Background: an optimization exercise with open tools, aiming at small area. Do not read the settings as production practice. At most, simulation tests tie the RTL to the original design; equivalence was not proved. The series may have gaps, and a smaller design here may also do less where the tests do not look. Only the layout flow was run in run 3; the RTL was not checked for function there. The clock port is modelled as an ideal driver; clocking choices that lean on that would not hold on a real chip. No activity file was given, so power comes from the tool's default toggle rates.

$ cat design/flow/run.sh
#!/bin/bash
# synth_recipe.tcl (not shown) runs the flow's synth.tcl, then flattens the netlist and writes it again
# the make line also repeats each setting of config.mk as NAME=value (left out here)
make -C /OpenROAD-flow-scripts/flow DESIGN_CONFIG=/design/flow/config.mk WORK_HOME=/design/flow/orfs CLKGATE_MAP_FILE= SYNTH_SCRIPT=/design/flow/synth_recipe.tcl finish
$ cat design/flow/config.mk
export PLATFORM = sky130hd
export DESIGN_NAME = uart
export DESIGN_NICKNAME = uart
export VERILOG_FILES = /design/flow/design.v
export SDC_FILE = /design/flow/constraint.sdc
export NUM_CORES = 4
export LEC_CHECK = 0
export CAP_MARGIN = 20
export CORE_MARGIN = 2
export CORE_UTILIZATION = 40
export SLEW_MARGIN = 20
$ cat design/flow/constraint.sdc
create_clock -name core_clock -period 10.0 [get_ports {clk}]
set_input_delay 2.0000 -clock core_clock [delete_from_list [all_inputs] [get_ports {clk}]]
set_output_delay 2.0000 -clock core_clock [all_outputs]
set_load 0.01 [all_outputs]
$ cat design/flow/design.v
`timescale 1ns/1ps
module fifo_tx (
    input  wire       clk_fifo_tx,
    input  wire       rst,
    input  wire [7:0] data_in,
    input  wire       wr_en,
    input  wire       start_tx,
    input  wire       next_frame,
    output reg  [7:0] data_out,
    output reg        fifo_tx_status
);
    reg [7:0] mem [0:15];
    reg [3:0] wr_ptr;
    reg [3:0] rd_ptr;
    reg [4:0] count;
    wire push = wr_en && (count < 16);
    wire load = next_frame || (start_tx && !fifo_tx_status);
    wire pop  = load && (count > 0);
    always @(posedge clk_fifo_tx) begin
        if (push)
            mem[wr_ptr] <= data_in;
        if (pop)
            data_out <= mem[rd_ptr];
    end
    always @(posedge clk_fifo_tx) begin
        if (rst) begin
            wr_ptr <= 0;
            rd_ptr <= 0;
            count  <= 0;
            fifo_tx_status <= 1'b0;
        end else begin
            if (push)
                wr_ptr <= wr_ptr + 1;
            if (load) begin
                if (count > 0) begin
                    rd_ptr <= rd_ptr + 1;
                    fifo_tx_status <= 1'b1;
                end else begin
                    fifo_tx_status <= 1'b0;
                end
            end
            count <= count + push - pop;
        end
    end
endmodule
`timescale 1ns/1ps
module transmitter #(
    parameter BAUD_DIV = 100    
)(
    input  wire [7:0] pc_t,
    input  wire       clk,
    input  wire       rst,
    input  wire       fifo_status,
    output reg        tx,
    output reg        dma_txend
);
    parameter tx_idle  = 2'b00,
              tx_start = 2'b01,
              tx_data  = 2'b10,
              tx_stop  = 2'b11;
    reg [1:0] mode;
    reg [9:0] tsr;
    integer   clk_count;
    integer   index;
    reg       txrdy;
    always @(posedge clk) begin
        if (rst) begin
            mode      <= tx_idle;
            clk_count <= 0;
            index     <= 0;
            txrdy     <= 1'b1;
            tx        <= 1'b1;
            dma_txend <= 1'b0;
        end else begin
            dma_txend <= 1'b0;
            case(mode)
                tx_idle: begin
                    tx <= 1'b1;
                    if (fifo_status && txrdy) begin
                        tsr <= {1'b1, pc_t, 1'b0};  
                        mode <= tx_start;
                        txrdy <= 1'b0;
                        clk_count <= 0;
                        index <= 0;
                        dma_txend <= 1'b1;          
                    end
                end
                tx_start, tx_data, tx_stop: begin
                    tx <= tsr[index];
                    if (clk_count < BAUD_DIV-1) begin
                        clk_count <= clk_count + 1;
                    end else begin
                        clk_count <= 0;
                        index <= index + 1;
                        if (index == 9) begin
                            mode <= tx_idle;
                            txrdy <= 1'b1;
                        end else begin
                            mode <= tx_data;
                        end
                    end
                end
            endcase
        end
    end
endmodule
`timescale 1ns/1ps
module receiver #(
    parameter BAUD_DIV = 100
)(
    input  wire clk_r,
    input  wire rst,
    input  wire rx,
    output reg  dma_rxend,
    output reg [7:0] data_out
);
    parameter rx_idle     = 3'b000,
              rx_start    = 3'b001,
              rx_data     = 3'b010,
              rx_stop     = 3'b011,
              rx_transfer = 3'b100;
    reg [2:0] mode_r;
    reg [9:0] rsr;
    reg [7:0] rhr;
    integer clk_cnt;
    integer index_r;
    reg rxrdy;
    always @(posedge clk_r) begin
        if (rst) begin
            mode_r    <= rx_idle;
            clk_cnt   <= 0;
            index_r   <= 0;
            rxrdy     <= 1'b0;
            dma_rxend <= 1'b0;
        end else begin
        case(mode_r)
            rx_idle: begin
                dma_rxend <= 0;
                if (rx == 1'b0) begin
                    mode_r <= rx_start;
                    clk_cnt <= 0;
                    index_r <= 0;
                end
            end
            rx_start: begin
                if (clk_cnt == (BAUD_DIV/2)) begin
                    if (rx == 1'b0) begin
                        clk_cnt <= 0;
                        mode_r <= rx_data;
                        index_r <= 0;
                    end else
                        mode_r <= rx_idle;
                end else
                    clk_cnt <= clk_cnt + 1;
            end
            rx_data: begin
                if (clk_cnt == BAUD_DIV-1) begin
                    rsr[index_r] <= rx;
                    clk_cnt <= 0;
                    if (index_r < 7) begin
                        index_r <= index_r + 1;
                    end else begin
                        mode_r <= rx_stop;
                    end
                end else
                    clk_cnt <= clk_cnt + 1;
            end
            rx_stop: begin
                if (clk_cnt == BAUD_DIV-1) begin
                    if (rx == 1'b1) begin
                        rhr <= rsr[7:0];
                        data_out <= rsr[7:0];
                        rxrdy <= 1;
                        dma_rxend <= 1;
                        mode_r <= rx_transfer;
                    end else begin
                        mode_r <= rx_idle;
                    end
                    clk_cnt <= 0;
                end else
                    clk_cnt <= clk_cnt + 1;
            end
            rx_transfer: begin
                rxrdy <= 0;
                mode_r <= rx_idle;
            end
        endcase
        end
    end
endmodule
`timescale 1ns/1ps
module uart (
    input  wire       clk,
    input  wire       rst,
    input  wire [7:0] pc_in_t,
    input  wire       wr_en,
    input  wire       start_tx,
    output wire [7:0] pc_out_r,
    output wire       tx,
    input  wire       rx,
    output wire       rx_done
);
    wire [7:0] data;
    wire fifo_status;
    wire dma_txend;
    fifo_tx ft (
        .clk_fifo_tx(clk),
        .rst(rst),
        .data_in(pc_in_t),
        .wr_en(wr_en),
        .start_tx(start_tx),
        .next_frame(dma_txend),
        .data_out(data),
        .fifo_tx_status(fifo_status)
    );
    transmitter #(.BAUD_DIV(100)) t (
        .pc_t(data),
        .clk(clk),
        .rst(rst),
        .fifo_status(fifo_status),
        .tx(tx),
        .dma_txend(dma_txend)
    );
    receiver #(.BAUD_DIV(100)) r (
        .clk_r(clk),
        .rst(rst),
        .rx(rx),
        .dma_rxend(rx_done),
        .data_out(pc_out_r)
    );
endmodule
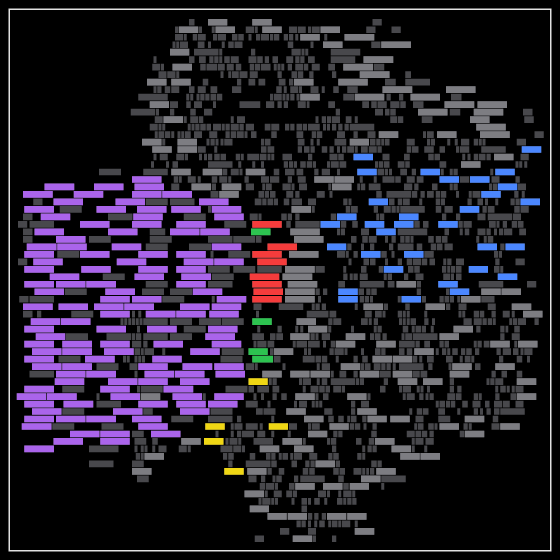
Fig. 1. Sequential cells colored by netlist name (run 1).
blue -> r.clk_cnt  # placed flops 32, where east
purple -> ft.mem  # placed flops 128
green -> ft.rd_ptr  # placed flops 4, where center
red -> ft.data_out  # placed flops 8, where center
yellow -> ft.count  # placed flops 5, where south
not colored = 134
Seq group: 1430 uW
Seq area share: 0.4764
FF/Latch Area: 7829 um2
final core area utilization: 0.4499

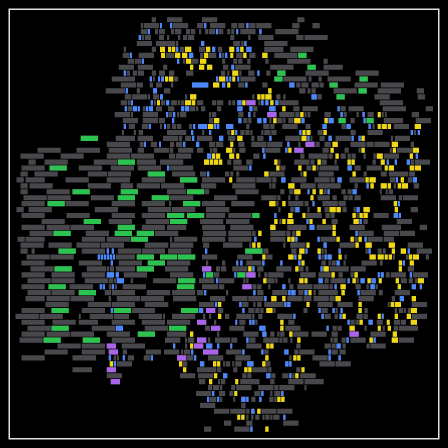
Fig. 2. Logic cells by family (run 1).
purple -> fa/ha/maj cells  # cells 19, most used ha_1
blue -> nor cells  # cells 251, most used nor2_1
yellow -> aoi and oai cells  # cells 231, most used a21oi_1
green -> mux cells  # cells 54, most used mux4_2
commonest non-fill, non-tap cell in the layout: nor2_1
Layout Cells excl Fill: 1874
multi-input gate share of total cell area: 0.3917

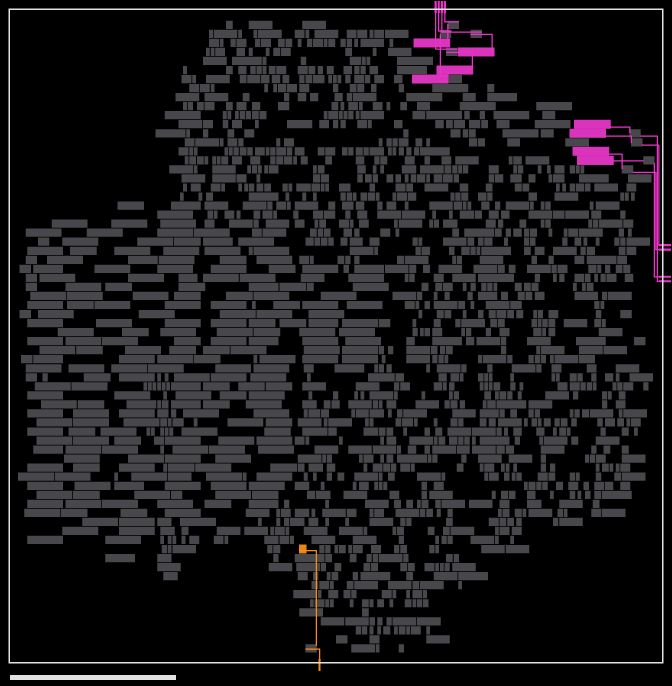
Fig. 3. Port wiring (run 1).
The bar under the picture is 50 um long.
magenta -> pc_out_r  # bits 8, direction output, end cells 8, wire 285 um
orange -> wr_en  # bits 1, direction input, end cells 1, wire 42.0 um
Port Buffers: 22
# IOs: 23

==> summary.txt, run 1 <==
Outcome
  • Status: no timing/DRC/antenna violations

Run
  • # Max-Cap Violations: 0

Layout
  • #MultiIn Comb: 969
  • Inverters: 31
  • Area grow syn2layout: 11.19%
  • Non-clk buf share: 0.01721
  • # diodes: 0
  • Final instance area: 16430 um2
  • Layout Nets: approximately 1400
  • Layout cells sized above 1: 0.09033
  • Largest reg by FF count: ft.mem
  • Max reg flops: 128
  • Multi-input gate area: 6436 um2
  • ClkCell Share: 0.07203
  • Clkbuf count: 46

Floorplan
  • Die area: 38500 um2
  • # rows: 70
  • Std-Cell Core Area: roughly 37000 um2
  • Initial Util: 0.4047

Routing
  • Routed wire length: ~32000 um
  • Met1 WL: 15220 um
  • Post-route DRC: 0
  • Via density per instance: 5.662
  • Top layer in use: met4
  • Detail Route Antenna Nets: 0
  • DR vias: 10610
  • Routed met3 length: 1426 um
  • Pre-antenna DRT Iters: 5

Critical path
  • Worst path depth: 11
  • Arr. time, crit path: 4.64 ns
  • CP bufs+invs: 1
  • Startpoint types: register
  • Slowest stage cell, crit path: nor4_4
  • CP Capture Type: register
  • Crit. Startpoint: r.index_r[0]
  • Worst-path fanout max: 14
  • Critical Path Sink: r.rsr[2]
  • Slowest cell delay on critical path: 0.51 ns
  • Worst r2r src: r.index_r[0]
  • Worst path cell trace: inv_1, ha_1, nor3b_1, nand3_1, nor3_1, xnor2_1, or4_1, a221o_1, nor4_4, nand3_1, mux2_1

Synth
  • Post-synth EDFFs: between 150 and 200
  • Yosys cell types: between 70 and 80
  • Commonest cells post-synth: 172 x nor2_1, 160 x edfxtp_1, 151 x dfxtp_1, 99 x nand2_1, 82 x a21oi_1
  • Count leader, synth: nor2_1
  • Register area share after synthesis: 0.5296
  • Post-synthesis simple-gate area fraction: 0.1971
  • Largest family of logic cells by synthesized area: simple AND/OR/NAND/NOR gates
  • FFs w/ async S/R, synth: 0
  • Post-Synth XOR/XNOR Area: 0.04445
  • Syn nets: between 1000 and 1500
  • Area contributors post-synth: edfxtp_1 33%, dfxtp_1 20%, mux4_2 6.2%
  • Adder-cell share of the synthesized area: 0.01659
  • Post-synth top area share: 0.3251
  • Yosys reg bits: slightly above 300
  • Mux cell area share after synthesis: 0.07205
  • Syn_area_per_cell: 10.49 um2
  • Synth Instances: between 1000 and 1500
  • Largest area contributor in the netlist: edfxtp_1
  • Most used DFF post-synth: edfxtp_1

Placement
  • Post-DP HPWL: ~21000 um
  • Placed cell count: 1810
  • Pre-CTS WS: 5.296 ns
  • RD Place Congestion: 0.7930
  • Placed inst area: 15230 um2

Timing
  • Final setup viols: 0
  • Worst Skew: 0.02661 ns
  • Least-Margin Pin Slew: 1.132 ns
  • Max_slew headroom: 0.2392
  • Final hold viol count: 0
  • Hold WS: 0.4101 ns
  • Period utilisation layout: 0.4363
  • Setup slack after layout: 5.637 ns
  • Setup TNS: 0 ns
  • Period minus WS final: approximately 4.4 ns

Power
  • Sequential power share: 0.441
  • Worst IR Drop VDD: about 0.16 mV
  • Top power group: sequential cells
  • Clock net power: about 1300 uW
  • P_comb: 507 uW
  • Power share of the combinational group: 0.156
  • Sw Share: 0.2603

CTS
  • Worst-Skew Late Latency: 0.54 ns
  • Sink Count: 311
  • CTS resizes: 0
  • CTS Hold Bufs: 0
  • Clock buffer count from CTS: 36
  • Post-CTS Setup Repair Bufs: 0

GRT
  • First-pass GRT wire length: 52700 um
  • Met3 GRT Util: 0.02647
  • Met2 Usage GRT: 0.2734
  • Vias in the first global route: 9909
  • GRT met1 Usage: 0.2347
  • Global route overflow: 0
  • GRT busiest layer: met2

Hold path
  • Hold endpoint: t.tsr[6]
Fig. 4: run 1, track usage over the die
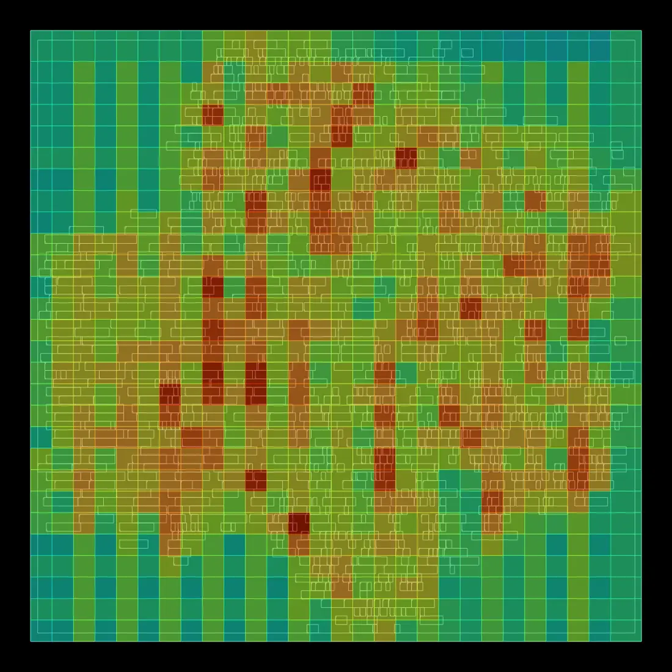

==> inputs of run 2 (changes only) <==
==> design/flow/design.v (replaced) <==
`timescale 1ns/1ps
module fifo_tx (
    input  wire       clk_fifo_tx,
    input  wire       rst,
    input  wire [7:0] data_in,
    input  wire       wr_en,
    input  wire       start_tx,
    input  wire       next_frame,
    output reg  [7:0] data_out,
    output reg        fifo_tx_status
);
    reg [7:0] mem [0:15];
    reg [4:0] count;
    wire push = wr_en && !count[4];
    wire load = next_frame || (start_tx && !fifo_tx_status);
    wire nz   = |count;
    wire pop  = load && nz;
    wire [7:0] rmem [0:15];
    genvar g;
    generate
        for (g = 0; g < 16; g = g + 1) begin : rm
            assign rmem[g] = mem[(g + 15) % 16];
        end
    endgenerate
    integer i;
    always @(posedge clk_fifo_tx) begin
        if (push) begin
            mem[0] <= data_in;
            for (i = 1; i < 16; i = i + 1)
                mem[i] <= mem[i-1];
        end
        if (pop)
            data_out <= rmem[count[3:0]];
    end
    always @(posedge clk_fifo_tx) begin
        if (rst) begin
            count <= 0;
            fifo_tx_status <= 1'b0;
        end else begin
            if (load)
                fifo_tx_status <= nz;
            count <= count + push - pop;
        end
    end
endmodule
`timescale 1ns/1ps
module transmitter #(
    parameter BAUD_DIV = 100
)(
    input  wire [7:0] pc_t,
    input  wire       clk,
    input  wire       rst,
    input  wire       fifo_status,
    output reg        tx,
    output reg        dma_txend
);
    reg [3:0] index;
    reg [6:0] clk_count;
    reg [7:0] tsr;
    wire idle = index[3] & index[1];
    wire take = idle & fifo_status;
    wire last = (clk_count == 7'd75);
    wire [6:0] cnt_step = {clk_count[5:0], ~(clk_count[6] ^ clk_count[5])};
    reg bitv;
    always @(*) begin
        case (index)
            4'd0: bitv = 1'b0;
            4'd1: bitv = tsr[0];
            4'd2: bitv = tsr[1];
            4'd3: bitv = tsr[2];
            4'd4: bitv = tsr[3];
            4'd5: bitv = tsr[4];
            4'd6: bitv = tsr[5];
            4'd7: bitv = tsr[6];
            4'd8: bitv = tsr[7];
            default: bitv = 1'b1;
        endcase
    end
    always @(posedge clk) begin
        if (take)
            tsr <= pc_t;
        if (idle || last)
            clk_count <= 0;
        else
            clk_count <= cnt_step;
    end
    always @(posedge clk) begin
        if (rst) begin
            index     <= 4'd10;
            tx        <= 1'b1;
            dma_txend <= 1'b0;
        end else begin
            dma_txend <= take;
            tx <= bitv;
            if (take)
                index <= 4'd0;
            else if (!idle && last)
                index <= index + 1;
        end
    end
endmodule
`timescale 1ns/1ps
module receiver #(
    parameter BAUD_DIV = 100
)(
    input  wire clk_r,
    input  wire rst,
    input  wire rx,
    output reg  dma_rxend,
    output reg [7:0] data_out
);
    reg [3:0] state;
    reg [6:0] clk_cnt;
    wire idle  = (state == 4'd8);
    wire last  = (clk_cnt == 7'd75);
    wire [6:0] cnt_step = {clk_cnt[5:0], ~(clk_cnt[6] ^ clk_cnt[5])};
    always @(posedge clk_r) begin
        if (idle)
            clk_cnt <= 7'd43;
        else if (last)
            clk_cnt <= 0;
        else
            clk_cnt <= cnt_step;
        if (!state[3] && last)
            data_out <= {rx, data_out[7:1]};
    end
    always @(posedge clk_r) begin
        if (rst) begin
            state     <= 4'd8;
            dma_rxend <= 1'b0;
        end else begin
            case (state)
                4'd8: begin
                    dma_rxend <= 1'b0;
                    if (!rx) state <= 4'd9;
                end
                4'd9: if (last) state <= rx ? 4'd8 : 4'd0;
                4'd10: if (last) begin
                    if (rx) begin
                        dma_rxend <= 1'b1;
                        state <= 4'd11;
                    end else
                        state <= 4'd8;
                end
                4'd11: state <= 4'd8;
                default: if (last) state <= (state == 4'd7) ? 4'd10 : state + 1;
            endcase
        end
    end
endmodule
`timescale 1ns/1ps
module uart (
    input  wire       clk,
    input  wire       rst,
    input  wire [7:0] pc_in_t,
    input  wire       wr_en,
    input  wire       start_tx,
    output wire [7:0] pc_out_r,
    output wire       tx,
    input  wire       rx,
    output wire       rx_done
);
    wire [7:0] data;
    wire fifo_status;
    wire dma_txend;
    fifo_tx ft (
        .clk_fifo_tx(clk),
        .rst(rst),
        .data_in(pc_in_t),
        .wr_en(wr_en),
        .start_tx(start_tx),
        .next_frame(dma_txend),
        .data_out(data),
        .fifo_tx_status(fifo_status)
    );
    transmitter #(.BAUD_DIV(100)) t (
        .pc_t(data),
        .clk(clk),
        .rst(rst),
        .fifo_status(fifo_status),
        .tx(tx),
        .dma_txend(dma_txend)
    );
    receiver #(.BAUD_DIV(100)) r (
        .clk_r(clk),
        .rst(rst),
        .rx(rx),
        .dma_rxend(rx_done),
        .data_out(pc_out_r)
    );
endmodule
--- a/design/flow/config.mk
+++ b/design/flow/config.mk
@@ -7,5 +7,7 @@
 export LEC_CHECK = 0
 export CAP_MARGIN = 20
 export CORE_MARGIN = 2
-export CORE_UTILIZATION = 40
+export CORE_UTILIZATION = 60
+export CTS_BUF_LIST = sky130_fd_sc_hd__clkbuf_8
+export CTS_CLUSTER_SIZE = 30
 export SLEW_MARGIN = 20
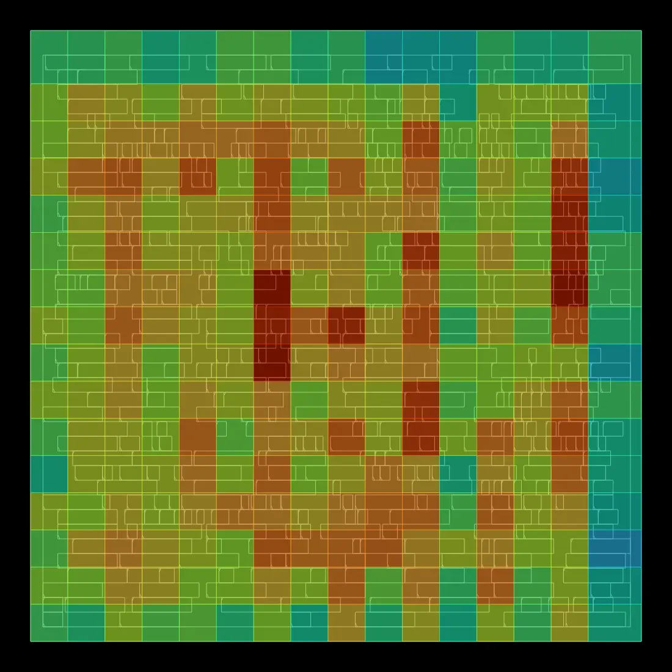
Fig. 5. Track usage over the die (run 2).
GRT Util Overall: 0.2217
GRT met1 Usage: 0.3082
WL/cell: 19.46 um
met3 GRT Util: 0.05570

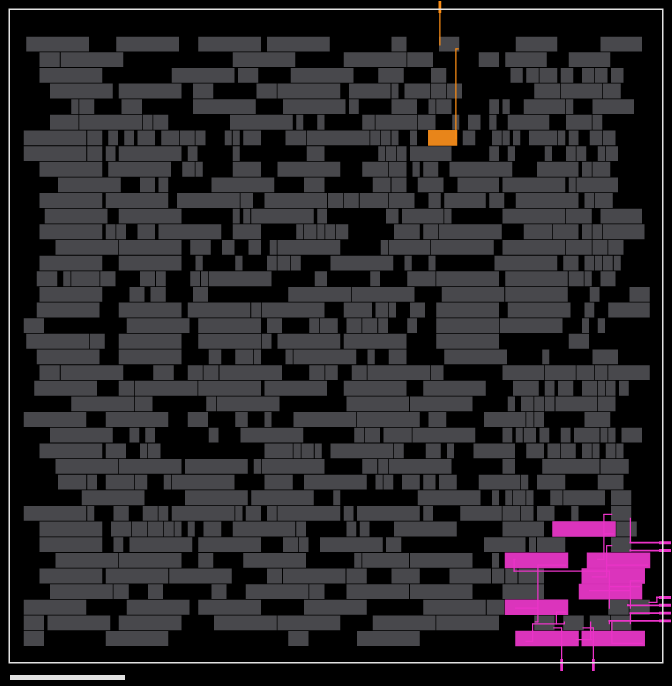
Fig. 6. Port wiring (run 2).
The bar under the picture is 20 um long.
magenta -> pc_out_r  # bits 8, direction output, end cells 8, wire 172 um
orange -> wr_en  # bits 1, direction input, end cells 1, wire 21.9 um

==> summary.txt, run 2 <==
Outcome
  • Status: no timing/DRC/antenna violations

Floorplan
  • # IOs: 23 (unchanged)
  • Die width: 113.4 um
  • Std-Cell Core Area: 11560 um2 (-68%)
  • Tap cell count: 143
  • # rows: 39 (-44%)
  • Die area: 12850 um2 (-67%)
  • Die Y: 113.4 um
  • Initial Util: 0.6205 (+0.2158)

Critical path
  • Crit path max-delay family: compound AO/OA/AOI/OAI gates
  • Arr. time, crit path: 4.85 ns (+0.21 ns)
  • Crit. Startpoint: start_tx
  • CP bufs+invs: 2 (+1)
  • Critical path's most frequent cell: a21oi_1
  • Startpoint types: primary input
  • R2r setup slk: 6.51 ns
  • Worst path depth: 11 (unchanged)
  • CP Class: in -> reg
  • R2R depth: 11
  • Slowest cell delay on critical path: 0.65 ns (+0.14 ns)
  • Worst path cell trace: clkdlybuf4s50_1, a21oi_1, a31oi_1, ha_1, inv_1, ha_1, fa_1, a21oi_1, nor2_1, or3_1, a21oi_1
  • Worst-path fanout max: 9 (-5)
  • Critical Path Sink: ft.count[4]
  • CP Capture Type: register
  • Critical Path RT: 10.37 ns
  • Slowest stage cell, crit path: a31oi_1
  • Worst r2r src: ft.count[0]
  • R2r endpoint: ft.count[4]

Timing
  • Least-Margin Pin Slew: 0.9674 ns (-0.1650 ns)
  • Final setup viols: 0 (unchanged)
  • Period utilisation layout: 0.4476 (+0.01131)
  • Final hold viol count: 0 (unchanged)
  • Setup TNS: 0 ns (unchanged)
  • Setup slack after layout: 5.524 ns (-0.1131 ns)
  • Hold WS: 0.4206 ns (+0.01047 ns)
  • Unrepaired setup endpoints after global routing: false
  • Worst Skew: 0.01302 ns (-0.01359 ns)
  • Max-slew violations: 0
  • Max_slew headroom: 0.3551 (+0.1158)
  • Period minus WS final: 4.476 ns (+0.1131 ns)
  • Highest clock rate: 0.2234 GHz

Synth
  • Post-synth EDFFs: 152 (-5.0%)
  • Count leader, synth: edfxtp_1
  • Syn_area_per_cell: 14.61 um2 (+39%)
  • Compound-Gate Fraction of Synth Area: 0.1250
  • Synth Cell Area: 7176 um2
  • Synth Instances: 491 (-65%)
  • Most used DFF post-synth: edfxtp_1
  • Register area share after synthesis: 0.7226 (+0.1929)
  • Yosys cell types: 53 (-29%)
  • Area contributors post-synth: edfxtp_1 64%, dfxtp_1 8.6%, a22oi_1 3.2%
  • Adder-cell share of the synthesized area: 0.03069 (+0.01410)
  • Post-synth top area share: 0.6361 (+0.3110)
  • Post-synthesis simple-gate area fraction: 0.08056 (-0.1165)
  • Largest area contributor in the netlist: edfxtp_1
  • FFs w/ async S/R, synth: 0 (unchanged)
  • Yosys warning count: 4
  • Yosys reg bits: 183 (-41%)
  • Largest family of logic cells by synthesized area: compound AO/OA/AOI/OAI gates
  • Commonest cells post-synth: 152 x edfxtp_1, 31 x a22oi_1, 31 x dfxtp_1, 29 x a21oi_1, 25 x nor2_1
  • Syn nets: 521 (-64%)
  • Mux cell area share after synthesis: 0.01011 (-0.06193)
  • Post-Synth XOR/XNOR Area: 0.006103 (-0.03834)

Hold path
  • Type of the tightest min-delay check: reg -> reg
  • Hold_sp: ft.data_out[0]
  • WHS Path Cells: 0
  • Hold endpoint: t.tsr[0]

Layout
  • Non-clock buffer total of the final layout: 30
  • Dominant kind of cell by area: flip-flops and latches
  • Multi-input gate share of total cell area: 0.2305 (-0.1612)
  • #MultiIn Comb: 267 (-72%)
  • Most frequent cells in the layout: 152 x edfxtp_1, 31 x a22oi_1, 31 x dfxtp_1
  • Non-clk buf share: 0.03550 (+0.01830)
  • Largest reg by FF count: ft.mem
  • Layout cells sized above 1: 0.08098 (-0.009348)
  • Multi-input gate area: 1819 um2 (-72%)
  • Commonest non-fill, non-tap cell in the layout: edfxtp_1
  • Filler cells: 827
  • # diodes: 0 (unchanged)
  • Layout Cells excl Fill: 674 (-64%)
  • Final instance area: 7894 um2 (-52%)
  • Flip-flop and latch count: 183
  • Inverters: 19 (-39%)
  • Layout Nets: 548 (-61%)
  • Area grow syn2layout: 10.01%
  • Clkbuf count: 17 (-63%)
  • ClkCell Share: 0.04549 (-0.02654)
  • Max reg flops: 128 (unchanged)

Routing
  • Routed wire length: 13120 um (-59%)
  • Routed met3 length: 839 um (-41%)
  • Met1 WL: 5817 um (-62%)
  • DR vias: 4187 (-61%)
  • Top layer in use: met4
  • DR iter-0 viols: 451
  • Pre-antenna DRT Iters: 5 (unchanged)
  • Via density per instance: 6.212 (+9.7%)
  • Routed wl met2: around 6200 um
  • Post-route DRC: 0 (unchanged)
  • Detail Route Antenna Nets: 0 (unchanged)

Placement
  • RD Place Congestion: 0.8172 (+3.1%)
  • Placed inst area: 7535 um2 (-51%)
  • Placed cell count: 642 (-65%)
  • Port Buffers: 22 (unchanged)
  • Post-DP HPWL: 8036 um (-61%)
  • Pre-CTS WS: 5.083 ns (-0.2134 ns)

Power
  • Top power group: sequential cells
  • Design Power: 2199 uW
  • Worst IR Drop VDD: 0.1936 mV (+22%)
  • P_comb: 605 uW (+19%)
  • Clock power share: 0.208
  • Switching power: 715.5 uW
  • Leak: between 0.002 and 0.003 uW
  • Sequential power share: 0.517 (+0.076)
  • Power share of the combinational group: 0.275 (+0.119)
  • Clock net power: 457 uW (-65%)
  • Power per cell area: 278.5 nW/um2
  • Sw Share: 0.3254 (+0.06514)
  • Internal Power: between 1000 and 1500 uW

CTS
  • Sink Count: 183 (-41%)
  • CTS Hold Bufs: 0 (unchanged)
  • CTS Buffer Depth: 2
  • Clk slew on worst S/H paths: 0.08 ns
  • CTS resizes: 0 (unchanged)
  • Worst-Skew Late Latency: 0.45 ns (-0.09 ns)
  • CTS root buf: clkbuf_8
  • Clock buffer count from CTS: 17 (-53%)
  • Post-CTS Setup Repair Bufs: 0 (unchanged)
  • CTS tree: done
  • CTS H-tree lvls: 4

GRT
  • First-pass GRT wire length: 21530 um (-59%)
  • Initial antenna violation count: 0
  • Global route overflow: 0 (unchanged)
  • GRT busiest layer: met2
  • Met2 Usage GRT: 0.3417 (+0.06835)
  • Pin count of the biggest net entering global routing: 80
  • Vias in the first global route: 4146 (-58%)

Run
  • # Max-Cap Violations: 0 (unchanged)
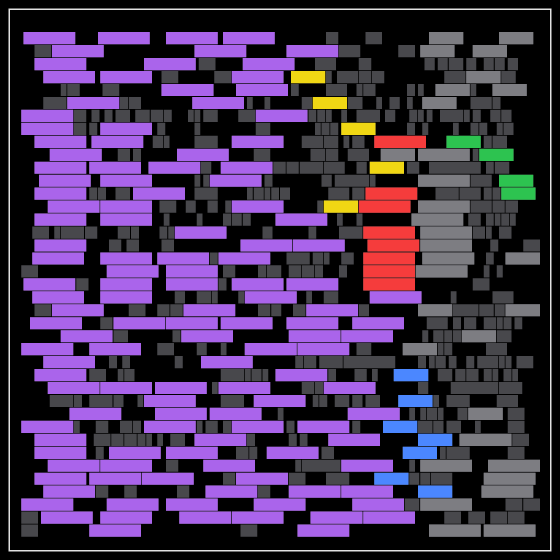
Fig. 7. Sequential cells colored by netlist name (run 2).
yellow -> ft.count  # placed flops 5, where north
blue -> r.clk_cnt  # placed flops 7, where south-east
green -> t.index  # placed flops 4
red -> ft.data_out  # placed flops 8
purple -> ft.mem  # placed flops 128
not colored = 31
final core area utilization: 0.6826
Seq area share: 0.6568
FF/Latch Area: 5185 um2
Seq group: 1140 uW

Fig. 8: run 2, logic cells by family
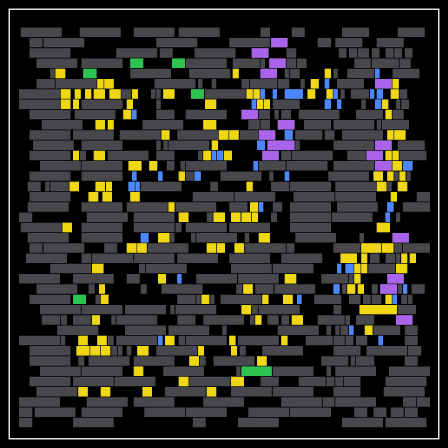

==> inputs of run 3 (changes only) <==
--- a/design/flow/design.v
+++ b/design/flow/design.v
@@ -6,32 +6,41 @@
     input  wire       wr_en,
     input  wire       start_tx,
     input  wire       next_frame,
-    output reg  [7:0] data_out,
+    output wire [7:0] data_out,
     output reg        fifo_tx_status
 );
-    reg [7:0] mem [0:15];
+    reg [7:0] mem [0:16];
     reg [4:0] count;
     wire push = wr_en && !count[4];
     wire load = next_frame || (start_tx && !fifo_tx_status);
     wire nz   = |count;
     wire pop  = load && nz;
-    wire [7:0] rmem [0:15];
-    genvar g;
-    generate
-        for (g = 0; g < 16; g = g + 1) begin : rm
-            assign rmem[g] = mem[(g + 15) % 16];
-        end
-    endgenerate
     integer i;
     always @(posedge clk_fifo_tx) begin
         if (push) begin
             mem[0] <= data_in;
-            for (i = 1; i < 16; i = i + 1)
+            for (i = 1; i < 17; i = i + 1)
                 mem[i] <= mem[i-1];
         end
-        if (pop)
-            data_out <= rmem[count[3:0]];
-    end
+    end
+    wire [7:0] m0 = count[4] ? mem[16] : mem[0];
+    reg  [7:0] l1 [0:3];
+    always @(*) begin
+        case (count[1:0])
+            2'd0: l1[0] = m0;
+            2'd1: l1[0] = mem[1];
+            2'd2: l1[0] = mem[2];
+            default: l1[0] = mem[3];
+        endcase
+        for (i = 1; i < 4; i = i + 1)
+            case (count[1:0])
+                2'd0: l1[i] = mem[4*i];
+                2'd1: l1[i] = mem[4*i+1];
+                2'd2: l1[i] = mem[4*i+2];
+                default: l1[i] = mem[4*i+3];
+            endcase
+    end
+    assign data_out = l1[count[3:2]];
     always @(posedge clk_fifo_tx) begin
         if (rst) begin
             count <= 0;
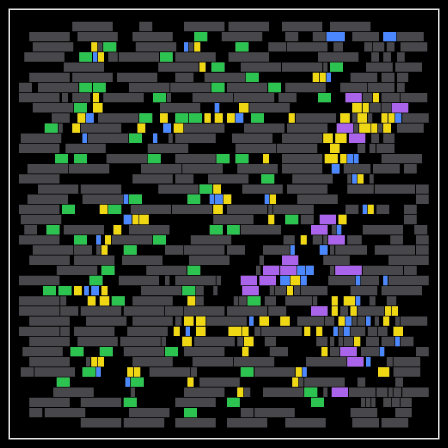
Fig. 9. Logic cells by family (run 3).
blue -> nor cells  # cells 47, most used nor2_1
green -> mux cells  # cells 59, most used mux2i_1
purple -> fa/ha/maj cells  # cells 18, most used ha_1
yellow -> aoi and oai cells  # cells 89, most used a21oi_1
commonest non-fill, non-tap cell in the layout: edfxtp_1
multi-input gate share of total cell area: 0.2491
Layout Cells excl Fill: 683

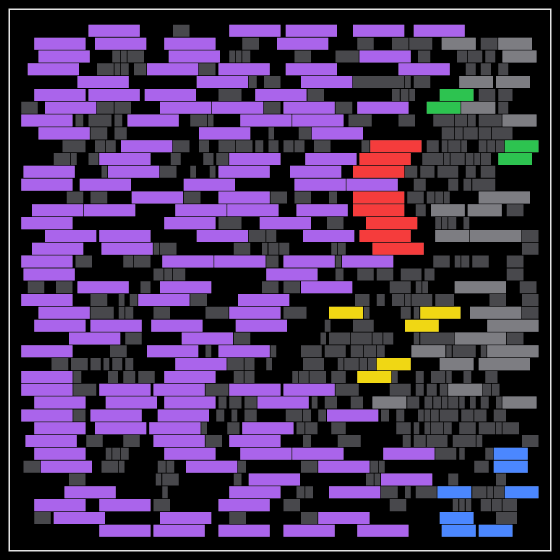
Fig. 10. Sequential cells colored by netlist name (run 3).
yellow -> ft.count  # placed flops 5
blue -> r.clk_cnt  # placed flops 7, where south-east
red -> t.tsr  # placed flops 8
purple -> ft.mem  # placed flops 136
green -> t.index  # placed flops 4, where north-east
not colored = 23
final core area utilization: 0.6713
FF/Latch Area: 5189 um2
Seq group: 1160 uW

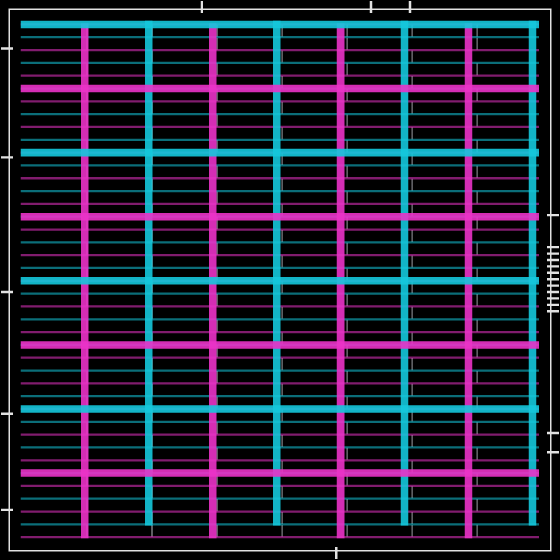
Fig. 11. Power grid (run 3).
Pins as bars on the die edge. Tap cells in gray.
magenta -> VSS
cyan -> VDD
rows = 40
met1 rails = 41
signal pins = 23
met4 straps = 8
die width: 114.6 um
Worst IR Drop VDD: 0.1642 mV

==> summary.txt, run 3 <==
Routing
  • Routed met3 length: 757 um (-9.8%)
  • DR iter-0 viols: 459 (+1.8%)
  • DR vias: 4052 (-3.2%)
  • Top layer in use: met4
  • Post-route DRC: 0 (unchanged)

Power
  • Clock net power: 443 uW (-3%)
  • Internal Power: 1458 uW (-1.7%)
  • Clock power share: 0.207 (about the same)
  • Power share of the combinational group: 0.252 (-0.023)
  • P_comb: 538 uW (-11%)
  • Sequential power share: 0.541 (+0.024)
  • Sw Share: 0.3173 (-0.008104)

Floorplan
  • # rows: 40 (+2.6%)
  • Die area: 13130 um2 (+2.2%)
  • # IOs: 23 (unchanged)
  • Tap cell count: 147 (+2.8%)

CTS
  • CTS H-tree lvls: 4 (unchanged)
  • Post-CTS Setup Repair Bufs: 0 (unchanged)
  • Worst-Skew Late Latency: 0.46 ns (about the same)
  • CTS resizes: 0 (unchanged)
  • CTS root buf: clkbuf_8
  • CTS Hold Bufs: 0 (unchanged)
  • CTS tree: done
  • Clock buffer count from CTS: 17 (unchanged)

Synth
  • Synth Cell Area: 7337 um2 (+2.2%)
  • Post-synthesis simple-gate area fraction: 0.07299 (-0.007570)
  • Area contributors post-synth: edfxtp_1 62%, dfxtp_1 8.5%, mux2i_1 8.0%
  • Mux cell area share after synthesis: 0.08049 (+0.07038)
  • Synth Instances: 500 (+1.8%)
  • Yosys cell types: 50 (-5.7%)
  • Largest area contributor in the netlist: edfxtp_1
  • Compound-Gate Fraction of Synth Area: 0.08168 (-0.04334)
  • Most used DFF post-synth: edfxtp_1
  • Yosys warning count: 5 (+1)
  • Yosys reg bits: 183 (unchanged)
  • Syn nets: 531 (+1.9%)
  • Register area share after synthesis: 0.7067 (-0.01590)
  • Commonest cells post-synth: 152 x edfxtp_1, 59 x mux2i_1, 31 x dfxtp_1, 29 x nor2_1, 28 x a21oi_1
  • Post-synth EDFFs: 152 (unchanged)
  • Largest family of logic cells by synthesized area: compound AO/OA/AOI/OAI gates

Timing
  • Setup slack after layout: 5.760 ns (+0.2365 ns)
  • Hold WS: 0.4388 ns (+0.01821 ns)
  • Max_slew headroom: 0.3472 (-0.007917)
  • Highest clock rate: 0.2359 GHz (+5.6%)
  • Unrepaired setup endpoints after global routing: false
  • Max-slew violations: 0 (unchanged)
  • Least-Margin Pin Slew: 0.9793 ns (+0.01187 ns)
  • Final hold viol count: 0 (unchanged)
  • Worst Skew: 0.01404 ns (+0.001016 ns)
  • Setup TNS: 0 ns (unchanged)

GRT
  • Met3 GRT Util: 0.07570 (+0.02000)
  • Pin count of the biggest net entering global routing: 78 (-2.5%)
  • Initial antenna violation count: 0 (unchanged)
  • GRT met1 Usage: 0.3003 (-0.007889)
  • Vias in the first global route: 3878 (-6.5%)
  • GRT Util Overall: 0.2086 (-0.01310)
  • GRT busiest layer: met1
  • First-pass GRT wire length: 20270 um (-5.9%)
  • Met2 Usage GRT: 0.2978 (-0.04389)

Layout
  • Non-clk buf share: 0.03069 (-0.004810)
  • Layout Nets: 554 (+1.1%)
  • Inverters: 17 (-2)
  • # diodes: 0 (unchanged)
  • Dominant kind of cell by area: flip-flops and latches
  • #MultiIn Comb: 279 (+4.5%)
  • Layout cells sized above 1: 0.06530 (-0.01568)
  • Final instance area: 8030 um2 (+1.7%)
  • Non-clock buffer total of the final layout: 25 (-17%)
  • Most frequent cells in the layout: 152 x edfxtp_1, 59 x mux2i_1, 30 x dfxtp_1
  • Seq area share: 0.6462 (-0.01069)
  • Area grow syn2layout: 9.447%
  • Flip-flop and latch count: 183 (unchanged)
  • Filler cells: 832 (+0.60%)
  • ClkCell Share: 0.04316 (-0.002331)
  • Largest reg by FF count: ft.mem

Placement
  • Pre-CTS WS: 5.286 ns (+0.2030 ns)
  • Post-DP HPWL: 7617 um (-5.2%)
  • Port Buffers: 22 (unchanged)
  • Placed inst area: 7680 um2 (+1.9%)
  • RD Place Congestion: 0.7837 (-4.1%)
  • Placed cell count: 651 (+1.4%)

Critical path
  • Slowest stage cell, crit path: buf_4
  • Arr. time, crit path: 4.56 ns (-0.29 ns)
  • CP bufs+invs: 3 (+1)
  • CP Capture Type: register
  • Worst r2r src: ft.count[0]
  • Slowest cell delay on critical path: 0.73 ns (+0.08 ns)
  • Critical Path RT: 10.32 ns (-0.05 ns)
  • Worst-path fanout max: 76 (+67)
  • R2r setup slk: 6.63 ns (+0.12 ns)
  • Worst path cell trace: clkdlybuf4s50_1, nor2b_4, buf_4, ha_1, inv_1, fa_1, nor2b_1, o21bai_1, a21oi_1, nor3b_1
  • R2r endpoint: ft.count[4]

Hold path
  • WHS Path Cells: 1 (+1)
  • Hold endpoint: r.clk_cnt[3]
  • Hold_sp: r.clk_cnt[2]

Run
  • # Max-Cap Violations: 0 (unchanged)

Outcome
  • Status: no timing/DRC/antenna violations
Fig. 12: run 3, track usage over the die
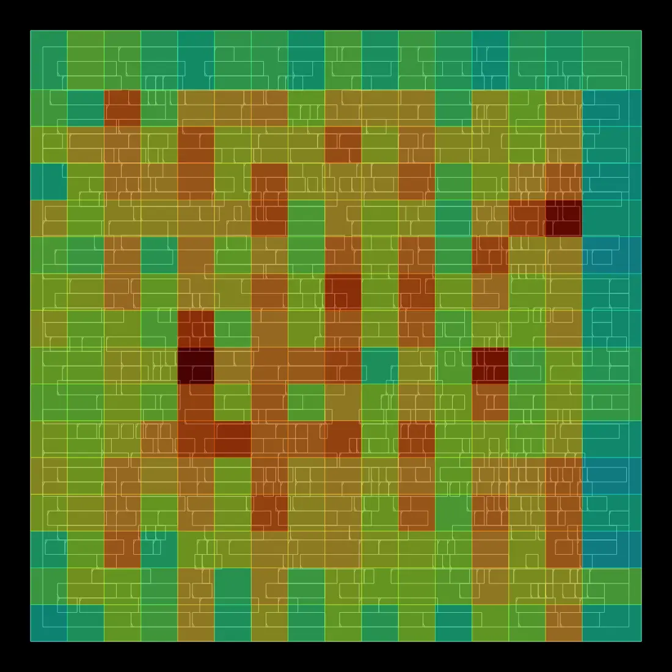

==> inputs of run 4 (changes only) <==
--- a/design/flow/design.v
+++ b/design/flow/design.v
@@ -6,41 +6,32 @@
     input  wire       wr_en,
     input  wire       start_tx,
     input  wire       next_frame,
-    output wire [7:0] data_out,
+    output reg  [7:0] data_out,
     output reg        fifo_tx_status
 );
-    reg [7:0] mem [0:16];
+    reg [7:0] mem [0:15];
     reg [4:0] count;
     wire push = wr_en && !count[4];
     wire load = next_frame || (start_tx && !fifo_tx_status);
     wire nz   = |count;
     wire pop  = load && nz;
+    wire [7:0] rmem [0:15];
+    genvar g;
+    generate
+        for (g = 0; g < 16; g = g + 1) begin : rm
+            assign rmem[g] = mem[(g + 15) % 16];
+        end
+    endgenerate
     integer i;
     always @(posedge clk_fifo_tx) begin
         if (push) begin
             mem[0] <= data_in;
-            for (i = 1; i < 17; i = i + 1)
+            for (i = 1; i < 16; i = i + 1)
                 mem[i] <= mem[i-1];
         end
+        if (pop)
+            data_out <= rmem[count[3:0]];
     end
-    wire [7:0] m0 = count[4] ? mem[16] : mem[0];
-    reg  [7:0] l1 [0:3];
-    always @(*) begin
-        case (count[1:0])
-            2'd0: l1[0] = m0;
-            2'd1: l1[0] = mem[1];
-            2'd2: l1[0] = mem[2];
-            default: l1[0] = mem[3];
-        endcase
-        for (i = 1; i < 4; i = i + 1)
-            case (count[1:0])
-                2'd0: l1[i] = mem[4*i];
-                2'd1: l1[i] = mem[4*i+1];
-                2'd2: l1[i] = mem[4*i+2];
-                default: l1[i] = mem[4*i+3];
-            endcase
-    end
-    assign data_out = l1[count[3:2]];
     always @(posedge clk_fifo_tx) begin
         if (rst) begin
             count <= 0;
==> design/flow/flow/run.sh (new file) <==
#!/bin/bash
# Own layout flow: the standard ORFS flow (standard.sh) with
#  - synthesis mapped by an area-oriented ABC script (flow/area.abc) and
#    without Yosys's separate adder mapping, so ABC maps the adders too;
#    registers come out of the same Yosys steps as the standard synthesis;
#  - input/output ports buffered with buf_1 cells.
# Each tool's output goes to a log file of its own in the work folder.
set -euo pipefail
W=$(pwd)
export MY_ABC_SCRIPT=$W/flow/area.abc
make -C "$FLOW_HOME" DESIGN_CONFIG="$W/config.mk" WORK_HOME="$W/orfs" CLKGATE_MAP_FILE= \
    SYNTH_SCRIPT="$W/flow/synth.tcl" ADDER_MAP_FILE= synth > "$W/synth.log" 2>&1
export BUFFER_PORTS_ARGS="-buffer_cell sky130_fd_sc_hd__buf_1"
bash standard.sh > "$W/layout.log" 2>&1
==> design/flow/flow/area.abc (new file) <==
strash
&get -n
&fraig -x
&put
scorr
dc2
strash
&get -n
&dch -f
&nf -p -R 1000 -a
&put
strash
&get -n
&dch -f
&nf -p -R 1000 -a
&put
==> design/flow/flow/synth.tcl (new file) <==
# The standard synthesis script (synth_recipe.tcl) with one change: the ABC
# call in ORFS's synth.tcl uses the area-oriented script in $MY_ABC_SCRIPT.
proc synth {args} { yosys synth -nofsm -noshare {*}$args }
set fh [open $::env(SCRIPTS_DIR)/synth.tcl]; set src [read $fh]; close $fh
set call {log_cmd abc {*}$abc_args}
if {[string first $call $src] < 0} { error "ABC call not found in synth.tcl" }
set src [string map [list $call {log_cmd abc {*}[lreplace $abc_args 1 1 $::env(MY_ABC_SCRIPT)]}] $src]
eval $src
# left out here: clear keep_hierarchy, flatten, clean up, hide names made inside functions, write 1_2_yosys.v
==> design/flow/standard.sh (new file) <==
#!/bin/bash
# synth_recipe.tcl (not shown) runs the flow's synth.tcl, then flattens the netlist and writes it again
# the make line also repeats each setting of config.mk as NAME=value (left out here)
make -C /OpenROAD-flow-scripts/flow DESIGN_CONFIG=/design/flow/config.mk WORK_HOME=/design/flow/orfs CLKGATE_MAP_FILE= SYNTH_SCRIPT=/design/flow/synth_recipe.tcl "${@:-finish}"
removed: design/flow/run.sh
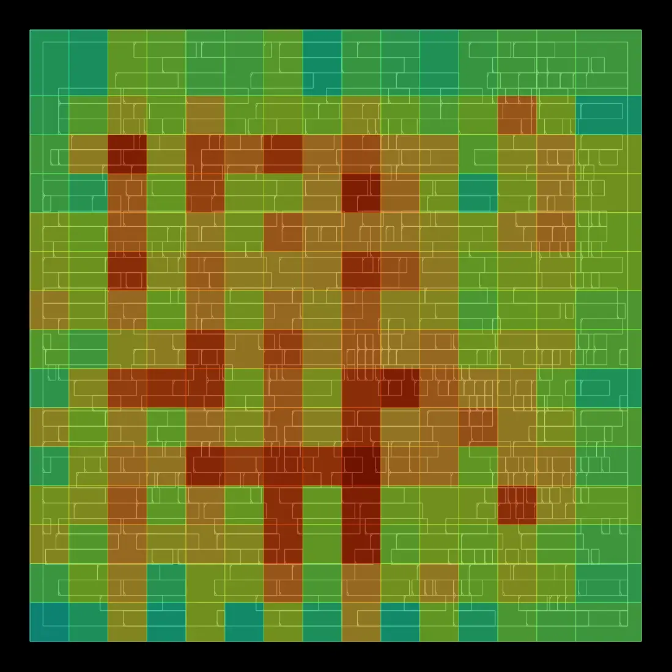
Fig. 13. Track usage over the die (run 4).
met3 GRT Util: 0.08198
GRT busiest layer: met2

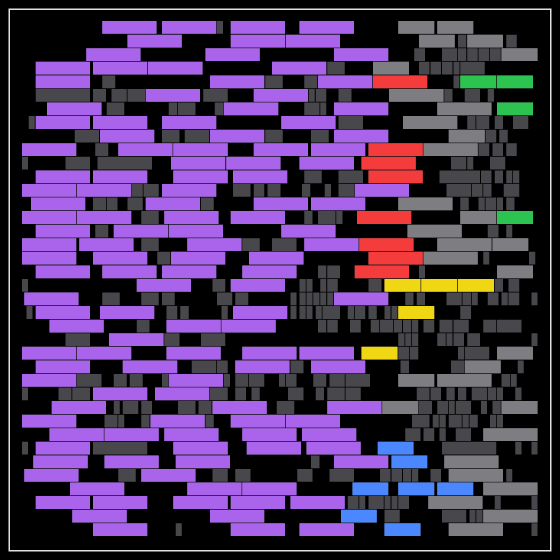
Fig. 14. Sequential cells colored by netlist name (run 4).
purple -> ft.mem  # placed flops 128
green -> t.index  # placed flops 4, where north-east
blue -> r.clk_cnt  # placed flops 7, where south-east
yellow -> ft.count  # placed flops 5, where east
red -> ft.data_out  # placed flops 8
not colored = 31
final core area utilization: 0.6794
FF/Latch Area: 5185 um2
Seq area share: 0.7134
Seq group: 1120 uW

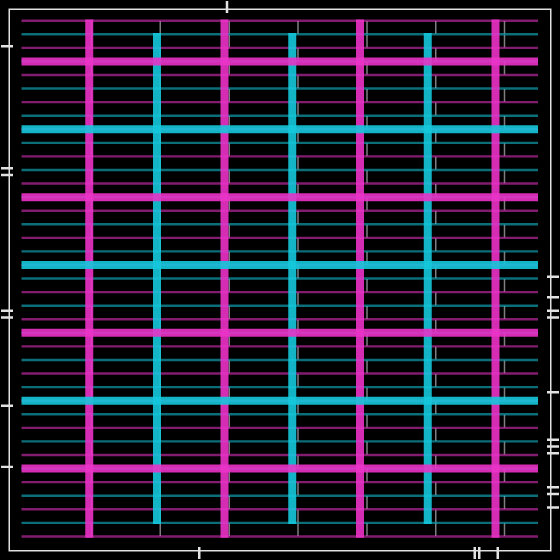
Fig. 15. Power grid (run 4).
Pins as bars on the die edge. Tap cells in gray.
cyan -> VDD
magenta -> VSS
met5 straps = 7
signal pins = 23
met1 rails = 39
tap cells = 140
Die Y: 108.2 um
Std-Cell Core Area: 10700 um2
Worst IR Drop VDD: 0.1741 mV
die width: 108.2 um

==> summary.txt, run 4 <==
Routing
  • Routed met3 length: 993 um (+31%)
  • Top layer in use: met4
  • DR vias: 3676 (-9.3%)
  • Post-route DRC: 0 (unchanged)

Power
  • P_comb: 358 uW (-33%)
  • Internal Power: 1425 uW (-2.3%)
  • Clock net power: 534 uW (+21%)
  • Clock power share: 0.266 (+0.059)
  • Sequential power share: 0.556 (+0.015)
  • Power share of the combinational group: 0.178 (-0.074)

Layout
  • Layout Nets: 456 (-18%)
  • Multi-input gate share of total cell area: 0.1825 (-0.06667)
  • Layout Cells excl Fill: 596 (-13%)
  • Most frequent cells in the layout: 152 x edfxtp_1, 31 x dfxtp_1, 27 x nand2_1
  • #MultiIn Comb: 208 (-25%)
  • Filler cells: 757 (-9.0%)
  • Commonest non-fill, non-tap cell in the layout: edfxtp_1
  • Non-clock buffer total of the final layout: 28 (+12%)
  • Area grow syn2layout: 11.52%
  • # diodes: 0 (unchanged)
  • Flip-flop and latch count: 183 (unchanged)
  • Layout cells sized above 1: 0.08991 (+0.02461)
  • Dominant kind of cell by area: flip-flops and latches
  • Non-clk buf share: 0.01756 (-0.01314)
  • Final instance area: 7268 um2 (-9.5%)

Critical path
  • CP Capture Type: register
  • Worst path cell trace: buf_1, nor2b_4, buf_4, and2_0, and2_0, o21bai_1, nand2_1, a21oi_1, nand3_1, a211oi_1
  • Slowest cell delay on critical path: 0.73 ns (about the same)
  • Slowest stage cell, crit path: buf_4
  • Arr. time, crit path: 4.13 ns (-0.43 ns)
  • R2r setup slk: 7.12 ns (+0.49 ns)
  • Critical Path RT: 10.37 ns (+0.05 ns)
  • R2r endpoint: ft.count[4]

Placement
  • Post-DP HPWL: 7726 um (+1.4%)
  • Pre-CTS WS: 5.745 ns (+0.4586 ns)
  • Port Buffers: 22 (unchanged)
  • RD Place Congestion: 0.7562 (-3.5%)

CTS
  • Post-CTS Setup Repair Bufs: 0 (unchanged)
  • CTS resizes: 0 (unchanged)
  • CTS root buf: clkbuf_8
  • Clock buffer count from CTS: 17 (unchanged)
  • Worst-Skew Late Latency: 0.46 ns (about the same)
  • CTS H-tree lvls: 4 (unchanged)
  • CTS Hold Bufs: 0 (unchanged)

Hold path
  • WHS Path Cells: 0 (-1)
  • Hold_sp: ft.data_out[2]

Floorplan
  • Tap cell count: 140 (-4.8%)
  • # rows: 38 (-5.0%)
  • Die area: 11710 um2 (-11%)

Timing
  • Max_slew headroom: 0.3259 (-0.02130)
  • Setup slack after layout: 6.247 ns (+0.4874 ns)
  • Hold WS: 0.4242 ns (-0.01460 ns)
  • Unrepaired setup endpoints after global routing: false
  • Max-slew violations: 0 (unchanged)

Synth
  • Mux cell area share after synthesis: 0.003456 (-0.07704)
  • Commonest cells post-synth: 152 x edfxtp_1, 31 x dfxtp_1, 27 x nand2_1, 26 x nor2_1, 22 x a222oi_1
  • Most used DFF post-synth: edfxtp_1
  • Yosys cell types: 34 (-32%)
  • Post-synth EDFFs: 152 (unchanged)
  • Compound-Gate Fraction of Synth Area: 0.09061 (+0.008928)
  • Yosys warning count: 4 (-1)
  • Register area share after synthesis: 0.7955 (+0.08886)
  • Synth Cell Area: 6518 um2 (-11%)
  • Post-synthesis simple-gate area fraction: 0.09541 (+0.02242)
  • Syn nets: 409 (-23%)
  • Largest area contributor in the netlist: edfxtp_1
  • Area contributors post-synth: edfxtp_1 70%, dfxtp_1 9.5%, a222oi_1 3.4%

GRT
  • Met2 Usage GRT: 0.3378 (+0.04000)
  • Vias in the first global route: 3503 (-9.7%)
  • GRT Util Overall: 0.2320 (+0.02343)

Outcome
  • Status: no timing/DRC/antenna violations

Run
  • # Max-Cap Violations: 0 (unchanged)
Fig. 16: run 4, port wiring
The bar under the picture is 20 um long.
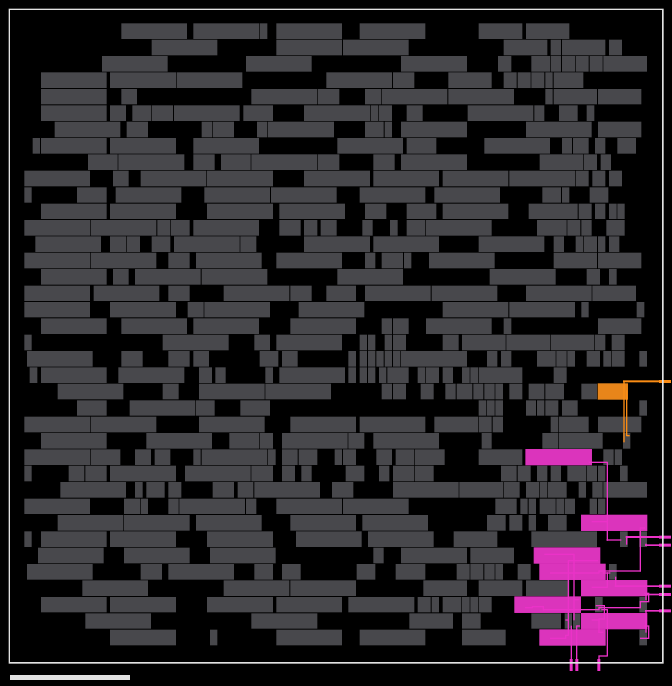

==> inputs of run 5 (changes only) <==
--- a/design/flow/design.v
+++ b/design/flow/design.v
@@ -52,51 +52,50 @@
     input  wire       rst,
     input  wire       fifo_status,
     output reg        tx,
-    output reg        dma_txend
+    output wire       dma_txend
 );
-    reg [3:0] index;
+    localparam IDLE = 4'd15, PRE = 4'd14;
+    reg [3:0] state;
     reg [6:0] clk_count;
     reg [7:0] tsr;
-    wire idle = index[3] & index[1];
-    wire take = idle & fifo_status;
     wire last = (clk_count == 7'd75);
     wire [6:0] cnt_step = {clk_count[5:0], ~(clk_count[6] ^ clk_count[5])};
-    reg bitv;
+    wire idle = (state == IDLE) || (state == 4'd9 && last);
+    wire take = idle & fifo_status;
+    assign dma_txend = (state == PRE);
     always @(*) begin
-        case (index)
-            4'd0: bitv = 1'b0;
-            4'd1: bitv = tsr[0];
-            4'd2: bitv = tsr[1];
-            4'd3: bitv = tsr[2];
-            4'd4: bitv = tsr[3];
-            4'd5: bitv = tsr[4];
-            4'd6: bitv = tsr[5];
-            4'd7: bitv = tsr[6];
-            4'd8: bitv = tsr[7];
-            default: bitv = 1'b1;
+        case (state)
+            4'd0: tx = 1'b0;
+            4'd1: tx = tsr[0];
+            4'd2: tx = tsr[1];
+            4'd3: tx = tsr[2];
+            4'd4: tx = tsr[3];
+            4'd5: tx = tsr[4];
+            4'd6: tx = tsr[5];
+            4'd7: tx = tsr[6];
+            4'd8: tx = tsr[7];
+            default: tx = 1'b1;
         endcase
     end
     always @(posedge clk) begin
         if (take)
             tsr <= pc_t;
-        if (idle || last)
+        if (state[3] & state[2] || last)
             clk_count <= 0;
         else
             clk_count <= cnt_step;
     end
     always @(posedge clk) begin
-        if (rst) begin
-            index     <= 4'd10;
-            tx        <= 1'b1;
-            dma_txend <= 1'b0;
-        end else begin
-            dma_txend <= take;
-            tx <= bitv;
-            if (take)
-                index <= 4'd0;
-            else if (!idle && last)
-                index <= index + 1;
-        end
+        if (rst)
+            state <= IDLE;
+        else if (take)
+            state <= PRE;
+        else if (idle)
+            state <= IDLE;
+        else if (state == PRE)
+            state <= 4'd0;
+        else if (last)
+            state <= state + 1;
     end
 endmodule
 `timescale 1ns/1ps
@@ -106,14 +105,15 @@
     input  wire clk_r,
     input  wire rst,
     input  wire rx,
-    output reg  dma_rxend,
+    output wire dma_rxend,
     output reg [7:0] data_out
 );
     reg [3:0] state;
     reg [6:0] clk_cnt;
-    wire idle  = (state == 4'd8);
+    wire idle  = (state == 4'd8) || (state == 4'd12);
     wire last  = (clk_cnt == 7'd75);
     wire [6:0] cnt_step = {clk_cnt[5:0], ~(clk_cnt[6] ^ clk_cnt[5])};
+    assign dma_rxend = (state == 4'd11) || (state == 4'd12);
     always @(posedge clk_r) begin
         if (idle)
             clk_cnt <= 7'd43;
@@ -126,23 +126,13 @@
     end
     always @(posedge clk_r) begin
         if (rst) begin
-            state     <= 4'd8;
-            dma_rxend <= 1'b0;
+            state <= 4'd8;
         end else begin
             case (state)
-                4'd8: begin
-                    dma_rxend <= 1'b0;
-                    if (!rx) state <= 4'd9;
-                end
+                4'd8, 4'd12: state <= rx ? 4'd8 : 4'd9;
                 4'd9: if (last) state <= rx ? 4'd8 : 4'd0;
-                4'd10: if (last) begin
-                    if (rx) begin
-                        dma_rxend <= 1'b1;
-                        state <= 4'd11;
-                    end else
-                        state <= 4'd8;
-                end
-                4'd11: state <= 4'd8;
+                4'd10: if (last) state <= rx ? 4'd11 : 4'd8;
+                4'd11: state <= 4'd12;
                 default: if (last) state <= (state == 4'd7) ? 4'd10 : state + 1;
             endcase
         end
--- a/design/flow/config.mk
+++ b/design/flow/config.mk
@@ -9,5 +9,6 @@
 export CORE_MARGIN = 2
 export CORE_UTILIZATION = 60
 export CTS_BUF_LIST = sky130_fd_sc_hd__clkbuf_8
+export CTS_CLUSTER_DIAMETER = 100
 export CTS_CLUSTER_SIZE = 30
 export SLEW_MARGIN = 20
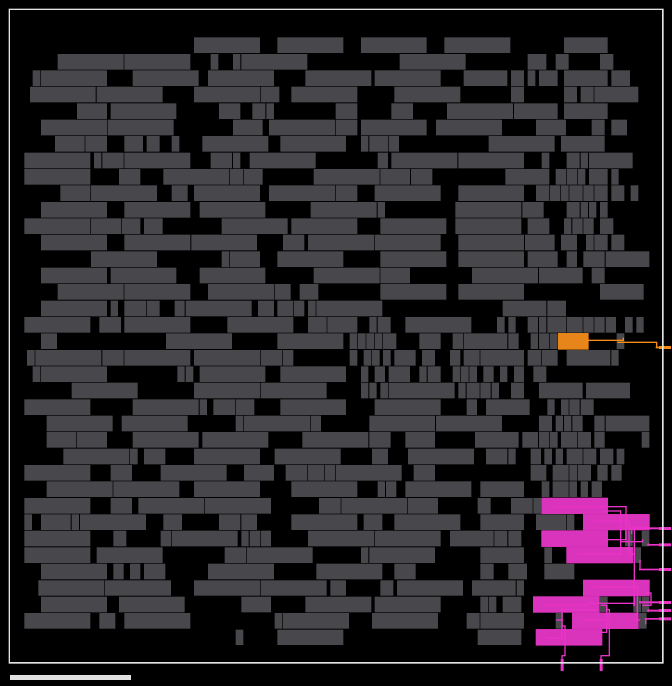
Fig. 17. Port wiring (run 5).
The bar under the picture is 20 um long.
orange -> wr_en  # bits 1, direction input, end cells 1, wire 14.2 um
magenta -> pc_out_r  # bits 8, direction output, end cells 8, wire 162 um

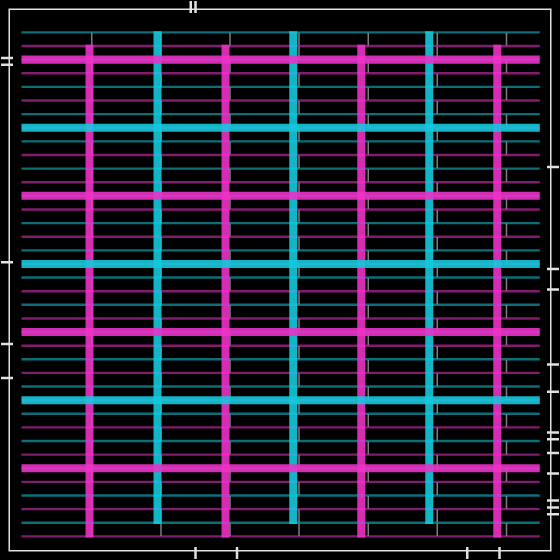
Fig. 18. Power grid (run 5).
Pins as bars on the die edge. Tap cells in gray.
cyan -> VDD
magenta -> VSS
signal pins = 23
rows = 37
met5 straps = 7
met4 straps = 7
Worst IR Drop VDD: 0.2080 mV
Std-Cell Core Area: 10420 um2
Die Y: 107.8 um
die width: 107.8 um

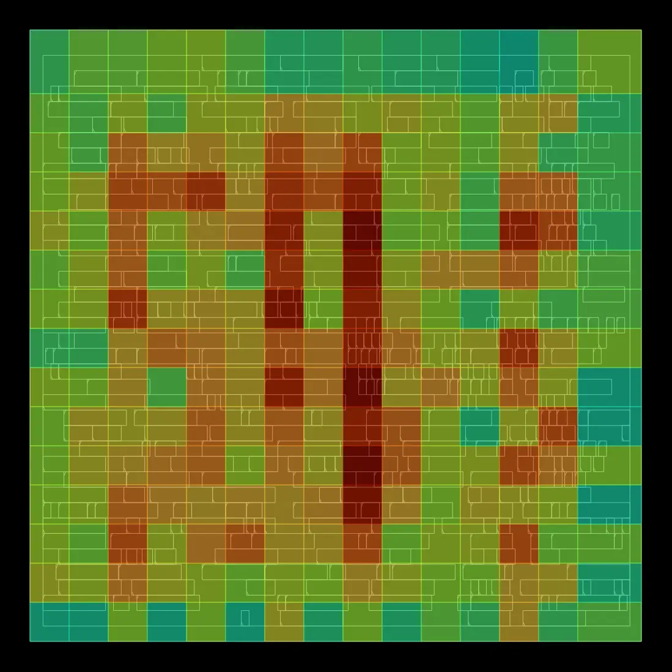
Fig. 19. Track usage over the die (run 5).
GRT met1 Usage: 0.3508
GRT busiest layer: met1
met3 GRT Util: 0.06840
GRT Util Overall: 0.2383
WL/cell: 21.15 um

==> summary.txt, run 5 <==
Outcome
  • Status: no timing/DRC/antenna violations

Layout
  • Largest reg by FF count: ft.mem
  • Seq area share: 0.7156 (+0.002209)
  • FF/Latch Area: 5125 um2 (-1.2%)
  • Multi-input gate share of total cell area: 0.1887 (+0.006205)
  • # diodes: 0 (unchanged)
  • Dominant kind of cell by area: flip-flops and latches
  • Layout Cells excl Fill: 594 (-0.34%)
  • Non-clock buffer total of the final layout: 26 (-7.1%)
  • ClkCell Share: 0.05416
  • #MultiIn Comb: 216 (+3.8%)
  • Inverters: 4
  • Max reg flops: 128
  • Commonest non-fill, non-tap cell in the layout: edfxtp_1
  • Final core area utilization: 0.6876 (+0.008153)
  • Final instance area: 7162 um2 (-1.5%)
  • Clkbuf count: 21
  • Layout Nets: 458 (+0.44%)
  • Filler cells: 735 (-2.9%)
  • Most frequent cells in the layout: 152 x edfxtp_1, 34 x nand2_1, 28 x nor2_1, 28 x a222oi_1, 28 x dfxtp_1
  • Layout cells sized above 1: 0.07205 (-0.01786)
  • Multi-input gate area: 1351 um2
  • Area grow syn2layout: 10.72%
  • Flip-flop and latch count: 180 (-1.6%)
  • Non-clk buf share: 0.01572 (-0.001836)

Routing
  • Routed wl met2: approximately 5800 um
  • Post-route DRC: 0 (unchanged)
  • Met1 WL: 5320 um
  • DR iter-0 viols: between 600 and 700
  • Routed wire length: roughly 13000 um
  • Routed met3 length: 1150 um (+16%)
  • Via density per instance: around 6.4
  • Top layer in use: met4
  • DR vias: 3784 (+2.9%)
  • Pre-antenna DRT Iters: 5
  • Detail Route Antenna Nets: 0

GRT
  • Met2 Usage GRT: 0.3396 (+0.001797)
  • Initial antenna violation count: 0
  • Pin count of the biggest net entering global routing: 74
  • Global route overflow: 0
  • Vias in the first global route: 3639 (+3.9%)
  • First-pass GRT wire length: 19800 um

Timing
  • Final setup viols: 0
  • Max_slew headroom: 0.3002 (-0.02563)
  • Setup slack after layout: 6.133 ns (-0.1142 ns)
  • Setup TNS: 0 ns
  • Unrepaired setup endpoints after global routing: false
  • Period utilisation layout: 0.3867
  • Period minus WS final: around 3.9 ns
  • Final hold viol count: 0
  • Worst Skew: 0.01339 ns
  • Hold WS: 0.4281 ns (+0.003923 ns)
  • Max-slew violations: 0 (unchanged)
  • Least-Margin Pin Slew: roughly 1.0 ns
  • Highest clock rate: 0.2586 GHz

CTS
  • CTS resizes: 0 (unchanged)
  • CTS root buf: clkbuf_8
  • CTS Hold Bufs: 0 (unchanged)
  • Clock buffer count from CTS: 17 (unchanged)
  • CTS H-tree lvls: 4 (unchanged)
  • CTS Buffer Depth: 2
  • Clk slew on worst S/H paths: 0.08 ns
  • Sink Count: 180
  • Worst-Skew Late Latency: 0.46 ns (about the same)
  • Post-CTS Setup Repair Bufs: 0 (unchanged)
  • CTS tree: done

Hold path
  • WHS Path Cells: 0 (unchanged)
  • Type of the tightest min-delay check: reg -> reg
  • Hold endpoint: t.tsr[2]
  • Hold_sp: ft.data_out[2]

Critical path
  • Critical Path Sink: tx
  • Slowest cell delay on critical path: 0.42 ns (-0.31 ns)
  • Worst r2r src: ft.count[2]
  • CP Class: reg -> out
  • Slowest stage cell, crit path: dfxtp_1
  • CP Capture Type: output port
  • CP bufs+invs: 1
  • Arr. time, crit path: 1.87 ns (-2.26 ns)
  • R2r endpoint: ft.count[4]
  • R2r setup slk: 6.49 ns (-0.63 ns)
  • Crit. Startpoint: t.state[1]
  • Worst-path fanout max: 6
  • Critical Path RT: 8.00 ns (-2.37 ns)
  • Worst path depth: 7
  • Crit path max-delay family: compound AO/OA/AOI/OAI gates
  • Critical path's most frequent cell: a21oi_1
  • R2R depth: 12
  • Startpoint types: register
  • Worst path cell trace: nor2b_1, a221o_1, a21oi_1, a31oi_1, nor2_1, a21oi_1, buf_1

Power
  • Power per cell area: 275.6 nW/um2
  • Power share of the combinational group: 0.196 (+0.018)
  • Switching power: between 500 and 600 uW
  • Leak: between 0.002 and 0.0025 uW
  • Seq group: 1110 uW (about the same)
  • Internal Power: 1392 uW (-2.3%)
  • Top power group: sequential cells
  • Design Power: 1974 uW
  • Sw Share: 0.2949
  • P_comb: 387 uW (+8.1%)
  • Clock net power: 475 uW (-11%)
  • Sequential power share: 0.563 (+0.007)
  • Clock power share: 0.241 (-0.025)

Synth
  • Compound-Gate Fraction of Synth Area: 0.1014 (+0.01074)
  • Post-Synth XOR/XNOR Area: 0.005416
  • Commonest cells post-synth: 152 x edfxtp_1, 34 x nand2_1, 28 x a222oi_1, 28 x dfxtp_1, 28 x nor2_1
  • Syn nets: 413 (+0.98%)
  • Largest family of logic cells by synthesized area: compound AO/OA/AOI/OAI gates
  • Area contributors post-synth: edfxtp_1 71%, dfxtp_1 8.7%, a222oi_1 4.3%
  • Yosys cell types: 35 (+2.9%)
  • Post-synthesis simple-gate area fraction: 0.09710 (+0.001687)
  • Syn_area_per_cell: ~16 um2
  • Most used DFF post-synth: edfxtp_1
  • Synth Cell Area: 6469 um2 (-0.75%)
  • Register area share after synthesis: 0.7923 (-0.003283)
  • Largest area contributor in the netlist: edfxtp_1
  • Count leader, synth: edfxtp_1
  • Synth Instances: 400
  • Yosys warning count: 4 (unchanged)
  • Post-synth top area share: 0.7056
  • Yosys reg bits: 180
  • Post-synth EDFFs: 152 (unchanged)
  • Adder-cell share of the synthesized area: 0
  • Mux cell area share after synthesis: 0.001547 (-0.001908)
  • FFs w/ async S/R, synth: 0

Floorplan
  • # IOs: 23
  • Tap cell count: 136 (-2.9%)
  • Initial Util: 0.6210
  • Die area: 11630 um2 (-0.73%)
  • # rows: 37 (-2.6%)

Run
  • # Max-Cap Violations: 0 (unchanged)

Placement
  • Pre-CTS WS: 5.962 ns (+0.2170 ns)
  • Port Buffers: 22 (unchanged)
  • Placed inst area: 6774 um2
  • RD Place Congestion: 0.7627 (+0.86%)
  • Post-DP HPWL: 7595 um (-1.7%)
  • Placed cell count: 562
Fig. 20: run 5, logic cells by family
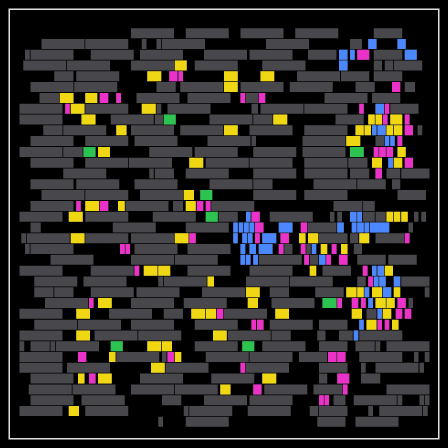

==> inputs of run 6 (changes only) <==
--- a/design/flow/config.mk
+++ b/design/flow/config.mk
@@ -8,7 +8,6 @@
 export CAP_MARGIN = 20
 export CORE_MARGIN = 2
 export CORE_UTILIZATION = 60
-export CTS_BUF_LIST = sky130_fd_sc_hd__clkbuf_8
-export CTS_CLUSTER_DIAMETER = 100
-export CTS_CLUSTER_SIZE = 30
+export CTS_BUF_LIST = sky130_fd_sc_hd__clkbuf_4 sky130_fd_sc_hd__clkbuf_8
+export CTS_CLUSTER_SIZE = 20
 export SLEW_MARGIN = 20
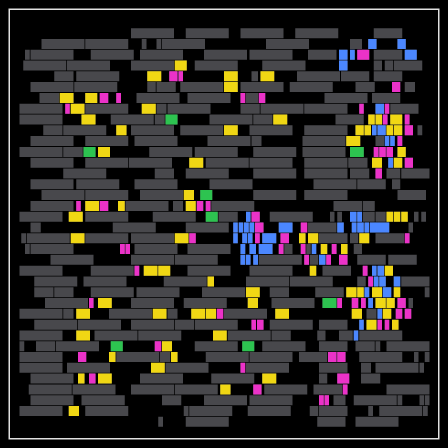
Fig. 21. Logic cells by family (run 6).
blue -> nor cells  # cells 48, most used nor2_1
yellow -> aoi and oai cells  # cells 75, most used a222oi_1
magenta -> nand cells  # cells 65, most used nand2_1, where widely spread
green -> non-inverting ao/oa cells  # cells 8, most used a22o_1
multi-input gate share of total cell area: 0.1880
Layout Cells excl Fill: 594

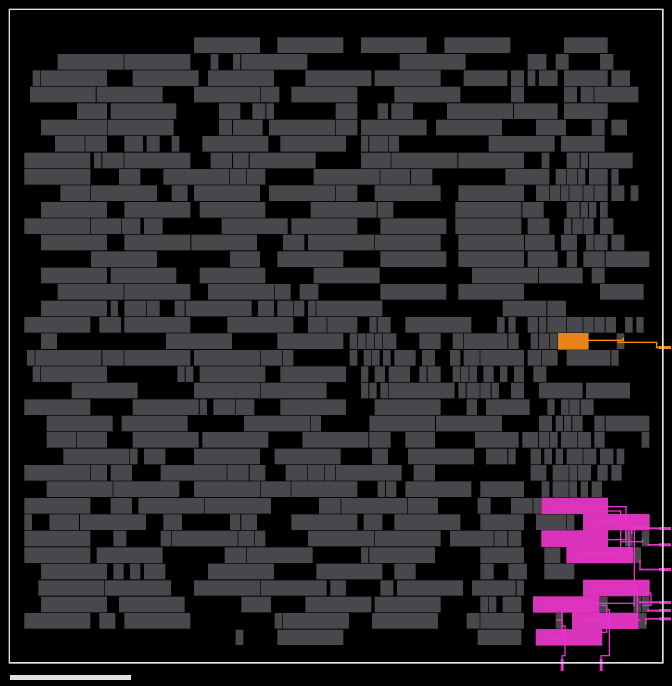
Fig. 22. Port wiring (run 6).
The bar under the picture is 20 um long.
orange -> wr_en  # bits 1, direction input, end cells 1, wire 14.2 um
magenta -> pc_out_r  # bits 8, direction output, end cells 8, wire 162 um

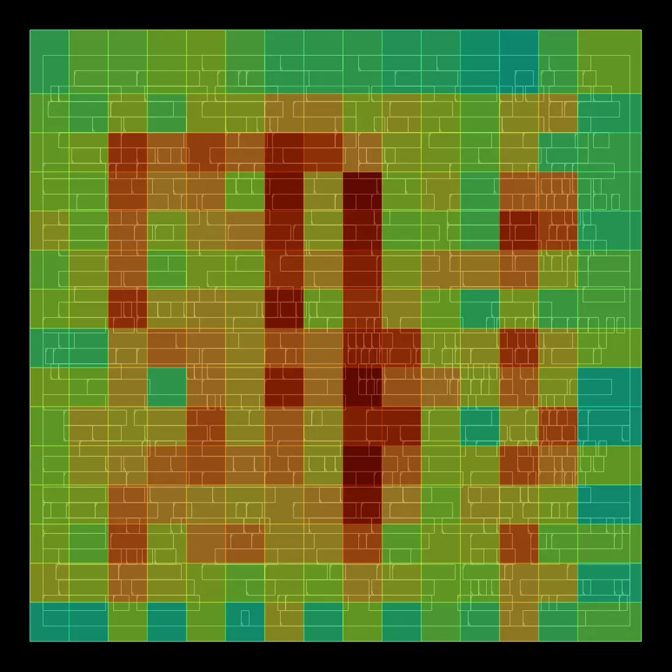
Fig. 23. Track usage over the die (run 6).
final core area utilization: 0.6901
met3 GRT Util: 0.07748
GRT Util Overall: 0.2391
met2 Usage GRT: 0.3378

==> summary.txt, run 6 <==
Power
  • Clock power share: 0.250 (+0.009)
  • P_comb: 388 uW (about the same)
  • Internal Power: 1418 uW (+1.9%)
  • Seq group: 1110 uW (about the same)
  • Sw Share: 0.2907 (-0.004232)
  • Power share of the combinational group: 0.194 (-0.002)
  • Top power group: sequential cells
  • Switching power: 581.0 uW (-0.17%)

Placement
  • Placed inst area: 6774 um2 (unchanged)
  • Port Buffers: 22 (unchanged)
  • Placed cell count: 562 (unchanged)

Hold path
  • Type of the tightest min-delay check: reg -> reg
  • Hold_sp: ft.data_out[4]

Floorplan
  • Die Y: 107.8 um (unchanged)
  • # IOs: 23 (unchanged)
  • Die area: 11630 um2 (unchanged)
  • Tap cell count: 136 (unchanged)

Layout
  • Commonest non-fill, non-tap cell in the layout: edfxtp_1
  • Non-clock buffer total of the final layout: 26 (unchanged)
  • FF/Latch Area: 5125 um2 (unchanged)
  • Non-clk buf share: 0.01567 (-0.00005746)
  • Multi-input gate area: 1351 um2 (unchanged)
  • # diodes: 0 (unchanged)
  • Clkbuf count: 28 (+33%)
  • Most frequent cells in the layout: 152 x edfxtp_1, 34 x nand2_1, 28 x nor2_1, 28 x a222oi_1, 28 x dfxtp_1
  • Layout Nets: 458 (unchanged)
  • Filler cells: 728 (-0.95%)
  • ClkCell Share: 0.05762 (+0.003458)
  • Layout cells sized above 1: 0.08734 (+0.01528)

Critical path
  • Crit path max-delay family: compound AO/OA/AOI/OAI gates
  • Worst path cell trace: nor2b_1, a221o_1, a21oi_1, a31oi_1, nor2_1, a21oi_1, buf_1
  • R2r endpoint: ft.count[4]
  • Worst-path fanout max: 6 (unchanged)
  • CP bufs+invs: 1 (unchanged)
  • R2r setup slk: 6.46 ns (-0.03 ns)
  • CP Class: reg -> out
  • Startpoint types: register
  • Worst r2r src: ft.count[2]
  • Worst path depth: 7 (unchanged)
  • Slowest stage cell, crit path: dfxtp_1
  • R2R depth: 12 (unchanged)
  • Critical Path Sink: tx
  • Slowest cell delay on critical path: 0.42 ns (about the same)
  • CP Capture Type: output port

Synth
  • Commonest cells post-synth: 152 x edfxtp_1, 34 x nand2_1, 28 x a222oi_1, 28 x dfxtp_1, 28 x nor2_1
  • Yosys cell types: 35 (unchanged)
  • FFs w/ async S/R, synth: 0 (unchanged)
  • Syn nets: 413 (unchanged)
  • Post-synth top area share: 0.7056 (unchanged)
  • Post-synthesis simple-gate area fraction: 0.09710 (unchanged)
  • Yosys warning count: 4 (unchanged)
  • Mux cell area share after synthesis: 0.001547 (unchanged)
  • Register area share after synthesis: 0.7923 (unchanged)
  • Most used DFF post-synth: edfxtp_1
  • Count leader, synth: edfxtp_1

Timing
  • Period utilisation layout: 0.3864 (about the same)
  • Max_slew headroom: 0.2906 (-0.009580)
  • Setup TNS: 0 ns (unchanged)
  • Max-slew violations: 0 (unchanged)
  • Final setup viols: 0 (unchanged)
  • Highest clock rate: 0.2588 GHz (about the same)
  • Final hold viol count: 0 (unchanged)

Routing
  • Met1 WL: 5338 um (+0.34%)
  • Detail Route Antenna Nets: 0 (unchanged)
  • DR iter-0 viols: 737 (+7.7%)
  • Top layer in use: met4
  • DR vias: 3758 (-0.69%)

GRT
  • GRT met1 Usage: 0.3525 (+0.001701)
  • Initial antenna violation count: 0 (unchanged)
  • GRT busiest layer: met1
  • First-pass GRT wire length: 19840 um (+0.24%)

CTS
  • CTS Buffer Depth: 2 (unchanged)
  • CTS H-tree lvls: 4 (unchanged)
  • Worst-Skew Late Latency: 0.45 ns (about the same)
  • CTS tree: done
  • Sink Count: 180 (unchanged)
  • Post-CTS Setup Repair Bufs: 0 (unchanged)

Outcome
  • Status: no timing/DRC/antenna violations
Fig. 24: run 6, sequential cells colored by netlist name
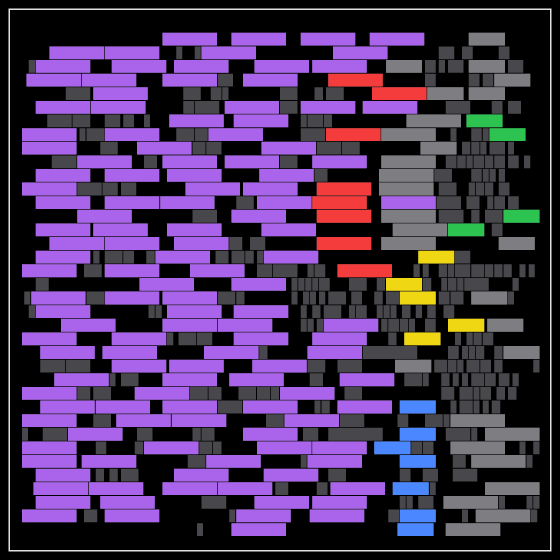

==> inputs of run 7 (changes only) <==
==> design/flow/flow/run.sh (replaced) <==
#!/bin/bash
# Own layout flow: the standard ORFS flow (standard.sh) with
#  - synthesis mapped by an area-oriented ABC script (flow/area.abc) and
#    without Yosys's separate adder mapping, so ABC maps the adders too;
#    registers come out of the same Yosys steps as the standard synthesis;
#  - input/output ports buffered with buf_1 cells;
#  - clock tree options from flow/cts.args (no dummy loads).
# Each tool's output goes to a log file of its own in the work folder.
set -euo pipefail
W=$(pwd)
export MY_ABC_SCRIPT=$W/flow/area.abc
make -C "$FLOW_HOME" DESIGN_CONFIG="$W/config.mk" WORK_HOME="$W/orfs" CLKGATE_MAP_FILE= \
    SYNTH_SCRIPT="$W/flow/synth.tcl" ADDER_MAP_FILE= synth > "$W/synth.log" 2>&1
export BUFFER_PORTS_ARGS="-buffer_cell sky130_fd_sc_hd__buf_1"
# clock_tree_synthesis arguments, if flow/cts.args gives them
if [[ -f "$W/flow/cts.args" ]]; then
    CTS_ARGS=$(cat "$W/flow/cts.args")
    export CTS_ARGS
fi
bash standard.sh > "$W/layout.log" 2>&1
==> design/flow/flow/cts.args (new file) <==
-sink_clustering_enable -repair_clock_nets -dont_use_dummy_load -buf_list sky130_fd_sc_hd__clkbuf_8
==> design/flow/config.mk (replaced) <==
export PLATFORM = sky130hd
export DESIGN_NAME = uart
export DESIGN_NICKNAME = uart
export VERILOG_FILES = /design/flow/design.v
export SDC_FILE = /design/flow/constraint.sdc
export NUM_CORES = 4
export LEC_CHECK = 0
export CAP_MARGIN = 20
export CORE_MARGIN = 2
export CORE_UTILIZATION = 80
export SLEW_MARGIN = 20
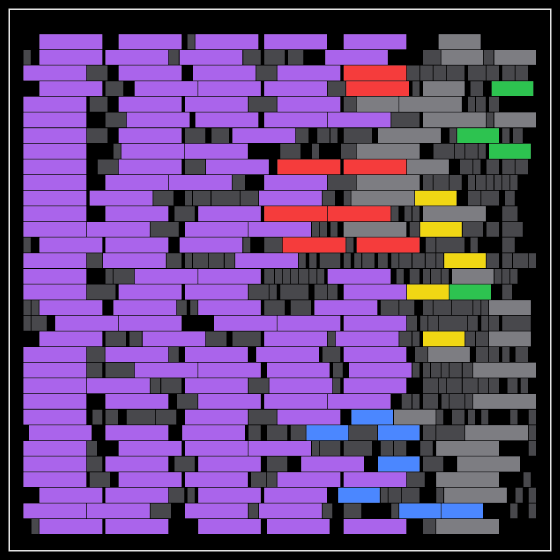
Fig. 25. Sequential cells colored by netlist name (run 7).
purple -> ft.mem  # placed flops 128
red -> ft.data_out  # placed flops 8
blue -> r.clk_cnt  # placed flops 7, where south-east
green -> t.state  # placed flops 4, where north-east
yellow -> ft.count  # placed flops 5, where east
Seq area share: 0.7360
final core area utilization: 0.8964
FF/Latch Area: 5125 um2

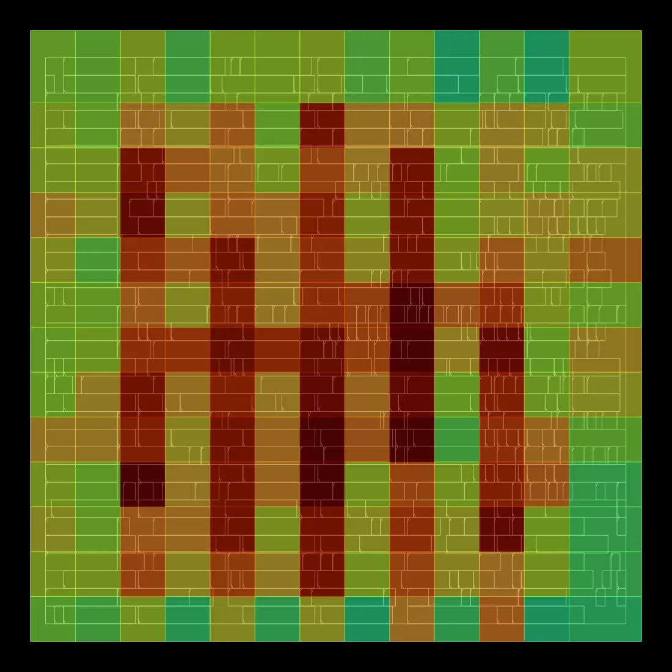
Fig. 26. Track usage over the die (run 7).
GRT busiest layer: met2
GRT Util Overall: 0.3375
met2 Usage GRT: 0.5226
WL/cell: 25.33 um

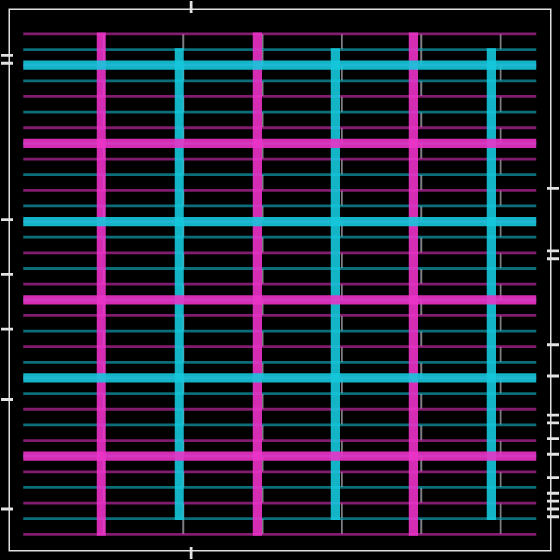
Fig. 27. Power grid (run 7).
Pins as bars on the die edge. Tap cells in gray.
cyan -> VDD
magenta -> VSS
met5 straps = 6
met4 straps = 6
met1 rails = 33
tap cells = 102
signal pins = 23
die width: 93.92 um
Die Y: 93.92 um

==> summary.txt, run 7 <==
Layout
  • Area grow syn2layout: 7.640%
  • Non-clk buf share: 0.01725 (+0.001585)
  • Clkbuf count: 17 (-39%)
  • Filler cells: 273 (-63%)
  • Commonest non-fill, non-tap cell in the layout: edfxtp_1
  • # diodes: 0 (unchanged)
  • ClkCell Share: 0.03360 (-0.02401)
  • Layout Nets: 459 (+0.22%)
  • Layout cells sized above 1: 0.05405 (-0.03328)
  • Multi-input gate area: 1341 um2 (-0.74%)
  • Multi-input gate share of total cell area: 0.1926 (+0.004643)
  • Layout Cells excl Fill: 546 (-8.1%)
  • Non-clock buffer total of the final layout: 27 (+3.8%)
  • Most frequent cells in the layout: 152 x edfxtp_1, 34 x nand2_1, 28 x nor2_1, 28 x a222oi_1, 28 x dfxtp_1

Synth
  • Commonest cells post-synth: 152 x edfxtp_1, 34 x nand2_1, 28 x a222oi_1, 28 x dfxtp_1, 28 x nor2_1
  • Yosys warning count: 4 (unchanged)
  • Post-synthesis simple-gate area fraction: 0.09710 (unchanged)
  • Post-synth EDFFs: 152
  • Mux cell area share after synthesis: 0.001547 (unchanged)
  • Count leader, synth: edfxtp_1
  • Post-synth top area share: 0.7056 (unchanged)
  • Yosys reg bits: 180
  • Register area share after synthesis: 0.7923 (unchanged)
  • FFs w/ async S/R, synth: 0 (unchanged)
  • Most used DFF post-synth: edfxtp_1
  • Yosys cell types: 35 (unchanged)
  • Syn nets: 413 (unchanged)

Critical path
  • Startpoint types: register
  • Crit path max-delay family: compound AO/OA/AOI/OAI gates
  • R2r setup slk: 6.71 ns (+0.25 ns)
  • CP Capture Type: output port
  • R2R depth: 12 (unchanged)
  • Worst path depth: 7 (unchanged)
  • Worst-path fanout max: 6 (unchanged)
  • Slowest cell delay on critical path: 0.42 ns (about the same)
  • Critical Path Sink: tx
  • Slowest stage cell, crit path: dfxtp_1
  • Worst path cell trace: nor2b_1, a221o_1, a21oi_1, a31oi_1, nor2_1, a21oi_1, buf_1
  • Worst r2r src: ft.count[2]
  • CP bufs+invs: 1 (unchanged)
  • CP Class: reg -> out
  • R2r endpoint: ft.count[4]

Power
  • Internal Power: 1306 uW (-7.9%)
  • P_comb: 411 uW (+5.9%)
  • Top power group: sequential cells
  • Leak: 0.002342 uW
  • Seq group: 1120 uW (about the same)
  • Switching power: 593.3 uW (+2.1%)
  • Sw Share: 0.3124 (+0.02176)
  • Design Power: 1899 uW
  • Power share of the combinational group: 0.216 (+0.022)
  • Clock net power: around 370 uW
  • Clock power share: 0.192 (-0.058)

Timing
  • Highest clock rate: 0.2545 GHz (-1.6%)
  • Final hold viol count: 0 (unchanged)
  • Setup TNS: 0 ns (unchanged)
  • Least-Margin Pin Slew: 1.070 ns
  • Max_slew headroom: 0.2769 (-0.01376)
  • Final setup viols: 0 (unchanged)
  • Period minus WS final: 3.929 ns
  • Max-slew violations: 0 (unchanged)
  • Period utilisation layout: 0.3929 (+0.006453)

Floorplan
  • Tap cell count: 102 (-25%)
  • Die area: 8821 um2 (-24%)
  • Std-Cell Core Area: 7767 um2
  • # IOs: 23 (unchanged)

Hold path
  • Hold_sp: ft.data_out[6]
  • Type of the tightest min-delay check: reg -> reg
  • Hold endpoint: t.tsr[6]

CTS
  • CTS tree: done
  • Sink Count: 180 (unchanged)
  • Clk slew on worst S/H paths: 0.09 ns
  • CTS Hold Bufs: 0
  • Post-CTS Setup Repair Bufs: 0 (unchanged)
  • Worst-Skew Late Latency: 0.45 ns (about the same)
  • Clock buffer count from CTS: 17

Routing
  • DR vias: 4083 (+8.6%)
  • Via density per instance: 7.478
  • DR iter-0 viols: 746 (+1.2%)
  • Met1 WL: 4868 um (-8.8%)
  • Detail Route Antenna Nets: 0 (unchanged)
  • Top layer in use: met4

Placement
  • Port Buffers: 22 (unchanged)
  • Placed cell count: 529 (-5.9%)
  • Post-DP HPWL: 8494 um
  • Placed inst area: 6724 um2 (-0.74%)
  • Pre-CTS WS: 5.807 ns

GRT
  • GRT met1 Usage: 0.4454 (+0.09292)
  • Initial antenna violation count: 0 (unchanged)
  • Met3 GRT Util: 0.08186 (+0.004380)
  • First-pass GRT wire length: 21070 um (+6.2%)

Outcome
  • Status: no timing/DRC/antenna violations
Fig. 28: run 7, port wiring
The bar under the picture is 20 um long.
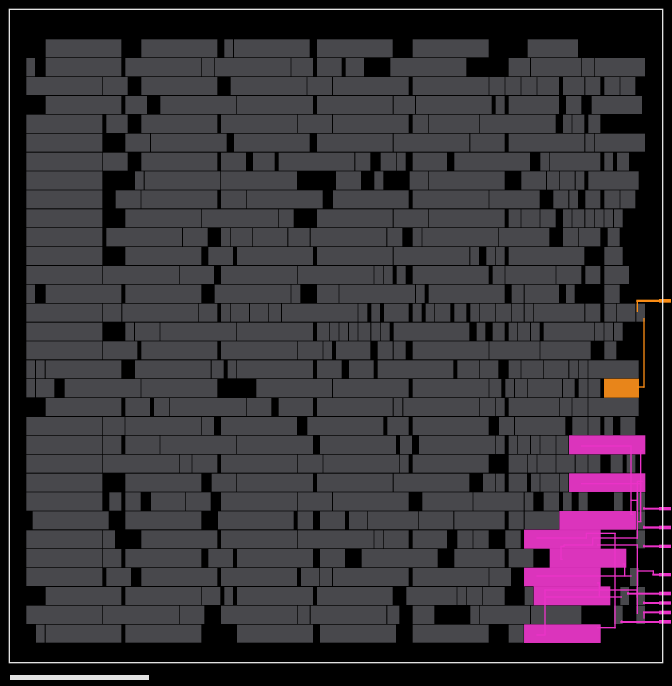

==> inputs of run 8 (changes only) <==
--- a/design/flow/config.mk
+++ b/design/flow/config.mk
@@ -7,5 +7,5 @@
 export LEC_CHECK = 0
 export CAP_MARGIN = 20
 export CORE_MARGIN = 2
-export CORE_UTILIZATION = 80
+export CORE_UTILIZATION = 70
 export SLEW_MARGIN = 20
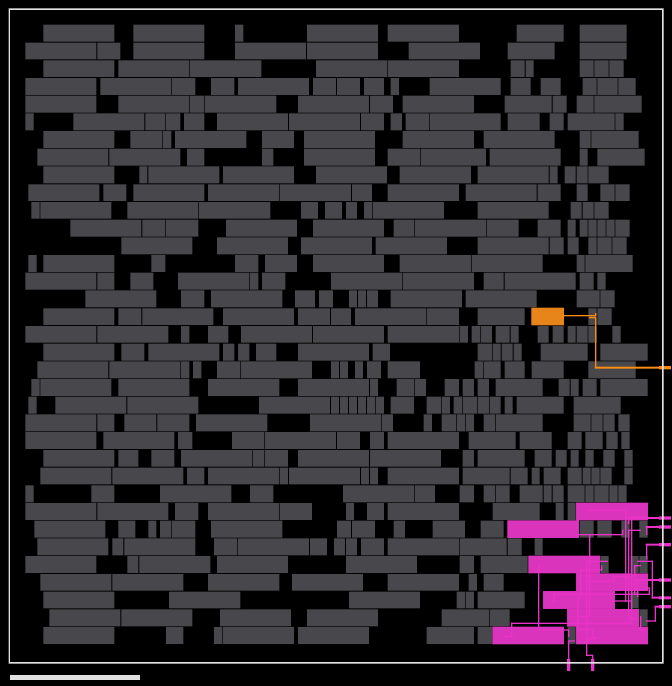
Fig. 29. Port wiring (run 8).
The bar under the picture is 20 um long.
magenta -> pc_out_r  # bits 8, direction output, end cells 8, wire 224 um
orange -> wr_en  # bits 1, direction input, end cells 1, wire 24.2 um

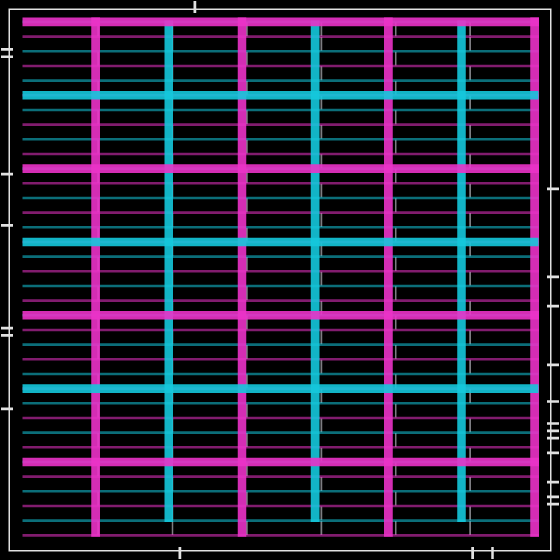
Fig. 30. Power grid (run 8).
Pins as bars on the die edge. Tap cells in gray.
magenta -> VSS
cyan -> VDD
met5 straps = 7
rows = 35
tap cells = 111
signal pins = 23
met4 straps = 7
die width: 100.1 um
Worst IR Drop VDD: 0.1622 mV
Std-Cell Core Area: 9109 um2
Die Y: 100.1 um

==> summary.txt, run 8 <==
Synth
  • Count leader, synth: edfxtp_1
  • Yosys warning count: 4 (unchanged)
  • Mux cell area share after synthesis: 0.001547 (unchanged)
  • Yosys reg bits: 180 (unchanged)
  • Commonest cells post-synth: 152 x edfxtp_1, 34 x nand2_1, 28 x a222oi_1, 28 x dfxtp_1, 28 x nor2_1
  • Post-synth EDFFs: 152 (unchanged)
  • Post-synthesis simple-gate area fraction: 0.09710 (unchanged)

Power
  • Power share of the combinational group: 0.211 (-0.005)
  • Design Power: 1867 uW (-1.7%)
  • Leak: 0.002354 uW (+0.54%)
  • Clock net power: 360 uW (-1%)
  • Switching power: 561.2 uW (-5.4%)
  • Top power group: sequential cells
  • Internal Power: 1306 uW (about the same)
  • Clock power share: 0.193 (about the same)

Floorplan
  • Tap cell count: 111 (+8.8%)
  • Die area: 10030 um2 (+14%)
  • # IOs: 23 (unchanged)

Critical path
  • CP Class: reg -> out
  • Worst-path fanout max: 6 (unchanged)
  • Crit path max-delay family: compound AO/OA/AOI/OAI gates
  • Worst path depth: 7 (unchanged)
  • CP Capture Type: output port
  • R2r endpoint: ft.count[4]
  • Slowest stage cell, crit path: dfxtp_1
  • R2R depth: 12 (unchanged)
  • Startpoint types: register
  • Slowest cell delay on critical path: 0.40 ns (-0.02 ns)

Timing
  • Highest clock rate: 0.2588 GHz (+1.7%)
  • Max-slew violations: 0 (unchanged)
  • Least-Margin Pin Slew: 1.005 ns (-0.06431 ns)
  • Period utilisation layout: 0.3864 (-0.006506)
  • Max_slew headroom: 0.3298 (+0.05292)
  • Setup TNS: 0 ns (unchanged)
  • Final hold viol count: 0 (unchanged)

Routing
  • Met1 WL: 5075 um (+4.3%)
  • WL/cell: 22.65 um (-11%)
  • DR vias: 3774 (-7.6%)

Layout
  • Filler cells: 554 (+100%)
  • Most frequent cells in the layout: 152 x edfxtp_1, 34 x nand2_1, 28 x nor2_1, 28 x a222oi_1, 28 x dfxtp_1
  • Multi-input gate area: 1341 um2 (unchanged)
  • Clkbuf count: 17 (unchanged)
  • # diodes: 0 (unchanged)
  • Non-clk buf share: 0.02109 (+0.003836)
  • Layout Cells excl Fill: 556 (+1.8%)
  • Non-clock buffer total of the final layout: 28 (+3.7%)
  • ClkCell Share: 0.03342 (-0.0001862)
  • Layout cells sized above 1: 0.05618 (+0.002126)
  • Multi-input gate share of total cell area: 0.1916 (-0.001067)
  • Commonest non-fill, non-tap cell in the layout: edfxtp_1

Placement
  • Port Buffers: 22 (unchanged)
  • Post-DP HPWL: 7881 um (-7.2%)
  • Pre-CTS WS: 5.820 ns (+0.01318 ns)

CTS
  • Worst-Skew Late Latency: 0.45 ns (about the same)
  • Sink Count: 180 (unchanged)
  • CTS tree: done
  • Clk slew on worst S/H paths: 0.08 ns (about the same)
  • Post-CTS Setup Repair Bufs: 0 (unchanged)

Hold path
  • Type of the tightest min-delay check: reg -> reg
  • Hold endpoint: t.tsr[5]

Outcome
  • Status: no timing/DRC/antenna violations

GRT
  • GRT busiest layer: met2
  • Met2 Usage GRT: 0.4192 (-0.1034)
  • Initial antenna violation count: 0 (unchanged)
  • GRT Util Overall: 0.2734 (-0.06417)
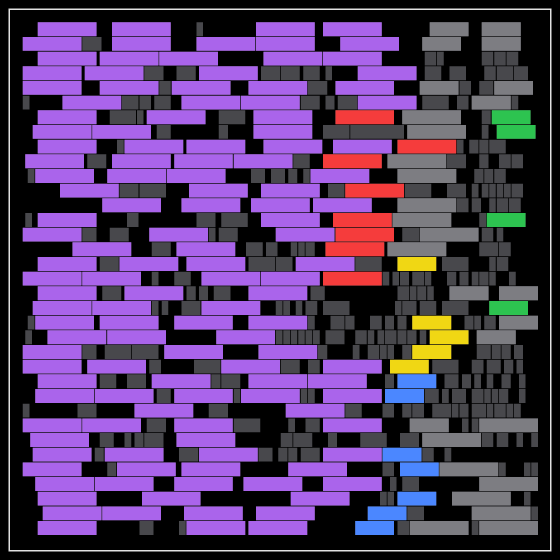
Fig. 31. Sequential cells colored by netlist name (run 8).
yellow -> ft.count  # placed flops 5, where east
purple -> ft.mem  # placed flops 128
blue -> r.clk_cnt  # placed flops 7, where south-east
green -> t.state  # placed flops 4
red -> ft.data_out  # placed flops 8
not colored = 28
Seq group: 1110 uW
Seq area share: 0.7320
final core area utilization: 0.7687

==> what the ideal ports hide <==
The flow's constraints put no driver on any port. The routed layouts listed below were extracted and timed again, unchanged, in two steps.
Step 1: set_driving_cell puts a clkbuf_16 on clk and a buf_2 on each other input, an assumption about the parent block.
Step 2 moves the port delays by t, midway between the first and last clock arrival at a register: inputs arrive t later, outputs are due t later. That takes back most of the time a late clock gives input paths.
a / b / c = ideal / step 1 / step 2; a / b = the first two.
run	t (ns)	slack for setup (ns)	pins driven straight from the clock port
run 1	0.579	5.637 / 5.637 / 5.350	1
run 2	0.481	5.524 / 5.532 / 5.051	1
run 3	0.495	5.760 / 5.770 / 5.275	1
run 4	0.487	6.247 / 6.251 / 5.764	1
run 5	0.486	6.133 / 6.098 / 5.949	1
run 6	0.481	6.136 / 6.101 / 5.951	1
run 7	0.470	6.071 / 6.036 / 5.781	1
run 8	0.469	6.136 / 6.104 / 5.788	1
After both steps every run listed still meets setup and hold. The setup slack of run 3, which loses most, moves by +0.010 ns with the drivers and by -0.485 ns with both steps.
